From an optimization exercise on the open Yosys and OpenROAD flow, aimed at a short achievable clock period and few clock cycles; shortcuts taken in it are not production practice.
At most, simulation tests tie the RTL to the original design; equivalence was not proved.
The series may have gaps, and a smaller design here may also do less where the tests do not look.
For runs 6 and 7, only the layout was checked, not whether the RTL still works.

Fig. 1: run 1, pin placement
Scale: 1 px per µm. Pins as bars across the die edge, other pins in grey.
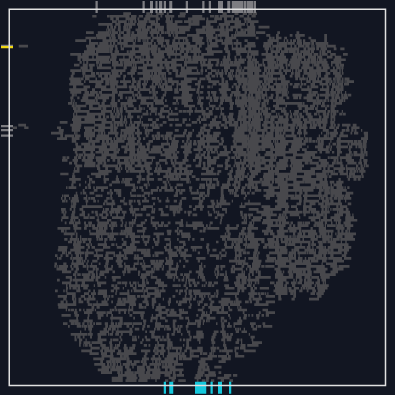
Fig. 2: run 1, path with the least slack
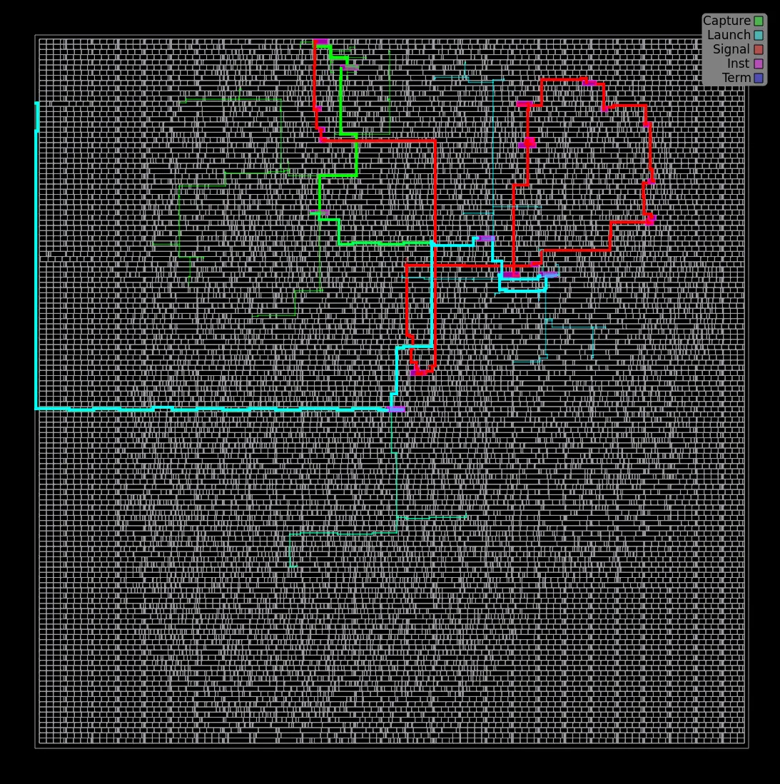
Fig. 3: run 1, nets reached from selected ports
Scale: 1 px per µm.
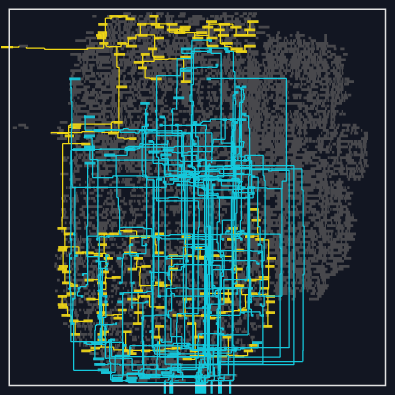
Fig. 4: run 1, M3 wires
Scale: 1.5 px per µm.
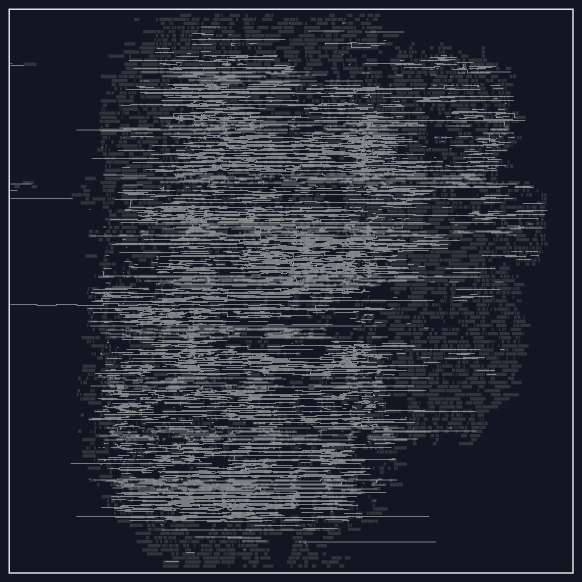
--- design/flow/design.v ---
module ALU(
        input [15:0] in1,in2,
        input [2:0] op,
        output reg [15:0] out,
        output [3:0] flags
    );
    wire [16:0] sum = {1'b0, in1} + {1'b0, in2};
    wire [15:0] diff = in1 - in2;
    wire [15:0] t = in1 ^ in2;
    wire [15:0] g = in1 | in2;
    wire [15:0] n = in1 & in2;
    reg c, zf;
    always @(*) begin
        c = 1'b0;
        case (op)
            3'd0: begin out = sum[15:0]; c = sum[16]; zf = (t == {g[14:0], 1'b0}); end
            3'd1: begin out = diff; c = !diff[15]; zf = (t == 16'h0); end
            3'd4: begin out = n; zf = (n == 16'h0); end
            3'd5: begin out = g; zf = (g == 16'h0); end
            default: begin out = t; zf = (t == 16'h0); end
        endcase
    end
    assign flags = {c, zf, out[15], out[15] ^ out[14]};
endmodule
module SHIFT(
        input [15:0] in1, in2,
        input left,
        output [15:0] out,
        output [3:0] flags
    );
    wire big = |in2[15:4];
    wire [15:0] shr = in1 >> in2[3:0];
    wire [15:0] shl = in1 << in2[3:0];
    wire [15:0] hmask = 16'hffff << in2[3:0];    
    wire [15:0] lmask = 16'hffff >> in2[3:0];    
    assign out = big ? 16'h0 : (left ? shl : shr);
    wire zf = big || ((in1 & (left ? lmask : hmask)) == 16'h0);
    assign flags = {1'b0, zf, out[15], out[15] ^ out[14]};
endmodule
module MULROWS(
        input [15:0] in1, in2,
        output [15:0] q0, q1, q2, q3
    );
    function [15:0] fs(input [15:0] a, input [15:0] b, input [15:0] d);
        fs = a ^ b ^ d;
    endfunction
    function [15:0] fc(input [15:0] a, input [15:0] b, input [15:0] d);
        fc = ((a & b) | (a & d) | (b & d)) << 1;
    endfunction
    wire [15:0] r [0:15];
    genvar gi;
    generate
        for (gi = 0; gi < 16; gi = gi + 1) begin : pp
            assign r[gi] = in2[gi] ? (in1 << gi) : 16'h0;
        end
    endgenerate
    wire [15:0] a0 = fs(r[0], r[1], r[2]),    a1 = fc(r[0], r[1], r[2]);
    wire [15:0] a2 = fs(r[3], r[4], r[5]),    a3 = fc(r[3], r[4], r[5]);
    wire [15:0] a4 = fs(r[6], r[7], r[8]),    a5 = fc(r[6], r[7], r[8]);
    wire [15:0] a6 = fs(r[9], r[10], r[11]),  a7 = fc(r[9], r[10], r[11]);
    wire [15:0] a8 = fs(r[12], r[13], r[14]), a9 = fc(r[12], r[13], r[14]);
    wire [15:0] a10 = r[15];
    wire [15:0] b0 = fs(a0, a1, a2), b1 = fc(a0, a1, a2);
    wire [15:0] b2 = fs(a3, a4, a5), b3 = fc(a3, a4, a5);
    wire [15:0] b4 = fs(a6, a7, a8), b5 = fc(a6, a7, a8);
    wire [15:0] b6 = a9, b7 = a10;
    wire [15:0] c0 = fs(b0, b1, b2), c1 = fc(b0, b1, b2);
    wire [15:0] c2 = fs(b3, b4, b5), c3 = fc(b3, b4, b5);
    wire [15:0] c4 = b6, c5 = b7;
    assign q0 = fs(c0, c1, c2);
    assign q1 = fc(c0, c1, c2);
    assign q2 = fs(c3, c4, c5);
    assign q3 = fc(c3, c4, c5);
endmodule
module MULSUM(
        input [15:0] q0, q1, q2, q3,
        output [15:0] out,
        output [3:0] flags
    );
    wire [15:0] d0 = q0 ^ q1 ^ q2;
    wire [15:0] d1 = ((q0 & q1) | (q0 & q2) | (q1 & q2)) << 1;
    wire [15:0] s = d0 ^ d1 ^ q3;
    wire [15:0] c = ((d0 & d1) | (d0 & q3) | (d1 & q3)) << 1;
    assign out = s + c;
    wire [15:0] t = s ^ c;
    wire [15:0] g = s | c;
    assign flags = {1'b0, t == {g[14:0], 1'b0}, out[15], out[15] ^ out[14]};
endmodule
module MCU  (
        input clk,reset,
        input [15:0] data_in,
        input mem_ready,
        output reg [15:0] addr_bus,
        output reg mem_en,write_en,
        output reg [15:0] data_out
    );
    localparam E_RUN = 2'd0;
    localparam E_MUL = 2'd1;
    localparam E_FIX = 2'd2;
    reg [15:0] r[0:7];       
    reg [15:0] ab, dout;
    reg men, wen;
    reg bdat;                
    reg [15:0] nfa;          
    reg issued;
    reg [15:0] ir, pcr;      
    reg irv;
    reg [1:0] es;
    reg ev;
    reg [15:0] ire, pce;
    reg [15:0] A, B, PZ;     
    reg [15:0] SA, SB;       
    reg [15:0] MA, MB;       
    reg [15:0] q0, q1, q2, q3;
    reg e_jmp, e_jres, e_mul, e_mem, e_we, e_inc, e_mvredir, e_decpc;
    reg e_wz_alu, e_wz_sh, e_wz_ld, e_wz_en, e_wy_en, e_fl_en, e_sh;
    reg [15:0] waddr;        
    reg [15:0] mtgt;         
    reg [15:0] mnfa1;        
    reg [15:0] mdr;
    reg [2:0] mz;            
    reg m_w, m_rw, m_x1, m_conf, m_dec, m_zpc, m_redir;
    wire bus_free = !men || mem_ready;
    wire [3:0] op = ire[3:0];
    wire [3:0] x = ire[7:4];
    wire [3:0] y = ire[11:8];
    wire [3:0] z = ire[15:12];
    wire [15:0] alu_out, sh_out, mres;
    wire [3:0] alu_flags, sh_flags, mflags;
    ALU alu(.in1(A), .in2(B), .op(op[2:0]), .out(alu_out), .flags(alu_flags));
    SHIFT shift(.in1(SA), .in2(SB), .left(op[2]), .out(sh_out), .flags(sh_flags));
    wire [15:0] q0_n, q1_n, q2_n, q3_n;
    MULROWS mulrows(.in1(MA), .in2(MB), .q0(q0_n), .q1(q1_n), .q2(q2_n), .q3(q3_n));
    MULSUM mulsum(.q0(q0), .q1(q1), .q2(q2), .q3(q3), .out(mres), .flags(mflags));
    wire [15:0] cz = z[3] ? {13'b0, z[2:0]} : PZ;        
    wire jmp_take = (x & r[6][3:0]) == y;
    wire [15:0] binc = B + 16'd1;
    wire [15:0] pzinc = PZ + 16'd1;
    wire [15:0] incval = e_we ? binc : pzinc;
    wire [15:0] decval = B - 16'd1;
    wire [15:0] mv_tgt = e_decpc ? decval : incval;
    wire [15:0] ld_v = z[3] ? {x, y, PZ[7:0]} : {PZ[15:8], x, y};
    wire [15:0] mv_v = e_inc ? incval : B;
    wire [15:0] oth_v = e_wz_ld ? ld_v : mv_v;       
    wire [15:0] wz_v = e_wz_alu ? alu_out : e_wz_sh ? sh_out : oth_v;
    wire [3:0] flv = e_sh ? sh_flags : alu_flags;
    wire [15:0] r6f = {r[6][15:4], flv};
    wire e_act = ev && es == E_RUN;                  
    wire e_redir = e_act && ((e_jmp && !e_jres && jmp_take) || e_mvredir);
    wire [15:0] e_tgt = e_jmp ? cz : mv_tgt;
    wire d_rd = bdat && !wen;                        
    wire ld_act = d_rd && m_w;                       
    wire pend_w = d_rd && m_rw;                      
    wire d_last = bdat && (wen || !m_rw);            
    wire smc = m_x1 && waddr == mnfa1;               
    wire m_block = bdat && (m_conf || m_redir || smc);
    wire m_squash = d_last && (m_conf || m_redir || smc);
    wire [15:0] m_tgt = m_redir ? mtgt : mnfa1;
    wire mul2 = es == E_MUL;
    wire [15:0] fixval = m_dec ? mdr - 16'd1 : mdr + 16'd1;
    wire fix_redir = es == E_FIX && m_zpc;
    wire [3:0] rop = ir[3:0];
    wire [3:0] rx = ir[7:4];
    wire [3:0] ry = ir[11:8];
    wire [3:0] rz = ir[15:12];
    function [15:0] raw(input [2:0] k);
        case (k)
            3'd0: raw = r[0];
            3'd1: raw = r[1];
            3'd2: raw = r[2];
            3'd3: raw = r[3];
            3'd4: raw = pcr;
            3'd5: raw = r[5];
            3'd6: raw = r[6];
            default: raw = r[7];
        endcase
    endfunction
    function [15:0] rdf(input [3:0] f);
        reg [2:0] k;
        reg imm, kr, hy, hz, hf, hl;
        begin
            k = f[2:0];
            imm = f[3];
            kr = !imm && k != 3'd4;
            hy = kr && e_act && e_wy_en && k == y[2:0];
            hz = kr && e_act && e_wz_en && k == z[2:0] && !hy;
            hf = kr && e_act && e_fl_en && k == 3'd6 && !hy && !hz;
            hl = kr && ld_act && k == mz && !hy && !hz;
            rdf = ({16{imm}} & {13'b0, k})
                | ({16{hy}} & decval)
                | ({16{hz && e_wz_alu}} & alu_out)
                | ({16{hz && e_wz_sh}} & sh_out)
                | ({16{hz && !e_wz_alu && !e_wz_sh}} & oth_v)
                | ({16{hf}} & r6f)
                | ({16{hl}} & data_in)
                | ({16{!imm && !hy && !hz && !hf && !hl}} & raw(k));
        end
    endfunction
    wire [15:0] A_rr = rdf(rx);
    wire [15:0] B_rr = rdf(ry);
    wire [15:0] PZ_rr = rdf({1'b0, rz[2:0]});
    wire [15:0] cz_rr = rz[3] ? {13'b0, rz[2:0]} : PZ_rr;
    wire r_sh = !rop[3] && rop[1:0] == 2'd3;
    wire r_mul = !rop[3] && rop[2:0] == 3'd2;
    wire r_alu = !rop[3] && !r_sh && !r_mul;
    wire r_jmp = rop == 4'd8;
    wire r_load = rop == 4'd9;
    wire r_move = rop == 4'd10;
    wire r_mem = r_move && (rx[0] || rx[1]);
    wire r_zlt7 = rz < 4'd7;
    wire r_zdst = rz[2:0] != 3'd4;
    wire r_we = !rx[0] && !rx[1] && r_zlt7;
    wire r_readc = rx[0] && !rx[1] && r_zlt7;
    wire r_inc = rx[2] && !rz[3] && !r_readc;
    wire r_dec_conf = r_readc && rx[3] && !ry[3] && ry[2:0] == rz[2:0];
    wire r_dec = rx[3] && !ry[3] && !r_dec_conf;
    wire r_conf = r_readc && (rx[2] || r_dec_conf);
    wire r_dec_pc = r_dec && ry[2:0] == 3'd4;
    wire r_mvredir = r_move && !r_mem && ((r_inc && r_we && rz[2:0] == 3'd4) || r_dec_pc);
    wire r_wz_alu = r_alu && r_zlt7 && r_zdst;
    wire r_wz_sh = r_sh && r_zlt7 && r_zdst;
    wire r_wz_ld = r_load && rz[2:0] != 3'd7 && r_zdst;
    wire r_wz_mv = r_move && (r_we || r_inc) && r_zdst;
    wire r_wy_en = r_move && r_dec && ry[2:0] != 3'd4;
    wire r_ux = !rop[3];
    wire r_uy = !rop[3] || r_move;
    wire r_uz = r_jmp || r_load || r_move;
    function reads(input [2:0] k);
        reads = (r_ux && !rx[3] && rx[2:0] == k) || (r_uy && !ry[3] && ry[2:0] == k)
             || (r_uz && (r_load || !rz[3]) && rz[2:0] == k);
    endfunction
    wire mul_haz = (m_w && reads(mz)) || reads(3'd6) || r_jmp;
    wire sq_e = e_redir || m_squash || fix_redir;
    wire e_busy = e_act && e_mul;                    
    wire r_adv = irv && !sq_e && !e_busy && !m_block && !(r_mem && pend_w) && !(mul2 && mul_haz);
    wire jz_hit = !rz[3] && rz[2:0] == z[2:0];
    wire j_fast = !mul2 && !ld_act && !(e_act && (e_fl_en || (e_wz_en && (z[2:0] == 3'd6 || (jz_hit && !e_wz_ld)))
                                                  || (e_wy_en && (y[2:0] == 3'd6 || (!rz[3] && rz[2:0] == y[2:0])))));
    wire [15:0] j_tgt = rz[3] ? {13'b0, rz[2:0]} : ((e_act && e_wz_ld && jz_hit) ? ld_v : raw(rz[2:0]));
    wire r_redir = r_adv && r_jmp && j_fast && ((rx & r[6][3:0]) == ry);
    wire redir = sq_e || r_redir;
    wire [15:0] tgt = e_redir ? e_tgt : fix_redir ? fixval : m_squash ? m_tgt : j_tgt;
    wire f_land = men && !bdat && !redir;
    wire k_next = f_land || (irv && !r_adv && !sq_e);   
    wire d_next = pend_w || (r_adv && r_mem);           
    wire f_ok = !d_next && !(k_next && r_adv && r_mul) && !(e_busy && (f_land || (irv && mul_haz)));
    wire [15:0] fa = redir ? tgt : (issued ? nfa + 16'd1 : nfa);
    reg [15:0] ab_n, dout_n;
    reg men_n, wen_n;
    always @(*) begin
        ab_n = fa;
        dout_n = dout;
        men_n = 1'b0;
        wen_n = 1'b0;
        if (pend_w) begin
            ab_n = waddr;
            dout_n = data_in;
            wen_n = 1'b1;
            men_n = 1'b1;
        end else if (r_adv && r_mem) begin
            ab_n = rx[0] ? B_rr : cz_rr;
            dout_n = B_rr;
            wen_n = !rx[0];
            men_n = 1'b1;
        end else if (f_ok) begin
            men_n = 1'b1;
        end
    end
    always @(posedge clk or negedge reset) begin
        if (!reset) begin
            mem_en <= 1'b0;
        end else begin
            mem_en <= bus_free ? men_n : men;
        end
    end
    always @(posedge clk) begin
        addr_bus <= bus_free ? ab_n : ab;
        write_en <= bus_free ? wen_n : wen;
        data_out <= bus_free ? dout_n : dout;
    end
    integer i;
    always @(posedge clk or negedge reset) begin
        if (!reset) begin
            for (i = 0; i < 8; i = i + 1) r[i] <= 16'h0;
            men <= 1'b0;
            wen <= 1'b0;
            bdat <= 1'b0;
            nfa <= 16'h0;
            issued <= 1'b0;
            irv <= 1'b0;
            ev <= 1'b0;
            es <= E_RUN;
        end else if (bus_free) begin
            if (e_act) begin
                for (i = 0; i < 8; i = i + 1) begin
                    if (e_wy_en && y[2:0] == i) r[i] <= decval;
                    else if (e_wz_en && z[2:0] == i) r[i] <= wz_v;
                    else if (e_fl_en && i == 6) r[i][3:0] <= flv;
                end
                if (e_mul) begin
                    q0 <= q0_n;
                    q1 <= q1_n;
                    q2 <= q2_n;
                    q3 <= q3_n;
                    es <= E_MUL;
                end
            end
            if (mul2) begin
                r[6][3:0] <= mflags;
                if (m_w) r[mz] <= mres;
                es <= E_RUN;
            end
            if (es == E_FIX) begin
                if (!m_zpc) r[mz] <= fixval;
                es <= E_RUN;
            end
            if (ld_act) r[mz] <= data_in;
            if (d_rd) mdr <= data_in;
            if (d_last && m_conf) es <= E_FIX;
            if (r_adv) begin
                ire <= ir;
                pce <= pcr;
                A <= A_rr;
                B <= B_rr;
                PZ <= PZ_rr;
                if (r_sh) begin
                    SA <= A_rr;
                    SB <= B_rr;
                end
                if (r_mul) begin
                    MA <= A_rr;
                    MB <= B_rr;
                    mz <= rz[2:0];
                    m_w <= r_zlt7 && r_zdst;
                end
                e_jmp <= r_jmp;
                e_jres <= r_jmp && j_fast;
                e_mul <= r_mul;
                e_mem <= r_mem;
                e_we <= r_we;
                e_inc <= r_inc;
                e_mvredir <= r_mvredir;
                e_decpc <= r_dec_pc;
                e_sh <= r_sh;
                e_wz_alu <= r_wz_alu;
                e_wz_sh <= r_wz_sh;
                e_wz_ld <= r_wz_ld;
                e_wz_en <= r_wz_alu || r_wz_sh || r_wz_ld || r_wz_mv;
                e_wy_en <= r_wy_en;
                e_fl_en <= r_alu || r_sh;
            end
            if (!e_busy) ev <= r_adv;
            if (men && !bdat) begin
                ir <= data_in;
                pcr <= ab;
            end
            irv <= f_land || (irv && !r_adv && !sq_e);
            ab <= ab_n;
            dout <= dout_n;
            men <= men_n;
            wen <= wen_n;
            bdat <= pend_w || (r_adv && r_mem);
            if (pend_w) begin
            end else if (r_adv && r_mem) begin
                waddr <= cz_rr;
                mtgt <= pcr - 16'd1;
                mnfa1 <= pcr + 16'd1;
                mz <= rz[2:0];
                m_w <= r_readc && r_zdst;
                m_rw <= rx[0] && rx[1];
                m_x1 <= rx[1];
                m_conf <= r_conf;
                m_dec <= r_dec_conf;
                m_zpc <= r_conf && rz[2:0] == 3'd4;
                m_redir <= r_dec_pc;
            end
            if (!d_next && f_ok) begin
                nfa <= fa;
                issued <= 1'b1;
            end else if (redir) begin
                nfa <= tgt;
                issued <= 1'b0;
            end
        end
    end
endmodule
--- design/flow/flow/run.sh ---
#!/bin/bash
# Layout flow: the standard flow (standard.sh, unchanged synthesis), with
# timing repair aimed well below the clock period so that the resizer works on
# the paths that set the achieved period. The SDC is the standard flow's, unchanged.
bash standard.sh SETUP_SLACK_MARGIN=8.5 finish > standard.log 2>&1
--- design/flow/standard.sh ---
#!/bin/bash
# synth_recipe.tcl (not shown) runs the flow's synth.tcl, then flattens the netlist and writes it again
# the make line also repeats each setting of config.mk as NAME=value (left out here)
make -C /OpenROAD-flow-scripts/flow DESIGN_CONFIG=/design/flow/config.mk WORK_HOME=/design/flow/orfs CLKGATE_MAP_FILE= SYNTH_SCRIPT=/design/flow/synth_recipe.tcl "${@:-finish}"
--- design/flow/config.mk ---
export PLATFORM = sky130hd
export DESIGN_NAME = MCU
export DESIGN_NICKNAME = MCU
export VERILOG_FILES = /design/flow/design.v
export SDC_FILE = /design/flow/constraint.sdc
export NUM_CORES = 4
export LEC_CHECK = 0
export CAP_MARGIN = 30
export CORE_MARGIN = 2
export CORE_UTILIZATION = 30
export SLEW_MARGIN = 30
--- design/flow/constraint.sdc ---
create_clock -name core_clock -period 12.0 [get_ports {clk}]
set_input_delay 2.4000 -clock core_clock [delete_from_list [all_inputs] [get_ports {clk}]]
set_output_delay 2.4000 -clock core_clock [all_outputs]
set_load 0.01 [all_outputs]
==> results.tsv, run 1 <==
stage	metric	value	unit
status	status	timing/DRC/antenna clean	
finish	signal_buffer_area_fraction	0.124	
finish	multi_input_area_share	0.536	
detailed_routing	wl_met1	88700	µm
finish	drive_gt1_frac	0.278	
finish	largest_cell_class	multi-input gates	
detailed_routing	top_layer	met5	
detailed_routing	antenna_left	0	
timing	setup_viol	0	
detailed_routing	wl_met3	38500	µm
timing	slew_headroom	0.230	
placement	post-place-ws	6.29	ns
finish	fillers	13400	
logic_synthesis	synthFlopType	edfxtp_1	
clocking	cts_setup_buffers	245	
logic_synthesis	yosys_warnings	4	
die	io_pins	53	
die	start_util	0.301	
logic_synthesis	synth_largest_area_cell	edfxtp_1	
logic_synthesis	yosysMostFrequentCell	nand2_1	
clocking	cts_tree	yes	
timing	rsz0062_at_grt	yes	
logic_synthesis	syn-num-nets	5016	
finish	num-multi-input-gates	3726	
finish	nClkBuffers	68	
critical_path	worstReg2RegEnd	addr_bus[10]	
critical_path	crit_path_start_kind	flop	
critical_path	cp_max_fo	3	
logic_synthesis	synth_area_leaders	edfxtp_1 (23%), dfrtp_1 (8.3%), o21ai_0 (4.5%)	
finish	final_cell_mix	nand2_1 (433), buf_4 (415), nor2_1 (365), edfxtp_1 (312), o21ai_0 (280)	
logic_synthesis	synth-async-reset-ratio	0.283	
critical_path	critPathBufInv	2	
global_route	gr-usage-met1	0.414	
logic_synthesis	syn_area	41200	µm²
die	n_tap_cell	1794	
hold_path	holdPathStages	0	
logic_synthesis	synthMuxAreaShare	0.0571	
logic_synthesis	synth_fa_ha_area_frac	0.0777	
logic_synthesis	yosysSeqAreaShare	0.326	
critical_path	endpoint	addr_bus[10]	
Testbench counts for the RTL of run 1, summed over its fixed seeds: cycles 39,285.
-- Fig. 1 (at the start) --
| colour | port | pins | direction | edge |
|---|---|---|---|---|
| cyan | data_in | 16 | input | bottom |
| yellow | reset | 1 | input | left |
all pins by edge: 32 top, 16 bottom, 5 left
IO Port Bufs: 52
die width: 375 µm
die height: 375 µm

-- Fig. 2 (at the start) --
setup total negative slack: 0 ns
Final Util: 0.398
Setup WS post-layout: 8.02 ns

-- Fig. 3 (at the start) --
| colour | port | bits | direction | end cells | buffers | wire |
|---|---|---|---|---|---|---|
| yellow | reset | 1 | input | 169 | 2 | 2430 µm |
| cyan | data_in | 16 | input | 200 | 70 | 16700 µm |

-- Fig. 4 (at the start) --
wire length on this layer: 38.5 mm
main direction: horizontal
longest straight run: 153 µm
share of all routed wire: 15%
nets with wire on the layer: 1149
detailed-route via count: 47400
met3 GRT Util: 0.145
Routed WL: 255000 µm

==> run 2: changes to the inputs <==
--- a/design/flow/design.v
+++ b/design/flow/design.v
@@ -86,6 +86,15 @@
     wire [15:0] g = s | c;
     assign flags = {1'b0, t == {g[14:0], 1'b0}, out[15], out[15] ^ out[14]};
 endmodule
+module JGO(
+        input [15:0] w,
+        input [3:0] f6,
+        input [2:0] rz,
+        output go
+    );
+    wire [3:0] c = (f6 & ~(w[7:4] ^ w[11:8])) | (~f6 & ~w[11:8]);
+    assign go = w[3:0] == 4'd8 && w[15:12] == {1'b0, rz} && (&c);
+endmodule
 module MCU  (
         input clk,reset,
         input [15:0] data_in,
@@ -102,7 +111,6 @@
     reg men, wen;
     reg bdat;                
     reg [15:0] nfa;          
-    reg issued;
     reg [15:0] ir, pcr;      
     reg irv;
     reg [1:0] es;
@@ -238,13 +246,37 @@
                                                   || (e_wy_en && (y[2:0] == 3'd6 || (!rz[3] && rz[2:0] == y[2:0])))));
     wire [15:0] j_tgt = rz[3] ? {13'b0, rz[2:0]} : ((e_act && e_wz_ld && jz_hit) ? ld_v : raw(rz[2:0]));
     wire r_redir = r_adv && r_jmp && j_fast && ((rx & r[6][3:0]) == ry);
+    wire [3:0] dop = data_in[3:0];
+    wire [3:0] dx = data_in[7:4];
+    wire [3:0] dy = data_in[11:8];
+    wire [3:0] dz = data_in[15:12];
+    wire r_wz_any = r_wz_alu || r_wz_sh || r_wz_ld || r_wz_mv;
+    wire i0_w6 = irv && ((r_wz_any && rz[2:0] == 3'd6) || (r_wy_en && ry[2:0] == 3'd6) || r_alu || r_sh);
+    wire i0_bad = irv && (r_mul || r_mem || r_jmp || r_mvredir);
+    wire i0_pe = e_act && ((e_wz_en && z[2:0] == rz[2:0]) || (e_wy_en && y[2:0] == rz[2:0]));
+    wire i0_pe_ld = e_act && e_wz_ld && z[2:0] == rz[2:0] && !(e_wy_en && y[2:0] == rz[2:0]);
+    wire e_w6 = e_act && ((e_wz_en && z[2:0] == 3'd6) || (e_wy_en && y[2:0] == 3'd6) || e_fl_en);
+    wire [15:0] i0_p = i0_pe_ld ? ld_v : raw(rz[2:0]);
+    wire [15:0] i0_ldv = rz[3] ? {rx, ry, i0_p[7:0]} : {i0_p[15:8], rx, ry};
+    wire fj_g = es == E_RUN && !e_busy && !i0_w6 && !i0_bad && !e_w6 && irv && r_wz_ld
+             && !(r_wy_en && ry[2:0] == rz[2:0]) && !(i0_pe && !i0_pe_ld);
+    wire fj_ok = dop == 4'd8 && fj_g && dz == {1'b0, rz[2:0]};
+    wire [3:0] f6 = r[6][3:0];
+    wire fj_go;
+    JGO jgo(.w(data_in), .f6(f6), .rz(rz[2:0]), .go(fj_go));
+    wire [15:0] fj_tgt = i0_ldv;
     wire redir = sq_e || r_redir;
     wire [15:0] tgt = e_redir ? e_tgt : fix_redir ? fixval : m_squash ? m_tgt : j_tgt;
     wire f_land = men && !bdat && !redir;
+    wire fj = f_land && fj_ok;                         
+    wire fj_take = men && !bdat && !sq_e && fj_g && fj_go;
     wire k_next = f_land || (irv && !r_adv && !sq_e);   
     wire d_next = pend_w || (r_adv && r_mem);           
     wire f_ok = !d_next && !(k_next && r_adv && r_mul) && !(e_busy && (f_land || (irv && mul_haz)));
-    wire [15:0] fa = redir ? tgt : (issued ? nfa + 16'd1 : nfa);
+    reg fjt;
+    reg [15:0] jt;
+    wire [15:0] ab_eff = fjt ? jt : ab;
+    wire [15:0] fa = redir ? tgt : ((men && !bdat) ? ab_eff + 16'd1 : nfa);
     reg [15:0] ab_n, dout_n;
     reg men_n, wen_n;
     always @(*) begin
@@ -274,7 +306,7 @@
         end
     end
     always @(posedge clk) begin
-        addr_bus <= bus_free ? ab_n : ab;
+        addr_bus <= bus_free ? (fj_take ? fj_tgt : ab_n) : ab_eff;
         write_en <= bus_free ? wen_n : wen;
         data_out <= bus_free ? dout_n : dout;
     end
@@ -285,8 +317,8 @@
             men <= 1'b0;
             wen <= 1'b0;
             bdat <= 1'b0;
+            fjt <= 1'b0;
             nfa <= 16'h0;
-            issued <= 1'b0;
             irv <= 1'b0;
             ev <= 1'b0;
             es <= E_RUN;
@@ -352,10 +384,12 @@
             if (!e_busy) ev <= r_adv;
             if (men && !bdat) begin
                 ir <= data_in;
-                pcr <= ab;
+                pcr <= ab_eff;
             end
-            irv <= f_land || (irv && !r_adv && !sq_e);
+            irv <= (f_land && !fj_ok) || (irv && !r_adv && !sq_e);
             ab <= ab_n;
+            fjt <= fj_take;
+            jt <= fj_tgt;
             dout <= dout_n;
             men <= men_n;
             wen <= wen_n;
@@ -374,13 +408,7 @@
                 m_zpc <= r_conf && rz[2:0] == 3'd4;
                 m_redir <= r_dec_pc;
             end
-            if (!d_next && f_ok) begin
-                nfa <= fa;
-                issued <= 1'b1;
-            end else if (redir) begin
-                nfa <= tgt;
-                issued <= 1'b0;
-            end
+            if (d_next || !f_ok) nfa <= fa;
         end
     end
 endmodule
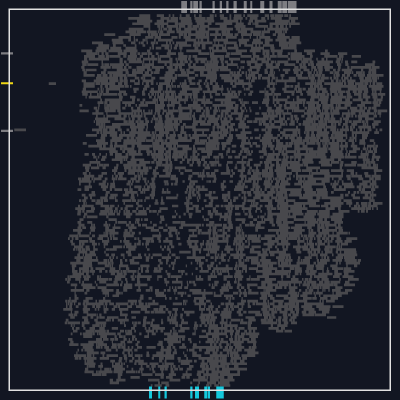
Fig. 5. Pin placement (run 2).
Scale: 1 px per µm. Pins as bars across the die edge, other pins in grey.
| colour | port | pins | direction | edge |
|---|---|---|---|---|
| yellow | reset | 1 | input | left |
| cyan | data_in | 16 | input | bottom |
all pins by edge: 34 top, 16 bottom, 3 left

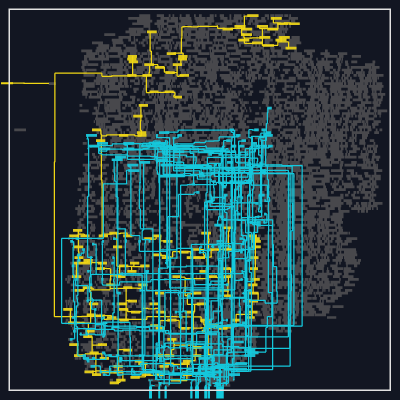
Fig. 6. Nets reached from selected ports (run 2).
Scale: 1 px per µm.
| colour | port | bits | direction | end cells | buffers | wire |
|---|---|---|---|---|---|---|
| cyan | data_in | 16 | input | 207 | 93 | 16500 µm |
| yellow | reset | 1 | input | 155 | 2 | 2620 µm |

==> run 2 against run 1 <==
Highest routed layer unchanged. First-iteration DRC count shrank 5.1%. Critical endpoint is now addr_bus[3]. Sequential cell count grew 16. Synthesized cell count grew 1.7%.
==> results.tsv, run 2 <==
stage	metric	value	unit
status	status	timing/DRC/antenna clean	
critical_path	crit_path_start_kind	flop	
logic_synthesis	synth-async-reset-ratio	0.274	
placement	gp_congestion	1.04	
finish	num-multi-input-gates	3774	
logic_synthesis	ys_ff_latch	497	
critical_path	endpoint	addr_bus[3]	
clocking	numCtsBuffers	60	
placement	io_buffers	52	
die	io_pins	53	
finish	regMostFlops	r	
critical_path	path_depth	18	
critical_path	reg2reg_slack	7.88	ns
logic_synthesis	yosysMostFrequentCell	nand2_1	
finish	nClkBuffers	78	
finish	seq_share	0.246	
detailed_routing	routed_wl	256000	µm
global_route	antenna_found_initial	15	
detailed_routing	antenna_left	0	
critical_path	critPathSlowestCell	a221o_4	
clocking	post_cts_resized	894	
die	fp.dieH	380	µm
die	rows	137	
die	dieWidth	380	µm
logic_synthesis	syn_avg_cell_area	8.68	µm²
global_route	grt_pass1_wl	347000	µm
critical_path	cp_cell_sequence	buf_12, ha_4, inv_2, fa_2, nor2b_2, o211ai_1, a211o_1, a31o_4, buf_6, o32ai_2, a21oi_1, nor4_1, buf_4, a221o_4, a2bb2oi_4, o211ai_1, o211ai_1, o21ai_1	
critical_path	worst_path_dominant_cell_family	compound AO/OA/AOI/OAI gates	
detailed_routing	vias	47100	
logic_synthesis	synth_fa_ha_area_frac	0.0775	
finish	seq_cell_count	497	
timing	whs	0.462	ns
placement	dpl.hpwl	168000	µm
die	n_tap_cell	1876	
critical_path	critPathBufInv	4	
logic_synthesis	synthFlopType	edfxtp_1	
timing	setup_tns	0	ns
detailed_routing	drt_iter0_markers	7639	
logic_synthesis	synthSimpleGateAreaFrac	0.168	
finish	fin_util	0.405	
critical_path	max_stage_delay	0.47	ns
logic_synthesis	synth_largest_area_cell	edfxtp_1	
logic_synthesis	syn_area	42300	µm²
clocking	cts_tree	yes	
timing	rsz0062_at_grt	yes	
finish	signal_buffer_area_fraction	0.127	
hold_path	hold_class	reg -> reg	
critical_path	cp.arrival	4.64	ns
clocking	cts_setup_buffers	295	
placement	dpl_cell_area	45600	µm²
detailed_routing	wl_met1	90900	µm
logic_synthesis	synthMuxAreaShare	0.0708	
finish	largest_cell_class	multi-input gates	
finish	multi_input_area_share	0.533	
critical_path	worst-setup-path-type	reg -> reg	
hold_path	holdPathStages	2	
placement	post-place-ws	6.11	ns
critical_path	startpoint	B[0]	
die	die_area	144000	µm²
clocking	clk_pin_slew_worst_paths	0.07	ns
detailed_routing	first_pass_iters	8	
logic_synthesis	syn-num-nets	5102	
die	start_util	0.303	
detailed_routing	via_per_inst	6.57	
critical_path	cp_max_fo	4	
logic_synthesis	synth_compound_area_frac	0.256	
logic_synthesis	ys_top_cells_by_count	nand2_1 (476), nor2_1 (413), o21ai_0 (350), a21oi_1 (328), edfxtp_1 (328)	
critical_path	worstReg2RegEnd	addr_bus[3]	
finish	final_cell_mix	nand2_1 (450), buf_4 (403), nor2_1 (374), edfxtp_1 (328), a21oi_1 (280)	
detailed_routing	top_layer	met5	
logic_synthesis	synth_area_leaders	edfxtp_1 (23%), dfrtp_1 (8.0%), nand2_1 (4.2%)	
detailed_routing	wl_met3	35900	µm
global_route	grt_pass1_vias	42500	
finish	drive_gt1_frac	0.292	
timing	period_needed	4.12	ns
global_route	gr-usage-met1	0.414	
logic_synthesis	yosysSeqAreaShare	0.329	
global_route	grt_util_met3	0.127	
timing	tightest_slew	1.32	ns
timing	setup_viol	0	
critical_path	rr_worst_depth	18	
finish	fillers	13600	
logic_synthesis	yosys_warnings	4	
timing	worst_slack	7.88	ns
clocking	clkSinkCount	497	
timing	slew_headroom	0.118	
Testbench counts for the RTL of run 2, summed over its fixed seeds: cycles 37,929.
Fig. 7: run 2, path with the least slack
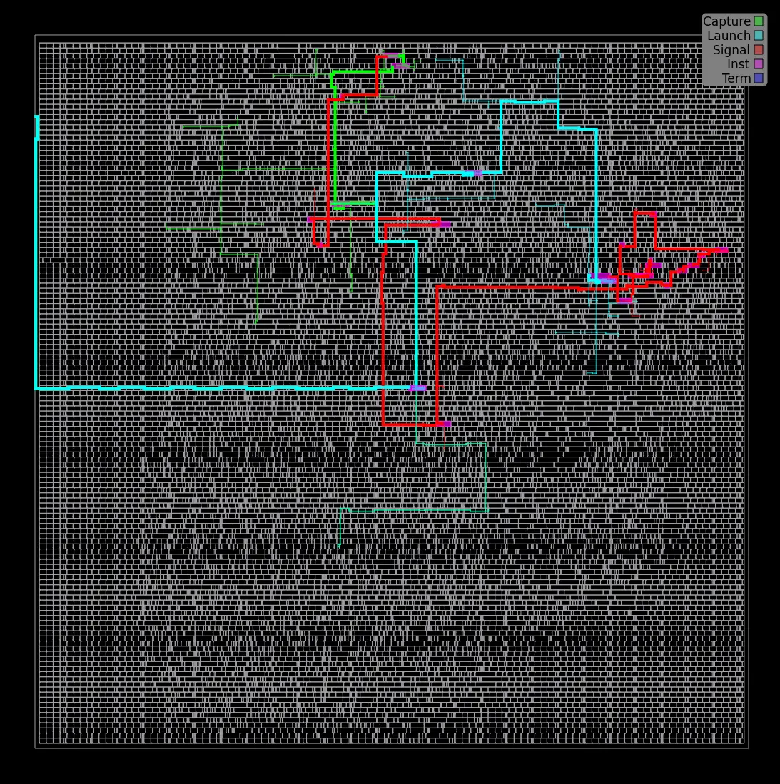

==> run 3: changes to the inputs <==
--- a/design/flow/design.v
+++ b/design/flow/design.v
@@ -260,7 +260,13 @@
     wire [15:0] i0_ldv = rz[3] ? {rx, ry, i0_p[7:0]} : {i0_p[15:8], rx, ry};
     wire fj_g = es == E_RUN && !e_busy && !i0_w6 && !i0_bad && !e_w6 && irv && r_wz_ld
              && !(r_wy_en && ry[2:0] == rz[2:0]) && !(i0_pe && !i0_pe_ld);
-    wire fj_ok = dop == 4'd8 && fj_g && dz == {1'b0, rz[2:0]};
+    reg fjg_q;
+    wire d_i0ok = dop == 4'd9 && dz[2:0] != 3'd7 && dz[2:0] != 3'd4 && dz[2:0] != 3'd6;
+    wire r_eok = !(r_wz_any && rz[2:0] == 3'd6) && !(r_wy_en && ry[2:0] == 3'd6) && !r_alu && !r_sh
+              && !r_mul && !r_mem && !r_jmp && !r_mvredir
+              && !(r_wz_any && !r_wz_ld && rz[2:0] == dz[2:0]) && !(r_wy_en && ry[2:0] == dz[2:0]);
+    wire fjg_n = f_land && d_i0ok && (r_adv ? r_eok : (!irv && !e_busy));
+    wire fj_ok = dop == 4'd8 && fjg_q && dz == {1'b0, rz[2:0]};
     wire [3:0] f6 = r[6][3:0];
     wire fj_go;
     JGO jgo(.w(data_in), .f6(f6), .rz(rz[2:0]), .go(fj_go));
@@ -269,7 +275,7 @@
     wire [15:0] tgt = e_redir ? e_tgt : fix_redir ? fixval : m_squash ? m_tgt : j_tgt;
     wire f_land = men && !bdat && !redir;
     wire fj = f_land && fj_ok;                         
-    wire fj_take = men && !bdat && !sq_e && fj_g && fj_go;
+    wire fj_take = men && !bdat && fjg_q && fj_go;
     wire k_next = f_land || (irv && !r_adv && !sq_e);   
     wire d_next = pend_w || (r_adv && r_mem);           
     wire f_ok = !d_next && !(k_next && r_adv && r_mul) && !(e_busy && (f_land || (irv && mul_haz)));
@@ -310,6 +316,34 @@
         write_en <= bus_free ? wen_n : wen;
         data_out <= bus_free ? dout_n : dout;
     end
+    reg [15:0] rn [0:7];
+    integer k2;
+    reg s_y, s_z, s_za, s_zs, s_zo, s_f, s_m, s_mf, s_x, s_l, s_h;
+    always @(*) begin
+        for (k2 = 0; k2 < 8; k2 = k2 + 1) begin
+            s_y = e_act && e_wy_en && y[2:0] == k2;
+            s_z = e_act && e_wz_en && z[2:0] == k2 && !s_y;
+            s_za = s_z && e_wz_alu;
+            s_zs = s_z && e_wz_sh;
+            s_zo = s_z && !e_wz_alu && !e_wz_sh;
+            s_f = k2 == 6 && e_act && e_fl_en && !s_y && !s_z;
+            s_m = mul2 && m_w && mz == k2;
+            s_mf = k2 == 6 && mul2 && !s_m;
+            s_x = es == E_FIX && !m_zpc && mz == k2;
+            s_l = ld_act && mz == k2;
+            s_h = !s_y && !s_z && !s_m && !s_x && !s_l;
+            rn[k2] = ({16{s_y}} & decval)
+                   | ({16{s_za}} & alu_out)
+                   | ({16{s_zs}} & sh_out)
+                   | ({16{s_zo}} & oth_v)
+                   | ({16{s_m}} & mres)
+                   | ({16{s_x}} & fixval)
+                   | ({16{s_l}} & data_in)
+                   | ({{12{s_h}}, {4{s_h && !s_f && !s_mf}}} & r[k2])
+                   | ({12'b0, {4{s_f}}} & flv)
+                   | ({12'b0, {4{s_mf}}} & mflags);
+        end
+    end
     integer i;
     always @(posedge clk or negedge reset) begin
         if (!reset) begin
@@ -318,17 +352,14 @@
             wen <= 1'b0;
             bdat <= 1'b0;
             fjt <= 1'b0;
+            fjg_q <= 1'b0;
             nfa <= 16'h0;
             irv <= 1'b0;
             ev <= 1'b0;
             es <= E_RUN;
         end else if (bus_free) begin
+            for (i = 0; i < 8; i = i + 1) if (i != 4) r[i] <= rn[i];
             if (e_act) begin
-                for (i = 0; i < 8; i = i + 1) begin
-                    if (e_wy_en && y[2:0] == i) r[i] <= decval;
-                    else if (e_wz_en && z[2:0] == i) r[i] <= wz_v;
-                    else if (e_fl_en && i == 6) r[i][3:0] <= flv;
-                end
                 if (e_mul) begin
                     q0 <= q0_n;
                     q1 <= q1_n;
@@ -337,16 +368,8 @@
                     es <= E_MUL;
                 end
             end
-            if (mul2) begin
-                r[6][3:0] <= mflags;
-                if (m_w) r[mz] <= mres;
-                es <= E_RUN;
-            end
-            if (es == E_FIX) begin
-                if (!m_zpc) r[mz] <= fixval;
-                es <= E_RUN;
-            end
-            if (ld_act) r[mz] <= data_in;
+            if (mul2) es <= E_RUN;
+            if (es == E_FIX) es <= E_RUN;
             if (d_rd) mdr <= data_in;
             if (d_last && m_conf) es <= E_FIX;
             if (r_adv) begin
@@ -389,6 +412,7 @@
             irv <= (f_land && !fj_ok) || (irv && !r_adv && !sq_e);
             ab <= ab_n;
             fjt <= fj_take;
+            fjg_q <= fjg_n;
             jt <= fj_tgt;
             dout <= dout_n;
             men <= men_n;
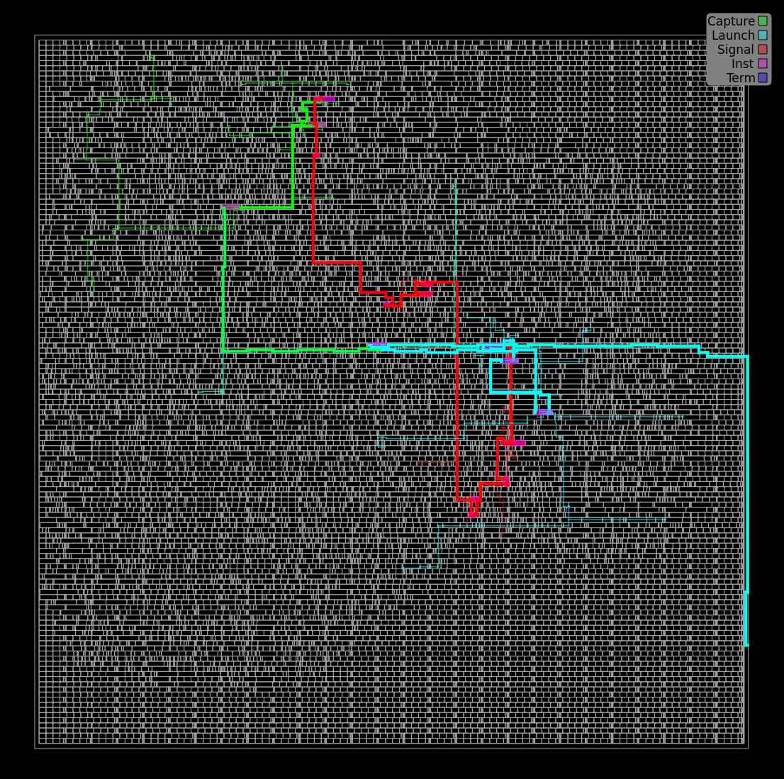
Fig. 8. Path with the least slack (run 3).
Final Util: 0.400
crit path time final: 3.85 ns

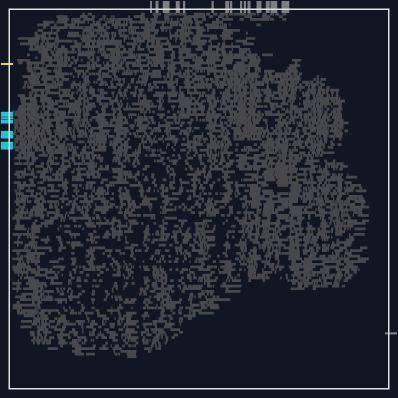
Fig. 9. Pin placement (run 3).
Scale: 1 px per µm. Pins as bars across the die edge, other pins in grey.
| colour | port | pins | direction | edge |
|---|---|---|---|---|
| cyan | data_in | 16 | input | left |
| yellow | reset | 1 | input | left |
all pins by edge: 35 top, 17 left, 1 right

==> run 3 against run 2 <==
Still clean. Area after synthesis down 0.84%. Sequential cell count grew 1. Maximum frequency grew 7.0%. Register-to-register slack better by 0.27 ns. First-iteration DRC count grew 19%. Non-clock buffer count down 60. Critical path type unchanged. Largest cell class unchanged.
==> results.tsv, run 3 <==
stage	metric	value	unit
critical_path	critPathBufInv	1	
logic_synthesis	yosysUniqueCellTypes	106	
timing	worst_slack	8.15	ns
timing	setup_viol	0	
logic_synthesis	synthXorXnorAreaFrac	0.0436	
timing	slew_headroom	0.192	
critical_path	max_stage_delay	0.50	ns
logic_synthesis	synth_largest_area_cell	edfxtp_1	
logic_synthesis	ys_top_cells_by_count	nand2_1 (574), edfxtp_1 (328), o21ai_0 (309), clkbuf_1 (284), nor2_1 (277)	
critical_path	worst_path_dominant_cell_family	compound AO/OA/AOI/OAI gates	
critical_path	cp_max_fo	10	
die	io_pins	53	
logic_synthesis	synth_area_leaders	edfxtp_1 (23%), dfrtp_1 (8.2%), nand2_1 (5.1%)	
finish	regMostFlops	r	
logic_synthesis	yosysMostFrequentCell	nand2_1	
detailed_routing	routed_wl	267000	µm
critical_path	reg2reg_slack	8.15	ns
die	n_tap_cell	1876	
clocking	cts_tree	yes	
timing	rsz0062_at_grt	yes	
timing	tightest_slew	1.21	ns
critical_path	cp.arrival	4.49	ns
clocking	clk_pin_slew_worst_paths	0.06	ns
detailed_routing	drt_iter0_markers	9057	
status	status	timing/DRC/antenna clean	
detailed_routing	top_layer	met5	
finish	nClkBuffers	69	
global_route	gr-usage-met1	0.443	
detailed_routing	first_pass_iters	13	
die	dieWidth	378	µm
finish	nets	5268	
finish	multi_input_area_share	0.534	
detailed_routing	via_per_inst	6.80	
logic_synthesis	ys_ff_latch	498	
finish	drive_gt1_frac	0.302	
finish	n_antenna_cell	24	
placement	post-place-ws	6.75	ns
finish	seq_cell_count	498	
logic_synthesis	yosysSeqAreaShare	0.332	
logic_synthesis	syn_area	42000	µm²
critical_path	cp_cell_sequence	bufbuf_16, nor2b_1, a22oi_1, mux2_2, o22ai_2, xor2_1, o21ai_0, o21ai_4, o211ai_1, o211ai_1, a31oi_1	
logic_synthesis	synthMuxAreaShare	0.0744	
detailed_routing	vias	47500	
critical_path	rr_worst_depth	11	
die	rows	137	
placement	dpl.hpwl	183000	µm
detailed_routing	wl_met1	96100	µm
clocking	clkSinkCount	498	
global_route	grt_pass1_vias	43100	
die	start_util	0.302	
placement	dpl_cell_area	45600	µm²
logic_synthesis	synth_fa_ha_area_frac	0.0782	
finish	fillers	13700	
logic_synthesis	syn-num-nets	4943	
die	die_area	143000	µm²
timing	whs	0.467	ns
finish	num-multi-input-gates	3625	
logic_synthesis	synthFlopType	edfxtp_1	
timing	setup_tns	0	ns
hold_path	holdPathStages	2	
clocking	numCtsBuffers	61	
logic_synthesis	synth-async-reset-ratio	0.275	
finish	seq_share	0.251	
logic_synthesis	synthSimpleGateAreaFrac	0.171	
global_route	gr-total-overflow	0	
logic_synthesis	syn_avg_cell_area	8.90	µm²
clocking	cts_setup_buffers	251	
global_route	grt_pass1_wl	358000	µm
detailed_routing	antenna_left	0	
critical_path	cp-end-kind	flop	
critical_path	endpoint	addr_bus[0]	
global_route	grt_util_met3	0.177	
die	fp.dieH	378	µm
finish	largest_cell_class	multi-input gates	
detailed_routing	wl_met3	43500	µm
placement	gp_congestion	1.10	
critical_path	crit_path_start_kind	flop	
global_route	antenna_found_initial	18	
finish	signal_buffer_area_fraction	0.117	
critical_path	startpoint	SB[0]	
critical_path	critPathSlowestCell	o211ai_1	
clocking	post_cts_resized	868	
logic_synthesis	synth_compound_area_frac	0.246	
Testbench counts for the RTL of run 3, summed over its fixed seeds: cycles 37,929.
Fig. 10: run 3, M3 wires
Scale: 1.5 px per µm.
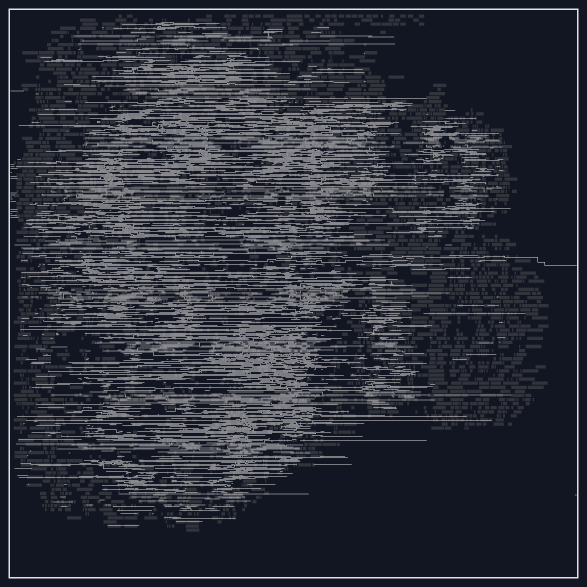

==> run 4: changes to the inputs <==
--- a/design/flow/design.v
+++ b/design/flow/design.v
@@ -204,10 +204,34 @@
                 | ({16{!imm && !hy && !hz && !hf && !hl}} & raw(k));
         end
     endfunction
+    function [15:0] rdm(input [3:0] f);
+        reg [2:0] k;
+        reg imm, kr, hy, hz, hl;
+        begin
+            k = f[2:0];
+            imm = f[3];
+            kr = !imm && k != 3'd4;
+            hy = kr && e_act && e_wy_en && k == y[2:0];
+            hz = kr && e_act && e_wz_en && k == z[2:0] && !hy;
+            hl = kr && ld_act && k == mz && !hy && !hz;
+            rdm = ({16{imm}} & {13'b0, k})
+                | ({16{hy}} & decval)
+                | ({16{hz}} & oth_v)
+                | ({16{hl}} & data_in)
+                | ({16{!imm && !hy && !hz && !hl}} & raw(k));
+        end
+    endfunction
+    function slow(input [3:0] f);
+        slow = !f[3] && e_act && ((e_wz_en && (e_wz_alu || e_wz_sh) && f[2:0] == z[2:0]
+                                   && !(e_wy_en && f[2:0] == y[2:0]))
+                                  || (e_fl_en && f[2:0] == 3'd6));
+    endfunction
     wire [15:0] A_rr = rdf(rx);
     wire [15:0] B_rr = rdf(ry);
     wire [15:0] PZ_rr = rdf({1'b0, rz[2:0]});
     wire [15:0] cz_rr = rz[3] ? {13'b0, rz[2:0]} : PZ_rr;
+    wire [15:0] B_rm = rdm(ry);
+    wire [15:0] cz_rm = rdm(rz);
     wire r_sh = !rop[3] && rop[1:0] == 2'd3;
     wire r_mul = !rop[3] && rop[2:0] == 3'd2;
     wire r_alu = !rop[3] && !r_sh && !r_mul;
@@ -240,7 +264,8 @@
     wire mul_haz = (m_w && reads(mz)) || reads(3'd6) || r_jmp;
     wire sq_e = e_redir || m_squash || fix_redir;
     wire e_busy = e_act && e_mul;                    
-    wire r_adv = irv && !sq_e && !e_busy && !m_block && !(r_mem && pend_w) && !(mul2 && mul_haz);
+    wire mem_slow = r_mem && (((rx[0] || rx[1]) && slow(ry)) || (rx[1] && slow(rz)));
+    wire r_adv = irv && !sq_e && !e_busy && !m_block && !(r_mem && pend_w) && !(mul2 && mul_haz) && !mem_slow;
     wire jz_hit = !rz[3] && rz[2:0] == z[2:0];
     wire j_fast = !mul2 && !ld_act && !(e_act && (e_fl_en || (e_wz_en && (z[2:0] == 3'd6 || (jz_hit && !e_wz_ld)))
                                                   || (e_wy_en && (y[2:0] == 3'd6 || (!rz[3] && rz[2:0] == y[2:0])))));
@@ -273,7 +298,8 @@
     wire [15:0] fj_tgt = i0_ldv;
     wire redir = sq_e || r_redir;
     wire [15:0] tgt = e_redir ? e_tgt : fix_redir ? fixval : m_squash ? m_tgt : j_tgt;
-    wire f_land = men && !bdat && !redir;
+    wire f_drop = men && !bdat && !redir && irv && !r_adv && !sq_e;
+    wire f_land = men && !bdat && !redir && !f_drop;
     wire fj = f_land && fj_ok;                         
     wire fj_take = men && !bdat && fjg_q && fj_go;
     wire k_next = f_land || (irv && !r_adv && !sq_e);   
@@ -282,7 +308,7 @@
     reg fjt;
     reg [15:0] jt;
     wire [15:0] ab_eff = fjt ? jt : ab;
-    wire [15:0] fa = redir ? tgt : ((men && !bdat) ? ab_eff + 16'd1 : nfa);
+    wire [15:0] fa = redir ? tgt : f_drop ? ab_eff : ((men && !bdat) ? ab_eff + 16'd1 : nfa);
     reg [15:0] ab_n, dout_n;
     reg men_n, wen_n;
     always @(*) begin
@@ -296,8 +322,8 @@
             wen_n = 1'b1;
             men_n = 1'b1;
         end else if (r_adv && r_mem) begin
-            ab_n = rx[0] ? B_rr : cz_rr;
-            dout_n = B_rr;
+            ab_n = rx[0] ? B_rm : cz_rm;
+            dout_n = B_rm;
             wen_n = !rx[0];
             men_n = 1'b1;
         end else if (f_ok) begin
@@ -405,7 +431,7 @@
                 e_fl_en <= r_alu || r_sh;
             end
             if (!e_busy) ev <= r_adv;
-            if (men && !bdat) begin
+            if (men && !bdat && !f_drop) begin
                 ir <= data_in;
                 pcr <= ab_eff;
             end
@@ -420,7 +446,7 @@
             bdat <= pend_w || (r_adv && r_mem);
             if (pend_w) begin
             end else if (r_adv && r_mem) begin
-                waddr <= cz_rr;
+                waddr <= cz_rm;
                 mtgt <= pcr - 16'd1;
                 mnfa1 <= pcr + 16'd1;
                 mz <= rz[2:0];
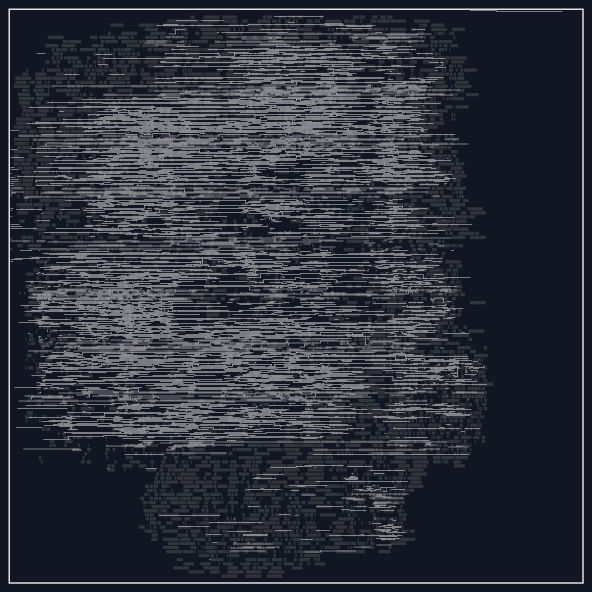
Fig. 11. M3 wires (run 4).
Scale: 1.5 px per µm.
main direction: horizontal
longest straight run: 210 µm

==> run 4 against run 3 <==
Register-to-register slack worse by 0.03 ns. Die area rose by 1.8%. Utilization up 0.12 points. Hold slack better by 0.0064 ns. Cell count grew 1.8%. Non-clock buffer count grew 23. Sequential cell count is the same. Still clean. Via count increased by 4.7%.
==> results.tsv, run 4 <==
stage	metric	value	unit
global_route	grt_pass1_vias	44700	
placement	post-place-ws	6.47	ns
finish	signal_buffer_area_fraction	0.120	
global_route	gr-total-overflow	0	
logic_synthesis	syn_area	42700	µm²
detailed_routing	routed_wl	286000	µm
detailed_routing	vias	49800	
detailed_routing	wl_met1	102000	µm
timing	setup_tns	0	ns
logic_synthesis	ys_ff_latch	498	
clocking	cts_setup_buffers	215	
detailed_routing	antenna_left	0	
critical_path	cp_max_fo	6	
critical_path	cp_cell_sequence	buf_12, buf_12, mux2_4, ha_4, nand4b_1, a222oi_1, buf_4, mux2i_4, o311ai_4, clkbuf_16, a221oi_4, nor2_1, a21oi_1, a21oi_2, o31a_1, a21bo_1	
finish	final_cell_mix	nand2_1 (479), buf_4 (442), nor2_1 (333), edfxtp_1 (328), o21ai_0 (226)	
timing	whs	0.473	ns
critical_path	worstReg2RegEnd	addr_bus[8]	
logic_synthesis	yosysSeqAreaShare	0.326	
logic_synthesis	synthFlopType	edfxtp_1	
logic_synthesis	synthXorXnorAreaFrac	0.0408	
die	fp.dieH	381	µm
placement	io_buffers	52	
logic_synthesis	synth_compound_area_frac	0.263	
logic_synthesis	syn_avg_cell_area	8.81	µm²
critical_path	cp.arrival	4.52	ns
global_route	grt_pass1_wl	381000	µm
finish	nets	5380	
logic_synthesis	synthMuxAreaShare	0.0630	
logic_synthesis	syn-num-nets	5071	
finish	regMostFlops	r	
timing	worst_slack	8.13	ns
placement	dpl_cell_area	46400	µm²
critical_path	reg2reg_slack	8.13	ns
status	status	timing/DRC/antenna clean	
clocking	numCtsBuffers	58	
critical_path	critPathBufInv	4	
critical_path	critPathSlowestCell	a222oi_1	
critical_path	worst_path_dominant_cell_family	compound AO/OA/AOI/OAI gates	
timing	rsz0062_at_grt	yes	
finish	seq_cell_count	498	
timing	tightest_slew	1.11	ns
logic_synthesis	yosys_warnings	5	
critical_path	cp-end-kind	flop	
finish	fillers	13800	
placement	gp_congestion	1.05	
finish	fin_util	0.402	
hold_path	hold_class	reg -> reg	
clocking	clk_pin_slew_worst_paths	0.07	ns
global_route	gr-usage-met1	0.454	
die	start_util	0.302	
critical_path	max_stage_delay	0.46	ns
logic_synthesis	synth_fa_ha_area_frac	0.0752	
finish	nClkBuffers	70	
die	n_tap_cell	1890	
critical_path	startpoint	e_we	
logic_synthesis	synth_largest_area_cell	edfxtp_1	
clocking	post_cts_resized	795	
finish	multi_input_area_share	0.539	
placement	dpl.hpwl	192000	µm
logic_synthesis	synth_area_leaders	edfxtp_1 (23%), dfrtp_1 (8.0%), nand2_1 (4.4%)	
die	die_area	145000	µm²
logic_synthesis	yosysMostFrequentCell	nand2_1	
timing	slew_headroom	0.256	
finish	num-multi-input-gates	3738	
detailed_routing	wl_met3	47300	µm
finish	largest_cell_class	multi-input gates	
hold_path	holdPathStages	2	
critical_path	path_depth	16	
critical_path	crit_path_start_kind	flop	
critical_path	rr_worst_depth	16	
die	dieWidth	381	µm
logic_synthesis	synth-async-reset-ratio	0.275	
Testbench counts for the RTL of run 4, summed over its fixed seeds: cycles 38,147.
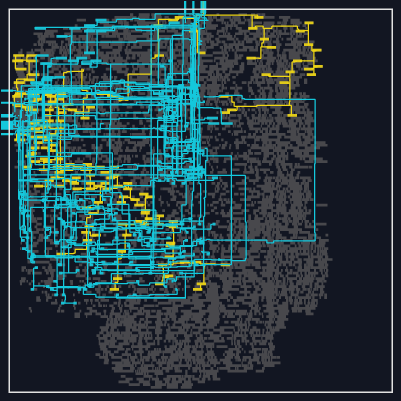
Fig. 12. Nets reached from selected ports (run 4).
Scale: 1 px per µm.
| colour | port | bits | direction | end cells | buffers | wire |
|---|---|---|---|---|---|---|
| cyan | data_in | 16 | input | 242 | 95 | 15900 µm |
| yellow | reset | 1 | input | 154 | 3 | 2010 µm |
IO Pins: 53

==> run 5: changes to the inputs <==
--- a/design/flow/config.mk
+++ b/design/flow/config.mk
@@ -7,5 +7,5 @@
 export LEC_CHECK = 0
 export CAP_MARGIN = 30
 export CORE_MARGIN = 2
-export CORE_UTILIZATION = 30
+export CORE_UTILIZATION = 35
 export SLEW_MARGIN = 30
==> run 5 against run 4 <==
Count of clock-buffer cells in the layout shrank 2. Maximum frequency increased by 2.4%. Synthesized cell count unchanged. Critical path depth fell by 9. Area after synthesis did not move. Final area decreased by 0.31%. Sequential cell count did not move. Die area is 14% lower. Sequential share of layout area increased by 0.073 points. Critical endpoint is now addr_bus[6]. Largest cell class unchanged. Highest routed layer unchanged.
==> results.tsv, run 5 <==
stage	metric	value	unit
logic_synthesis	syn-num-nets	5071	
finish	multi_input_area_share	0.540	
global_route	grt_pass1_vias	44700	
critical_path	endpoint	addr_bus[6]	
finish	n_antenna_cell	29	
finish	fillers	11500	
critical_path	path_depth	7	
critical_path	rr_worst_depth	12	
detailed_routing	antenna_left	0	
finish	final_cell_mix	nand2_1 (477), buf_4 (466), nor2_1 (339), edfxtp_1 (328), o21ai_0 (232)	
timing	period_needed	3.78	ns
global_route	grt_pass1_wl	377000	µm
clocking	clk_pin_slew_worst_paths	0.06	ns
critical_path	startpoint	data_in[6]	
global_route	gr-total-overflow	0	
critical_path	crit_path_start_kind	input port	
logic_synthesis	synth_area_leaders	edfxtp_1 (23%), dfrtp_1 (8.0%), nand2_1 (4.4%)	
logic_synthesis	synthMuxAreaShare	0.0630	
logic_synthesis	yosysSeqAreaShare	0.326	
clocking	cts_setup_buffers	233	
detailed_routing	drt_iter0_markers	9819	
critical_path	cp_max_fo	15	
timing	setup_viol	0	
hold_path	holdPathStages	2	
logic_synthesis	synth_largest_area_cell	edfxtp_1	
detailed_routing	via_per_inst	7.31	
finish	drive_gt1_frac	0.296	
die	start_util	0.352	
logic_synthesis	synthSimpleGateAreaFrac	0.176	
finish	num-multi-input-gates	3739	
logic_synthesis	yosysMostFrequentCell	nand2_1	
status	status	timing/DRC/antenna clean	
timing	worst_slack	8.22	ns
timing	setup_tns	0	ns
clocking	cts_tree	yes	
logic_synthesis	synth-async-reset-ratio	0.275	
die	dieWidth	353	µm
detailed_routing	first_pass_iters	17	
detailed_routing	top_layer	met5	
detailed_routing	wl_met3	48000	µm
finish	seq_share	0.247	
die	n_tap_cell	1625	
critical_path	worst-setup-path-type	in -> reg	
timing	tightest_slew	1.15	ns
critical_path	cp_cell_sequence	buf_2, buf_4, a22oi_1, a21oi_2, a211oi_2, o31ai_4, a211o_1	
logic_synthesis	syn_area	42700	µm²
logic_synthesis	synthFlopType	edfxtp_1	
critical_path	reg2reg_slack	8.23	ns
critical_path	max_stage_delay	0.57	ns
finish	signal_buffer_area_fraction	0.126	
logic_synthesis	syn_avg_cell_area	8.81	µm²
critical_path	critPathBufInv	2	
global_route	gr-usage-met1	0.534	
finish	nets	5411	
clocking	clkSinkCount	498	
die	io_pins	53	
logic_synthesis	synth_fa_ha_area_frac	0.0752	
hold_path	hold_class	reg -> reg	
placement	dpl.hpwl	187000	µm
finish	nClkBuffers	68	
logic_synthesis	yosysUniqueCellTypes	110	
clocking	numCtsBuffers	58	
critical_path	critPathSlowestCell	a22oi_1	
global_route	antenna_found_initial	32	
die	fp.dieH	353	µm
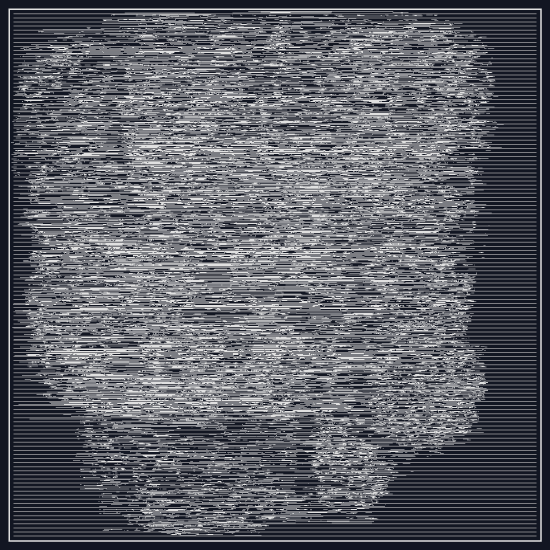
Fig. 13. M1 wires (run 5).
Scale: 1.5 px per µm. Supply wires on this layer in grey.
longest straight run: 96.4 µm
share of all routed wire: 36%
main direction: horizontal
nets with wire on the layer: 5088

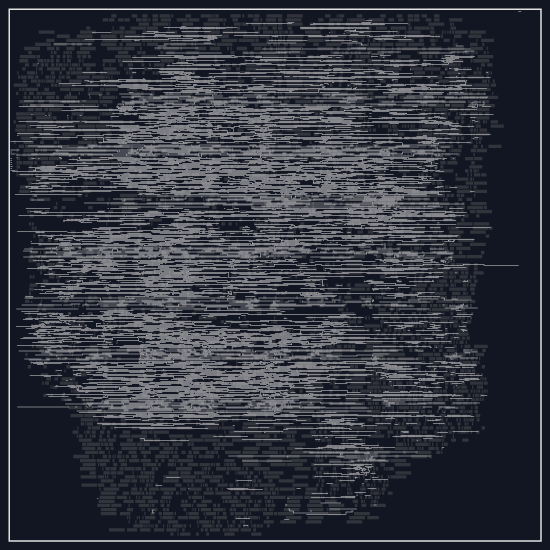
Fig. 14. M3 wires (run 5).
Scale: 1.5 px per µm.
main direction: horizontal
longest straight run: 173 µm
detailed-route via count: 50300
Routed WL: 286000 µm
met3 GRT Util: 0.220

==> run 6: a larger rewrite; changed files in full <==
==> design/flow/design.v <==
module ALU(
        input [15:0] in1,in2,
        input [2:0] op,
        output reg [15:0] out,
        output [3:0] flags
    );
    wire [16:0] sum = {1'b0, in1} + {1'b0, in2};
    wire [15:0] diff = in1 - in2;
    wire [15:0] t = in1 ^ in2;
    wire [15:0] g = in1 | in2;
    wire [15:0] n = in1 & in2;
    reg c, zf;
    always @(*) begin
        c = 1'b0;
        case (op)
            3'd0: begin out = sum[15:0]; c = sum[16]; zf = (t == {g[14:0], 1'b0}); end
            3'd1: begin out = diff; c = !diff[15]; zf = (t == 16'h0); end
            3'd4: begin out = n; zf = (n == 16'h0); end
            3'd5: begin out = g; zf = (g == 16'h0); end
            default: begin out = t; zf = (t == 16'h0); end
        endcase
    end
    assign flags = {c, zf, out[15], out[15] ^ out[14]};
endmodule
module SHIFT(
        input [15:0] in1, in2,
        input left,
        output [15:0] out,
        output [3:0] flags
    );
    wire big = |in2[15:4];
    wire [15:0] shr = in1 >> in2[3:0];
    wire [15:0] shl = in1 << in2[3:0];
    wire [15:0] hmask = 16'hffff << in2[3:0];    
    wire [15:0] lmask = 16'hffff >> in2[3:0];    
    assign out = big ? 16'h0 : (left ? shl : shr);
    wire zf = big || ((in1 & (left ? lmask : hmask)) == 16'h0);
    assign flags = {1'b0, zf, out[15], out[15] ^ out[14]};
endmodule
module MULROWS(
        input [15:0] in1, in2,
        output [15:0] q0, q1, q2, q3
    );
    function [15:0] fs(input [15:0] a, input [15:0] b, input [15:0] d);
        fs = a ^ b ^ d;
    endfunction
    function [15:0] fc(input [15:0] a, input [15:0] b, input [15:0] d);
        fc = ((a & b) | (a & d) | (b & d)) << 1;
    endfunction
    wire [15:0] r [0:15];
    genvar gi;
    generate
        for (gi = 0; gi < 16; gi = gi + 1) begin : pp
            assign r[gi] = in2[gi] ? (in1 << gi) : 16'h0;
        end
    endgenerate
    wire [15:0] a0 = fs(r[0], r[1], r[2]),    a1 = fc(r[0], r[1], r[2]);
    wire [15:0] a2 = fs(r[3], r[4], r[5]),    a3 = fc(r[3], r[4], r[5]);
    wire [15:0] a4 = fs(r[6], r[7], r[8]),    a5 = fc(r[6], r[7], r[8]);
    wire [15:0] a6 = fs(r[9], r[10], r[11]),  a7 = fc(r[9], r[10], r[11]);
    wire [15:0] a8 = fs(r[12], r[13], r[14]), a9 = fc(r[12], r[13], r[14]);
    wire [15:0] a10 = r[15];
    wire [15:0] b0 = fs(a0, a1, a2), b1 = fc(a0, a1, a2);
    wire [15:0] b2 = fs(a3, a4, a5), b3 = fc(a3, a4, a5);
    wire [15:0] b4 = fs(a6, a7, a8), b5 = fc(a6, a7, a8);
    wire [15:0] b6 = a9, b7 = a10;
    wire [15:0] c0 = fs(b0, b1, b2), c1 = fc(b0, b1, b2);
    wire [15:0] c2 = fs(b3, b4, b5), c3 = fc(b3, b4, b5);
    wire [15:0] c4 = b6, c5 = b7;
    assign q0 = fs(c0, c1, c2);
    assign q1 = fc(c0, c1, c2);
    assign q2 = fs(c3, c4, c5);
    assign q3 = fc(c3, c4, c5);
endmodule
module MULSUM(
        input [15:0] q0, q1, q2, q3,
        output [15:0] out,
        output [3:0] flags
    );
    wire [15:0] d0 = q0 ^ q1 ^ q2;
    wire [15:0] d1 = ((q0 & q1) | (q0 & q2) | (q1 & q2)) << 1;
    wire [15:0] s = d0 ^ d1 ^ q3;
    wire [15:0] c = ((d0 & d1) | (d0 & q3) | (d1 & q3)) << 1;
    assign out = s + c;
    wire [15:0] t = s ^ c;
    wire [15:0] g = s | c;
    assign flags = {1'b0, t == {g[14:0], 1'b0}, out[15], out[15] ^ out[14]};
endmodule
module MCU  (
        input clk,reset,
        input [15:0] data_in,
        input mem_ready,
        output reg [15:0] addr_bus,
        output reg mem_en,write_en,
        output reg [15:0] data_out
    );
    localparam E_RUN = 2'd0;
    localparam E_MUL = 2'd1;
    localparam E_FIX = 2'd2;
    reg [15:0] r[0:7];       
    reg bdat;                
    reg [15:0] nfa;          
    reg issued;
    reg [15:0] ir, pcr;      
    reg irv;
    reg [1:0] es;
    reg ev;
    reg [15:0] ire, pce;
    reg ejd;                 
    reg [15:0] A, B, PZ;     
    reg [15:0] SA, SB;       
    reg [15:0] MA, MB;       
    reg [15:0] q0, q1, q2, q3;
    reg [15:0] waddr;        
    reg [15:0] mtgt;         
    reg [15:0] mnfa1;        
    reg [15:0] mdr;
    reg [2:0] mz;            
    reg m_w, m_rw, m_x1, m_conf, m_dec, m_zpc, m_redir;
    wire bus_free = !mem_en || mem_ready;
    wire [3:0] op = ire[3:0];
    wire [3:0] x = ire[7:4];
    wire [3:0] y = ire[11:8];
    wire [3:0] z = ire[15:12];
    wire [15:0] alu_out, sh_out, mres;
    wire [3:0] alu_flags, sh_flags, mflags;
    ALU alu(.in1(A), .in2(B), .op(op[2:0]), .out(alu_out), .flags(alu_flags));
    SHIFT shift(.in1(SA), .in2(SB), .left(op[2]), .out(sh_out), .flags(sh_flags));
    wire [15:0] q0_n, q1_n, q2_n, q3_n;
    MULROWS mulrows(.in1(MA), .in2(MB), .q0(q0_n), .q1(q1_n), .q2(q2_n), .q3(q3_n));
    MULSUM mulsum(.q0(q0), .q1(q1), .q2(q2), .q3(q3), .out(mres), .flags(mflags));
    wire is_sh = !op[3] && op[1:0] == 2'd3;
    wire is_mul = !op[3] && op[2:0] == 3'd2;
    wire is_alu = !op[3] && !is_sh && !is_mul;
    wire is_jmp = op == 4'd8;
    wire is_load = op == 4'd9;
    wire is_move = op == 4'd10;
    wire is_mem = is_move && (x[0] || x[1]);
    wire zlt7 = z < 4'd7;
    wire [15:0] cz = z[3] ? {13'b0, z[2:0]} : PZ;        
    wire jmp_take = (x & r[6][3:0]) == y;
    wire w_e = !x[0] && !x[1] && zlt7;                   
    wire readc = x[0] && !x[1] && zlt7;                  
    wire inc_now = x[2] && !z[3] && !readc;
    wire dec_conf = readc && x[3] && !y[3] && y[2:0] == z[2:0];
    wire dec_now = x[3] && !y[3] && !dec_conf;
    wire [15:0] binc = B + 16'd1;
    wire [15:0] pzinc = PZ + 16'd1;
    wire [15:0] incval = w_e ? binc : pzinc;
    wire [15:0] decval = B - 16'd1;
    wire dec_pc = dec_now && y[2:0] == 3'd4;
    wire mv_redir = (inc_now && w_e && z[2:0] == 3'd4) || dec_pc;
    wire [15:0] mv_tgt = dec_pc ? decval : incval;
    wire zdst = z[2:0] != 3'd4;
    wire wz_alu = is_alu && zlt7 && zdst;
    wire wz_sh = is_sh && zlt7 && zdst;
    wire wz_ld = is_load && z[2:0] != 3'd7 && zdst;
    wire wz_mv = is_move && (w_e || inc_now) && zdst;
    wire wz_en = wz_alu || wz_sh || wz_ld || wz_mv;
    wire [15:0] ld_v = z[3] ? {x, y, PZ[7:0]} : {PZ[15:8], x, y};
    wire [15:0] mv_v = inc_now ? incval : B;
    wire [15:0] oth_v = is_load ? ld_v : mv_v;       
    wire [15:0] wz_v = wz_alu ? alu_out : wz_sh ? sh_out : oth_v;
    wire wy_en = is_move && dec_now && y[2:0] != 3'd4;
    wire fl_en = is_alu || is_sh;
    wire [3:0] flv = is_sh ? sh_flags : alu_flags;
    wire [15:0] r6f = {r[6][15:4], flv};
    wire e_act = ev && es == E_RUN;                  
    wire e_slow = e_act && fl_en;                    
    wire e_redir = e_act && ((is_jmp && !ejd && jmp_take) || (is_move && !is_mem && mv_redir));
    wire [15:0] e_tgt = is_jmp ? cz : mv_tgt;
    wire d_rd = bdat && !write_en;                   
    wire ld_act = d_rd && m_w;                       
    wire pend_w = d_rd && m_rw;                      
    wire d_last = bdat && (write_en || !m_rw);       
    wire smc = m_x1 && waddr == mnfa1;               
    wire m_block = bdat && (m_conf || m_redir || smc);
    wire m_squash = d_last && (m_conf || m_redir || smc);
    wire [15:0] m_tgt = m_redir ? mtgt : mnfa1;
    wire mul2 = es == E_MUL;
    wire [15:0] fixval = m_dec ? mdr - 16'd1 : mdr + 16'd1;
    wire fix_redir = es == E_FIX && m_zpc;
    wire [3:0] rop = ir[3:0];
    wire [3:0] rx = ir[7:4];
    wire [3:0] ry = ir[11:8];
    wire [3:0] rz = ir[15:12];
    function [15:0] raw(input [2:0] k);
        case (k)
            3'd0: raw = r[0];
            3'd1: raw = r[1];
            3'd2: raw = r[2];
            3'd3: raw = r[3];
            3'd4: raw = pcr;
            3'd5: raw = r[5];
            3'd6: raw = r[6];
            default: raw = r[7];
        endcase
    endfunction
    function [15:0] rdf(input [3:0] f);
        reg [2:0] k;
        reg imm, kr, hy, hz, hf, hm, hmf, hl;
        begin
            k = f[2:0];
            imm = f[3];
            kr = !imm && k != 3'd4;
            hy = kr && e_act && wy_en && k == y[2:0];
            hz = kr && e_act && wz_en && k == z[2:0] && !hy;
            hf = kr && e_act && fl_en && k == 3'd6 && !hy && !hz;
            hm = kr && mul2 && m_w && k == mz;
            hmf = kr && mul2 && k == 3'd6 && !hm;
            hl = kr && ld_act && k == mz && !hy && !hz;
            rdf = ({16{imm}} & {13'b0, k})
                | ({16{hy}} & decval)
                | ({16{hz && wz_alu}} & alu_out)
                | ({16{hz && wz_sh}} & sh_out)
                | ({16{hz && !wz_alu && !wz_sh}} & oth_v)
                | ({16{hf}} & r6f)
                | ({16{hm}} & mres)
                | ({16{hmf}} & {r[6][15:4], mflags})
                | ({16{hl}} & data_in)
                | ({16{!imm && !hy && !hz && !hf && !hm && !hmf && !hl}} & raw(k));
        end
    endfunction
    wire [15:0] A_rr = rdf(rx);
    wire [15:0] B_rr = rdf(ry);
    wire [15:0] PZ_rr = rdf({1'b0, rz[2:0]});
    wire [15:0] cz_rr = rz[3] ? {13'b0, rz[2:0]} : PZ_rr;
    wire r_sh = !rop[3] && rop[1:0] == 2'd3;
    wire r_mul = !rop[3] && rop[2:0] == 3'd2;
    wire r_jmp = rop == 4'd8;
    wire r_mem = rop == 4'd10 && (rx[0] || rx[1]);
    wire r_zlt7 = rz < 4'd7;
    wire r_readc = rx[0] && !rx[1] && r_zlt7;
    wire r_dec_conf = r_readc && rx[3] && !ry[3] && ry[2:0] == rz[2:0];
    wire r_conf = r_readc && (rx[2] || r_dec_conf);
    wire r_dec_pc = rx[3] && !ry[3] && !r_dec_conf && ry[2:0] == 3'd4;
    wire sq_e = e_redir || m_squash || fix_redir;
    wire e_busy = e_act && is_mul;                   
    wire r_adv = irv && !sq_e && !e_busy && !m_block && !(r_mem && pend_w);
    wire jz_hit = !rz[3] && rz[2:0] == z[2:0];
    wire j_fast = !mul2 && !ld_act && !(e_act && (fl_en || (wz_en && (z[2:0] == 3'd6 || (jz_hit && !wz_ld)))
                                                  || (wy_en && (y[2:0] == 3'd6 || (!rz[3] && rz[2:0] == y[2:0])))));
    wire [15:0] j_tgt = rz[3] ? {13'b0, rz[2:0]} : ((e_act && wz_ld && jz_hit) ? ld_v : raw(rz[2:0]));
    wire r_redir = r_adv && r_jmp && j_fast && ((rx & r[6][3:0]) == ry);
    wire redir = sq_e || r_redir;
    wire [15:0] tgt = e_redir ? e_tgt : fix_redir ? fixval : m_squash ? m_tgt : j_tgt;
    wire f_land = mem_en && !bdat && !redir;
    wire k_next = f_land || (irv && !r_adv && !sq_e);   
    wire d_next = pend_w || (r_adv && r_mem);           
    wire f_ok = !d_next && !(k_next && r_adv && r_mul);
    wire [15:0] fa = redir ? tgt : (issued ? nfa + 16'd1 : nfa);
    integer i;
    always @(posedge clk or negedge reset) begin
        if (!reset) begin
            for (i = 0; i < 8; i = i + 1) r[i] <= 16'h0;
            mem_en <= 1'b0;
            write_en <= 1'b0;
            bdat <= 1'b0;
            nfa <= 16'h0;
            issued <= 1'b0;
            irv <= 1'b0;
            ev <= 1'b0;
            es <= E_RUN;
        end else if (bus_free) begin
            if (e_act) begin
                for (i = 0; i < 8; i = i + 1) begin
                    if (wy_en && y[2:0] == i) r[i] <= decval;
                    else if (wz_en && z[2:0] == i) r[i] <= wz_v;
                    else if (fl_en && i == 6) r[i][3:0] <= flv;
                end
                if (is_mul) begin
                    q0 <= q0_n;
                    q1 <= q1_n;
                    q2 <= q2_n;
                    q3 <= q3_n;
                    es <= E_MUL;
                end
            end
            if (mul2) begin
                r[6][3:0] <= mflags;
                if (m_w) r[mz] <= mres;
                es <= E_RUN;
            end
            if (es == E_FIX) begin
                if (!m_zpc) r[mz] <= fixval;
                es <= E_RUN;
            end
            if (ld_act) r[mz] <= data_in;
            if (d_rd) mdr <= data_in;
            if (d_last && m_conf) es <= E_FIX;
            if (r_adv) begin
                ire <= ir;
                pce <= pcr;
                ejd <= r_jmp && j_fast;
                A <= A_rr;
                B <= B_rr;
                PZ <= PZ_rr;
                if (r_sh) begin
                    SA <= A_rr;
                    SB <= B_rr;
                end
                if (r_mul) begin
                    MA <= A_rr;
                    MB <= B_rr;
                    mz <= rz[2:0];
                    m_w <= r_zlt7 && rz[2:0] != 3'd4;
                end
            end
            if (!(e_act && is_mul)) ev <= r_adv;
            if (mem_en && !bdat) begin
                ir <= data_in;
                pcr <= addr_bus;
            end
            irv <= f_land || (irv && !r_adv && !sq_e);
            if (pend_w) begin
                addr_bus <= waddr;
                data_out <= data_in;
                write_en <= 1'b1;
                mem_en <= 1'b1;
                bdat <= 1'b1;
            end else if (r_adv && r_mem) begin
                addr_bus <= rx[0] ? B_rr : cz_rr;
                write_en <= !rx[0];
                data_out <= B_rr;
                waddr <= cz_rr;
                mem_en <= 1'b1;
                bdat <= 1'b1;
                mtgt <= pcr - 16'd1;
                mnfa1 <= pcr + 16'd1;
                mz <= rz[2:0];
                m_w <= r_readc && rz[2:0] != 3'd4;
                m_rw <= rx[0] && rx[1];
                m_x1 <= rx[1];
                m_conf <= r_conf;
                m_dec <= r_dec_conf;
                m_zpc <= r_conf && rz[2:0] == 3'd4;
                m_redir <= r_dec_pc;
            end else if (f_ok) begin
                addr_bus <= fa;
                write_en <= 1'b0;
                mem_en <= 1'b1;
                bdat <= 1'b0;
            end else begin
                write_en <= 1'b0;
                mem_en <= 1'b0;
                bdat <= 1'b0;
            end
            if (!d_next && f_ok) begin
                nfa <= fa;
                issued <= 1'b1;
            end else if (redir) begin
                nfa <= tgt;
                issued <= 1'b0;
            end
        end
    end
endmodule
==> design/flow/config.mk <==
export PLATFORM = sky130hd
export DESIGN_NAME = MCU
export DESIGN_NICKNAME = MCU
export VERILOG_FILES = /design/flow/design.v
export SDC_FILE = /design/flow/constraint.sdc
export NUM_CORES = 4
export LEC_CHECK = 0
export CAP_MARGIN = 20
export CORE_MARGIN = 2
export CORE_UTILIZATION = 25
export SLEW_MARGIN = 20
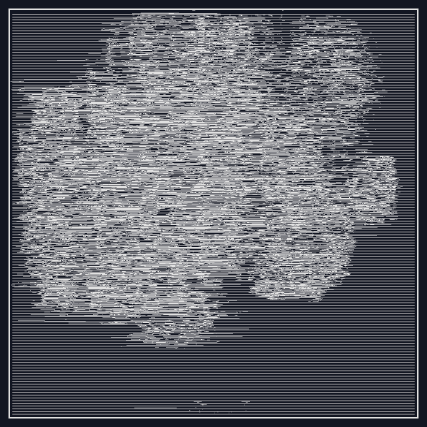
Fig. 15. M1 wires (run 6).
Scale: 1 px per µm. Supply wires on this layer in grey.
main direction: horizontal
longest straight run: 137 µm
wire length on this layer: 99.9 mm
nets with wire on the layer: 5173

==> run 6 against run 5 <==
Now fails the layout checks on max-capacitance violations, max-slew violations. Maximum frequency is 5.8% lower. Hold slack better by 0.018 ns. Non-clock buffer count up 140. Worst setup slack worse by 0.23 ns. Wire length decreased by 1.7%. Final area grew 0.82%. Critical path type unchanged. Critical endpoint is now addr_bus[12]. Largest cell class unchanged.
==> results.tsv, run 6 <==
stage	metric	value	unit
status	status	failed layout checks	
status	so_faults	max-capacitance violations, max-slew violations	
logic_synthesis	yosysMostFrequentCell	nor2_1	
critical_path	path_depth	6	
critical_path	worst_path_dominant_cell_family	compound AO/OA/AOI/OAI gates	
placement	dpl_cell_area	44600	µm²
finish	final_cell_mix	buf_4 (519), nand2_1 (410), nor2_1 (391), edfxtp_1 (300), a21oi_1 (261)	
hold_path	hold_class	reg -> reg	
run	maxCapViolCount	1	
clocking	cts_tree	yes	
clocking	clkSinkCount	436	
critical_path	worst-setup-path-type	in -> reg	
logic_synthesis	synth_compound_area_frac	0.262	
logic_synthesis	synth-async-reset-ratio	0.312	
placement	post-place-ws	6.42	ns
finish	drive_gt1_frac	0.326	
die	start_util	0.252	
clocking	numCtsBuffers	56	
detailed_routing	drt_iter0_markers	8473	
placement	gp_congestion	1.07	
timing	setup_viol	0	
logic_synthesis	synthFlopType	edfxtp_1	
global_route	antenna_found_initial	28	
logic_synthesis	yosysSeqAreaShare	0.306	
detailed_routing	wl_met1	99900	µm
finish	seq_cell_count	436	
finish	largest_cell_class	multi-input gates	
finish	nClkBuffers	66	
clocking	clk_pin_slew_worst_paths	0.07	ns
critical_path	cp-end-kind	flop	
timing	drv_slew	2	
critical_path	cp_max_fo	17	
die	die_area	166000	µm²
detailed_routing	routed_wl	282000	µm
hold_path	holdPathStages	0	
logic_synthesis	yosysUniqueCellTypes	111	
placement	dpl.hpwl	190000	µm
die	rows	147	
timing	tightest_slew	1.50	ns
critical_path	endpoint	addr_bus[12]	
detailed_routing	antenna_left	0	
logic_synthesis	ys_top_cells_by_count	nor2_1 (452), nand2_1 (445), a21oi_1 (317), clkbuf_1 (309), edfxtp_1 (300)	
critical_path	reg2reg_slack	8.01	ns
finish	num-multi-input-gates	3741	
logic_synthesis	syn-num-nets	4979	
detailed_routing	vias	48900	
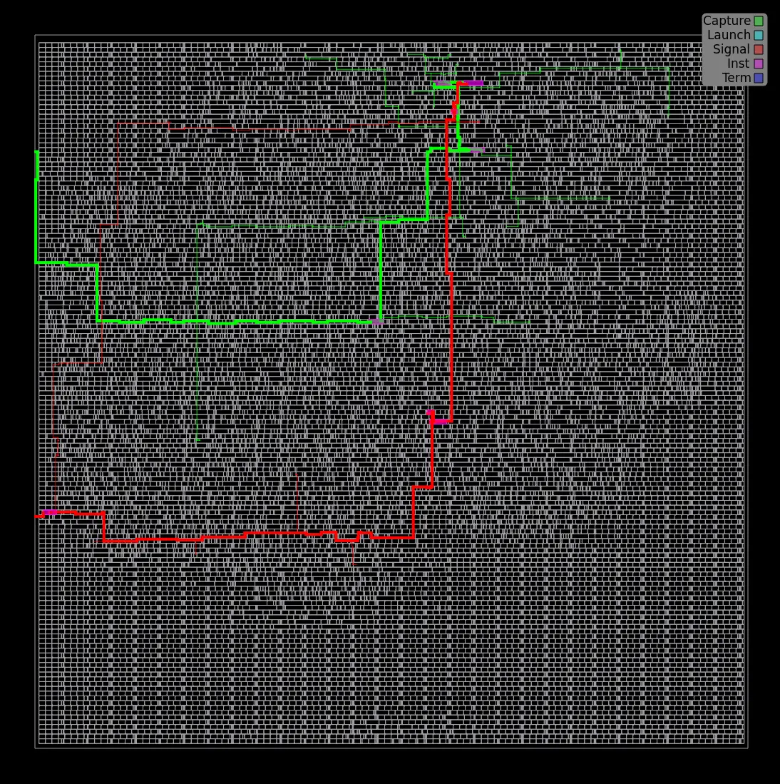
Fig. 16. Path with the least slack (run 6).
crit path time final: 4.02 ns
Final Util: 0.355
Non-Filler Instances: 7498

Fig. 17: run 6, M3 wires
Scale: 1.5 px per µm.
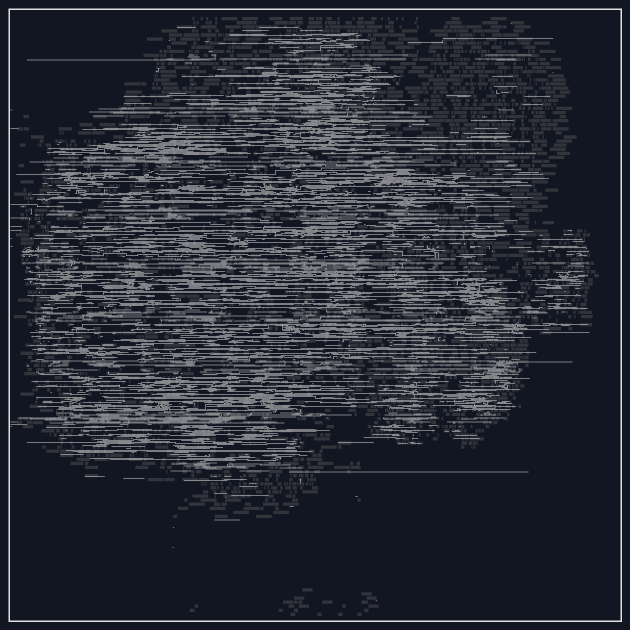

--- run 7 (changed files replaced; the others as in run 6) ---
removed: design/flow/flow/run.sh
removed: design/flow/standard.sh
==> design/flow/design.v <==
module ALU(
        input [15:0] in1,in2,
        input [2:0] op,
        output [15:0] out,
        output [3:0] flags
    );
    wire z,s,o;
    reg c;
    reg [15:0] val;
    always @(*) begin
        c = 1'b0;
        case (op)
            3'b000: {c,val} = in1 + in2;
            3'b001: begin
                val = in1 - in2;
                c = !val[15];
            end
            3'b010: val = in1 * in2;
            3'b011: val = in1 >> in2;
            3'b100: val = in1 & in2;
            3'b101: val = in1 | in2;
            3'b110: val = in1 ^ in2;
            3'b111: val = in1 << in2;
        endcase
    end
    assign o = out[15] ^ out[14];
    assign z = (out == 0)? 1'b1 : 1'b0;
    assign s = out[15];
    assign flags = {c,z,s,o};
    assign out = val;
endmodule
module MCU  (
        input clk,reset,
        input [15:0] data_in,
        input mem_ready,
        output reg [15:0] addr_bus,
        output reg mem_en,write_en,
        output reg [15:0] data_out
    );
    localparam ST_FETCH = 3'b000;
    localparam ST_DECODE = 3'b001;
    localparam ST_EXECUTE = 3'b010;
    localparam ST_WRITEBACK = 3'b100;
    localparam ST_DONE = 3'b111;
    localparam REG_PC = 4'b0100;
    localparam REG_SP = 4'b0101;
    localparam REG_FLG = 4'b0110;
    localparam REG_CTL = 4'b0111;
    localparam OP_JUMP = 4'b1000;
    localparam OP_LOAD = 4'b1001;
    localparam OP_MOVE = 4'b1010;
    reg [2:0] state;
    reg [15:0] ir;
    reg [15:0] r[0:7];
    wire [3:0] op = ir[3:0];
    wire is_alu = !op[3];
    wire [3:0] x = ir[7:4];
    wire [3:0] y = ir[11:8];
    wire [3:0] z = ir[15:12];
    wire [3:0] flags = r[REG_FLG][3:0];
    wire [15:0] alu_op1 = x[3] ? {13'b0, x[2:0]} : r[x[2:0]];
    wire [15:0] alu_op2 = y[3] ? {13'b0, y[2:0]} : r[y[2:0]];
    wire [15:0] alu_out;
    wire [3:0] alu_flags;
    ALU alu(
            .op(op[2:0]),
            .in1(alu_op1),
            .in2(alu_op2),
            .flags(alu_flags),
            .out(alu_out)
        );
    reg mem_read,mem_write,jmp_en,decr_y,incr_z,reg_write;
    reg [15:0] out;  
    reg [15:0] new_pc;
    integer i;
    always @(posedge clk or negedge reset) begin
        if (!reset) begin
            for(i=0;i<8;i=i+1) begin
                r[i] <= 0;
            end
            state <= 0;
            ir <= 0;
            mem_read <= 0;
            mem_en <= 0;
            write_en <= 0;
        end else begin
            case(state)
                ST_FETCH: begin
                    mem_read <= 1'b0;
                    mem_write <= 1'b0;
                    incr_z <= 1'b0;
                    decr_y <= 1'b0;
                    jmp_en <= 1'b0;
                    reg_write <= 1'b0;
                    if (mem_ready) begin
                        ir <= data_in;
                        mem_en <= 1'b0;
                        state <= ST_DECODE;
                    end else begin
                        addr_bus <= r[REG_PC];
                        mem_en <= 1'b1;
                        write_en <= 1'b0;
                        state <= ST_FETCH;
                    end
                end
                ST_DECODE:begin
                    if (op == OP_MOVE) begin  
                        mem_read <= x[0];
                        mem_write <= x[1];
                        incr_z <= x[2];
                        decr_y <= x[3];
                        reg_write <= !x[1] && (z < 4'b0111);
                        out <= y[3] ? {13'b0, y[2:0]} : r[y[2:0]];
                    end else if (op == OP_JUMP) begin  
                        jmp_en <= ((x&flags)==y)?1'b1:1'b0;
                        out <= z[3] ? {13'b0, z[2:0]} : r[z[2:0]];
                        reg_write <= (z < 4'b0111);
                    end else if (op == OP_LOAD) begin  
                        out <= z[3] ? {x,y,r[z[2:0]][7:0]} : {r[z[2:0]][15:8],x,y};
                        reg_write <= (z[2:0] != 3'b111);
                    end else if (is_alu) begin
                        reg_write <= (z < 4'b0111);
                    end
                    state <= ST_EXECUTE;
                end
                ST_EXECUTE:begin
                    if (is_alu) begin
                        out <= alu_out;
                        new_pc <= r[REG_PC] + 1;
                        r[REG_FLG][3:0] <= {alu_flags};
                        state <= ST_WRITEBACK;
                    end else if(mem_read) begin
                        if (mem_ready) begin
                            out <= data_in;
                            mem_en <= 1'b0;
                            write_en <= 1'b0;
                            new_pc <= r[REG_PC] + 1;
                            state <= ST_WRITEBACK;
                        end else begin
                            addr_bus <= y[3]?{13'b0, y[2:0]}:r[y[2:0]];
                            mem_en <= 1'b1;
                            write_en <= 1'b0;
                            state <= ST_EXECUTE;
                        end
                    end else if (jmp_en) begin
                        new_pc <= out;
                        state <= ST_WRITEBACK;
                    end else begin
                        new_pc <= r[REG_PC] + 1;
                        state <= ST_WRITEBACK;
                    end
                end
                ST_WRITEBACK:begin
                    if(mem_write) begin
                        if (mem_ready) begin
                            mem_en <= 1'b0;
                            state <= ST_DONE;
                        end else begin
                            addr_bus <= z[3]?{13'b0, z[2:0]}:r[z[2:0]];
                            data_out <= out;
                            mem_en <= 1'b1;
                            write_en <= 1'b1;
                            state <= ST_WRITEBACK;
                        end
                    end else begin
                        if (reg_write) r[z[2:0]] <= out;
                        state <= ST_DONE;
                    end
                end
                ST_DONE: begin
                    r[REG_PC] <= new_pc;
                    if(incr_z && !z[3]) r[z[2:0]] <= r[z[2:0]] + 1;
                    if(decr_y && !y[3]) r[y[2:0]] <= r[y[2:0]] - 1;
                    state <= ST_FETCH;
                end
                default: state <= state;
            endcase
        end
    end
endmodule
==> design/flow/run.sh <==
#!/bin/bash
# synth_recipe.tcl (not shown) runs the flow's synth.tcl, then flattens the netlist and writes it again
# the make line also repeats each setting of config.mk as NAME=value (left out here)
make -C /OpenROAD-flow-scripts/flow DESIGN_CONFIG=/design/flow/config.mk WORK_HOME=/design/flow/orfs CLKGATE_MAP_FILE= SYNTH_SCRIPT=/design/flow/synth_recipe.tcl finish
==> design/flow/config.mk <==
export PLATFORM = sky130hd
export DESIGN_NAME = MCU
export DESIGN_NICKNAME = MCU
export VERILOG_FILES = /design/flow/design.v
export SDC_FILE = /design/flow/constraint.sdc
export NUM_CORES = 4
export LEC_CHECK = 0
export CAP_MARGIN = 20
export CORE_MARGIN = 2
export CORE_UTILIZATION = 40
export SLEW_MARGIN = 20
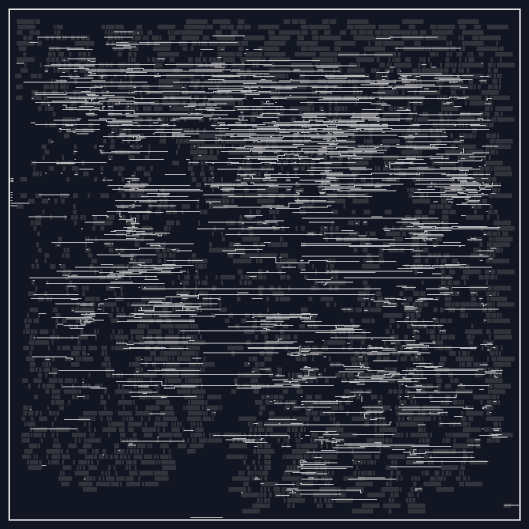
Fig. 18. M3 wires (run 7).
Scale: 2 px per µm.
nets with wire on the layer: 523
longest straight run: 119 µm
share of all routed wire: 10%
wire length on this layer: 13900 µm
detailed-route via count: 27300
Routed WL: 138000 µm
met3 GRT Util: 0.0896

==> run 7 against run 6 <==
Register-to-register slack worse by 5.6 ns. Sequential cell count is 217 lower. Critical path type is now reg -> reg. Final area shrank 52%. Worst setup slack worse by 5.6 ns. Cell count decreased by 47%. Maximum frequency is 58% lower. The run now finishes clean.
==> results.tsv, run 7 <==
stage	metric	value	unit
die	start_util	0.406	
finish	multi_input_area_share	0.639	
placement	dpl.hpwl	102000	µm
logic_synthesis	yosys_warnings	3	
logic_synthesis	ys_ff_latch	219	
logic_synthesis	synthXorXnorAreaFrac	0.0342	
finish	final_cells	3965	
logic_synthesis	yosysSeqAreaShare	0.232	
logic_synthesis	synth_compound_area_frac	0.279	
critical_path	reg2reg_slack	2.43	ns
status	status	timing/DRC/antenna clean	
timing	slew_headroom	0.179	
finish	seq_cell_count	219	
timing	period_needed	9.57	ns
global_route	gr-usage-met1	0.506	
detailed_routing	first_pass_iters	8	
logic_synthesis	syn_avg_cell_area	7.93	µm²
critical_path	critPathSlowestCell	dfrtp_1	
logic_synthesis	synthFlopType	dfrtp_1	
finish	nClkBuffers	35	
placement	dpl_cell_area	26300	µm²
finish	fin_util	0.442	
global_route	grt_pass1_wl	194000	µm
logic_synthesis	synth_area_leaders	dfrtp_1 (15%), edfxtp_1 (8.2%), fa_1 (6.5%)	
clocking	clk_pin_slew_worst_paths	0.07	ns
finish	regMostFlops	r	
logic_synthesis	synth_fa_ha_area_frac	0.114	
detailed_routing	wire_per_inst	34.8	µm
detailed_routing	antenna_left	0	
detailed_routing	drt_iter0_markers	3942	
die	rows	91	
hold_path	holdPathStages	2	
critical_path	worst-setup-path-type	reg -> reg	
finish	seq_share	0.213	
finish	final_cell_mix	nand2_1 (370), nor2_1 (361), o21ai_0 (203), a21oi_1 (175), inv_1 (173)	
placement	io_buffers	52	
clocking	clkSinkCount	219	
timing	rsz0062_at_grt	no	
detailed_routing	wl_met1	50300	µm
critical_path	cp_max_fo	21	
detailed_routing	top_layer	met4	
finish	drive_gt1_frac	0.0950	
logic_synthesis	syn_area	25100	µm²
die	core	61900	µm²
die	n_tap_cell	837	
finish	nets	3301	
global_route	antenna_found_initial	3	
critical_path	cp.arrival	10.08	ns
logic_synthesis	ys_top_cells_by_count	nand2_1 (372), nor2_1 (369), o21ai_0 (207), a21oi_1 (175), inv_1 (173)	
critical_path	worst_path_dominant_cell_family	adder cells	
critical_path	max_stage_delay	1.01	ns
finish	num-multi-input-gates	2509	
logic_synthesis	synthSimpleGateAreaFrac	0.197	
critical_path	startpoint	ir[6]	
global_route	grt_pass1_vias	25800	
clocking	numCtsBuffers	29	
timing	setup_tns	0	ns
timing	drv_slew	0	
critical_path	cp-end-kind	flop	
clocking	cts_tree	yes	
logic_synthesis	yosysMostFrequentCell	nand2_1	
critical_path	critPathBufInv	8	
die	dieWidth	255	µm
logic_synthesis	synth-async-reset-ratio	0.685	
logic_synthesis	synth_largest_area_cell	dfrtp_1	
global_route	gr-total-overflow	0	
timing	tightest_slew	1.23	ns
clocking	post_cts_resized	0	
finish	largest_cell_class	multi-input gates	
die	fp.dieH	255	µm
detailed_routing	wl_met3	13900	µm
die	io_pins	53	
critical_path	worstReg2RegEnd	r[6][2]	
global_route	grt_use_met2	0.637	
hold_path	hold_class	reg -> reg	
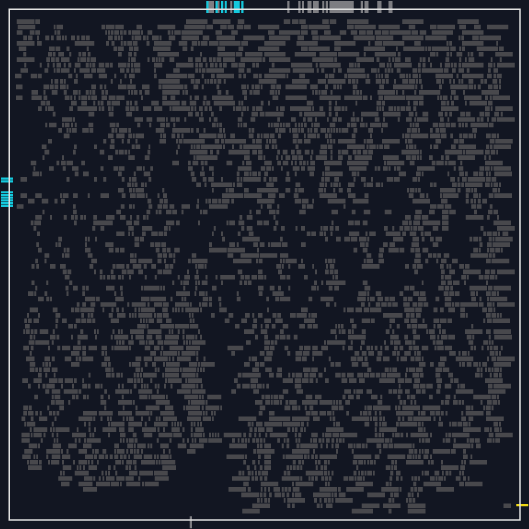
Fig. 19. Pin placement (run 7).
Scale: 2 px per µm. Pins as bars across the die edge, other pins in grey.
| colour | port | pins | direction | edge |
|---|---|---|---|---|
| cyan | data_in | 16 | input | 8 left, 8 top |
| yellow | reset | 1 | input | right |


==> gallery <==
Pin placement.
(a)
Scale: 1 px per µm. Pins as bars across the die edge, other pins in grey.
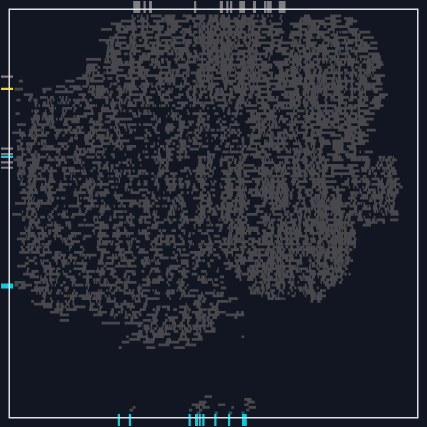
(b)
Scale: 1.5 px per µm. Pins as bars across the die edge, other pins in grey.
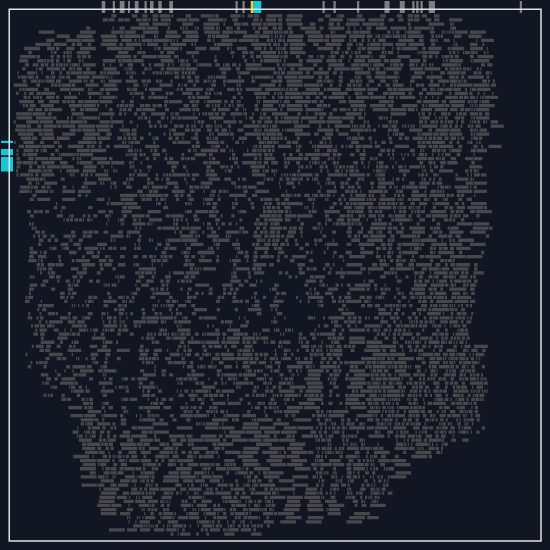
(c)
Scale: 1 px per µm. Pins as bars across the die edge, other pins in grey.
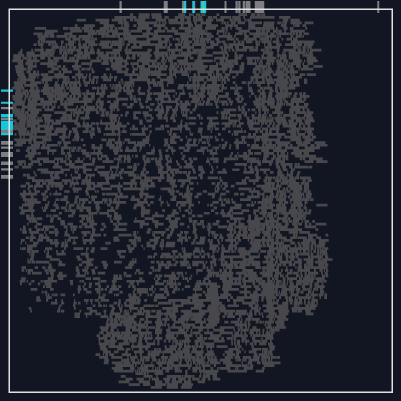
run 4 -> (c)
run 5 -> (b)
run 6 -> (a)
- smallest die: (b)


==> gallery <==
Path with the least slack.
Plate I
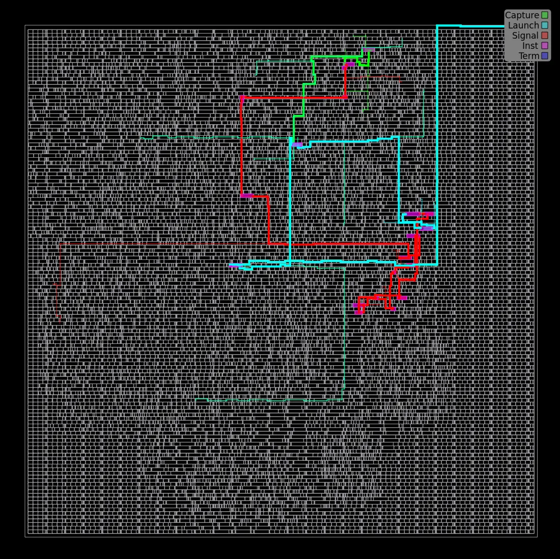
Plate II
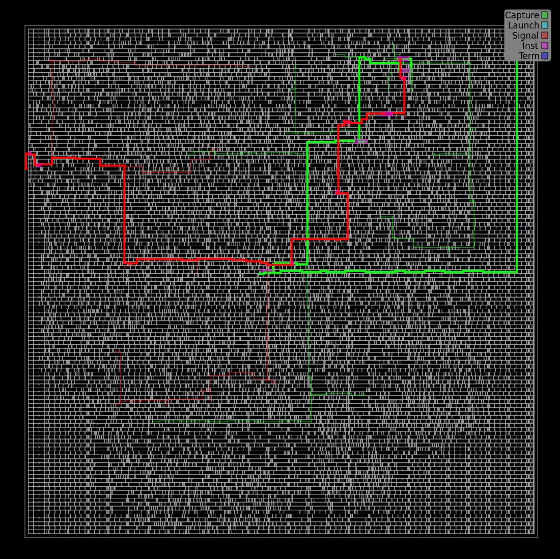
Plate I -> run 4
Plate II -> run 5
Of these, highest utilization: Plate II

[port drivers added, routing unchanged]
In the flow no input, the clock included, has a driving cell. The finished layouts below were timed again as built, in two steps.
Step 1 assumes that a clkbuf_16 drives the clock port and a buf_2 every other input.
Step 2 also shifts input and output timing later by t, the mid clock arrival at the registers, as if the neighbouring blocks saw the same clock.
Slacks: ideal / step 1 / step 2; pairs: ideal / step 1.
run | shift t [ns] | slack for setup (ns) | cell pins on the clock port's net
run 1 | 0.756 | 8.023 / 8.023 / 7.407 | 1
run 2 | 0.768 | 7.881 / 7.881 / 7.332 | 1
run 3 | 0.764 | 8.152 / 8.152 / 7.589 | 1
run 4 | 0.808 | 8.126 / 8.126 / 7.528 | 1
run 5 | 0.791 | 8.218 / 8.204 / 7.484 | 1
run 6 | 0.780 | 7.984 / 7.924 / 7.261 | 1
run 7 | 0.661 | 2.431 / 2.431 / 2.431 | 1
The setup slack of run 5, which loses most, moves by -0.014 ns with the drivers and by -0.734 ns with both steps.
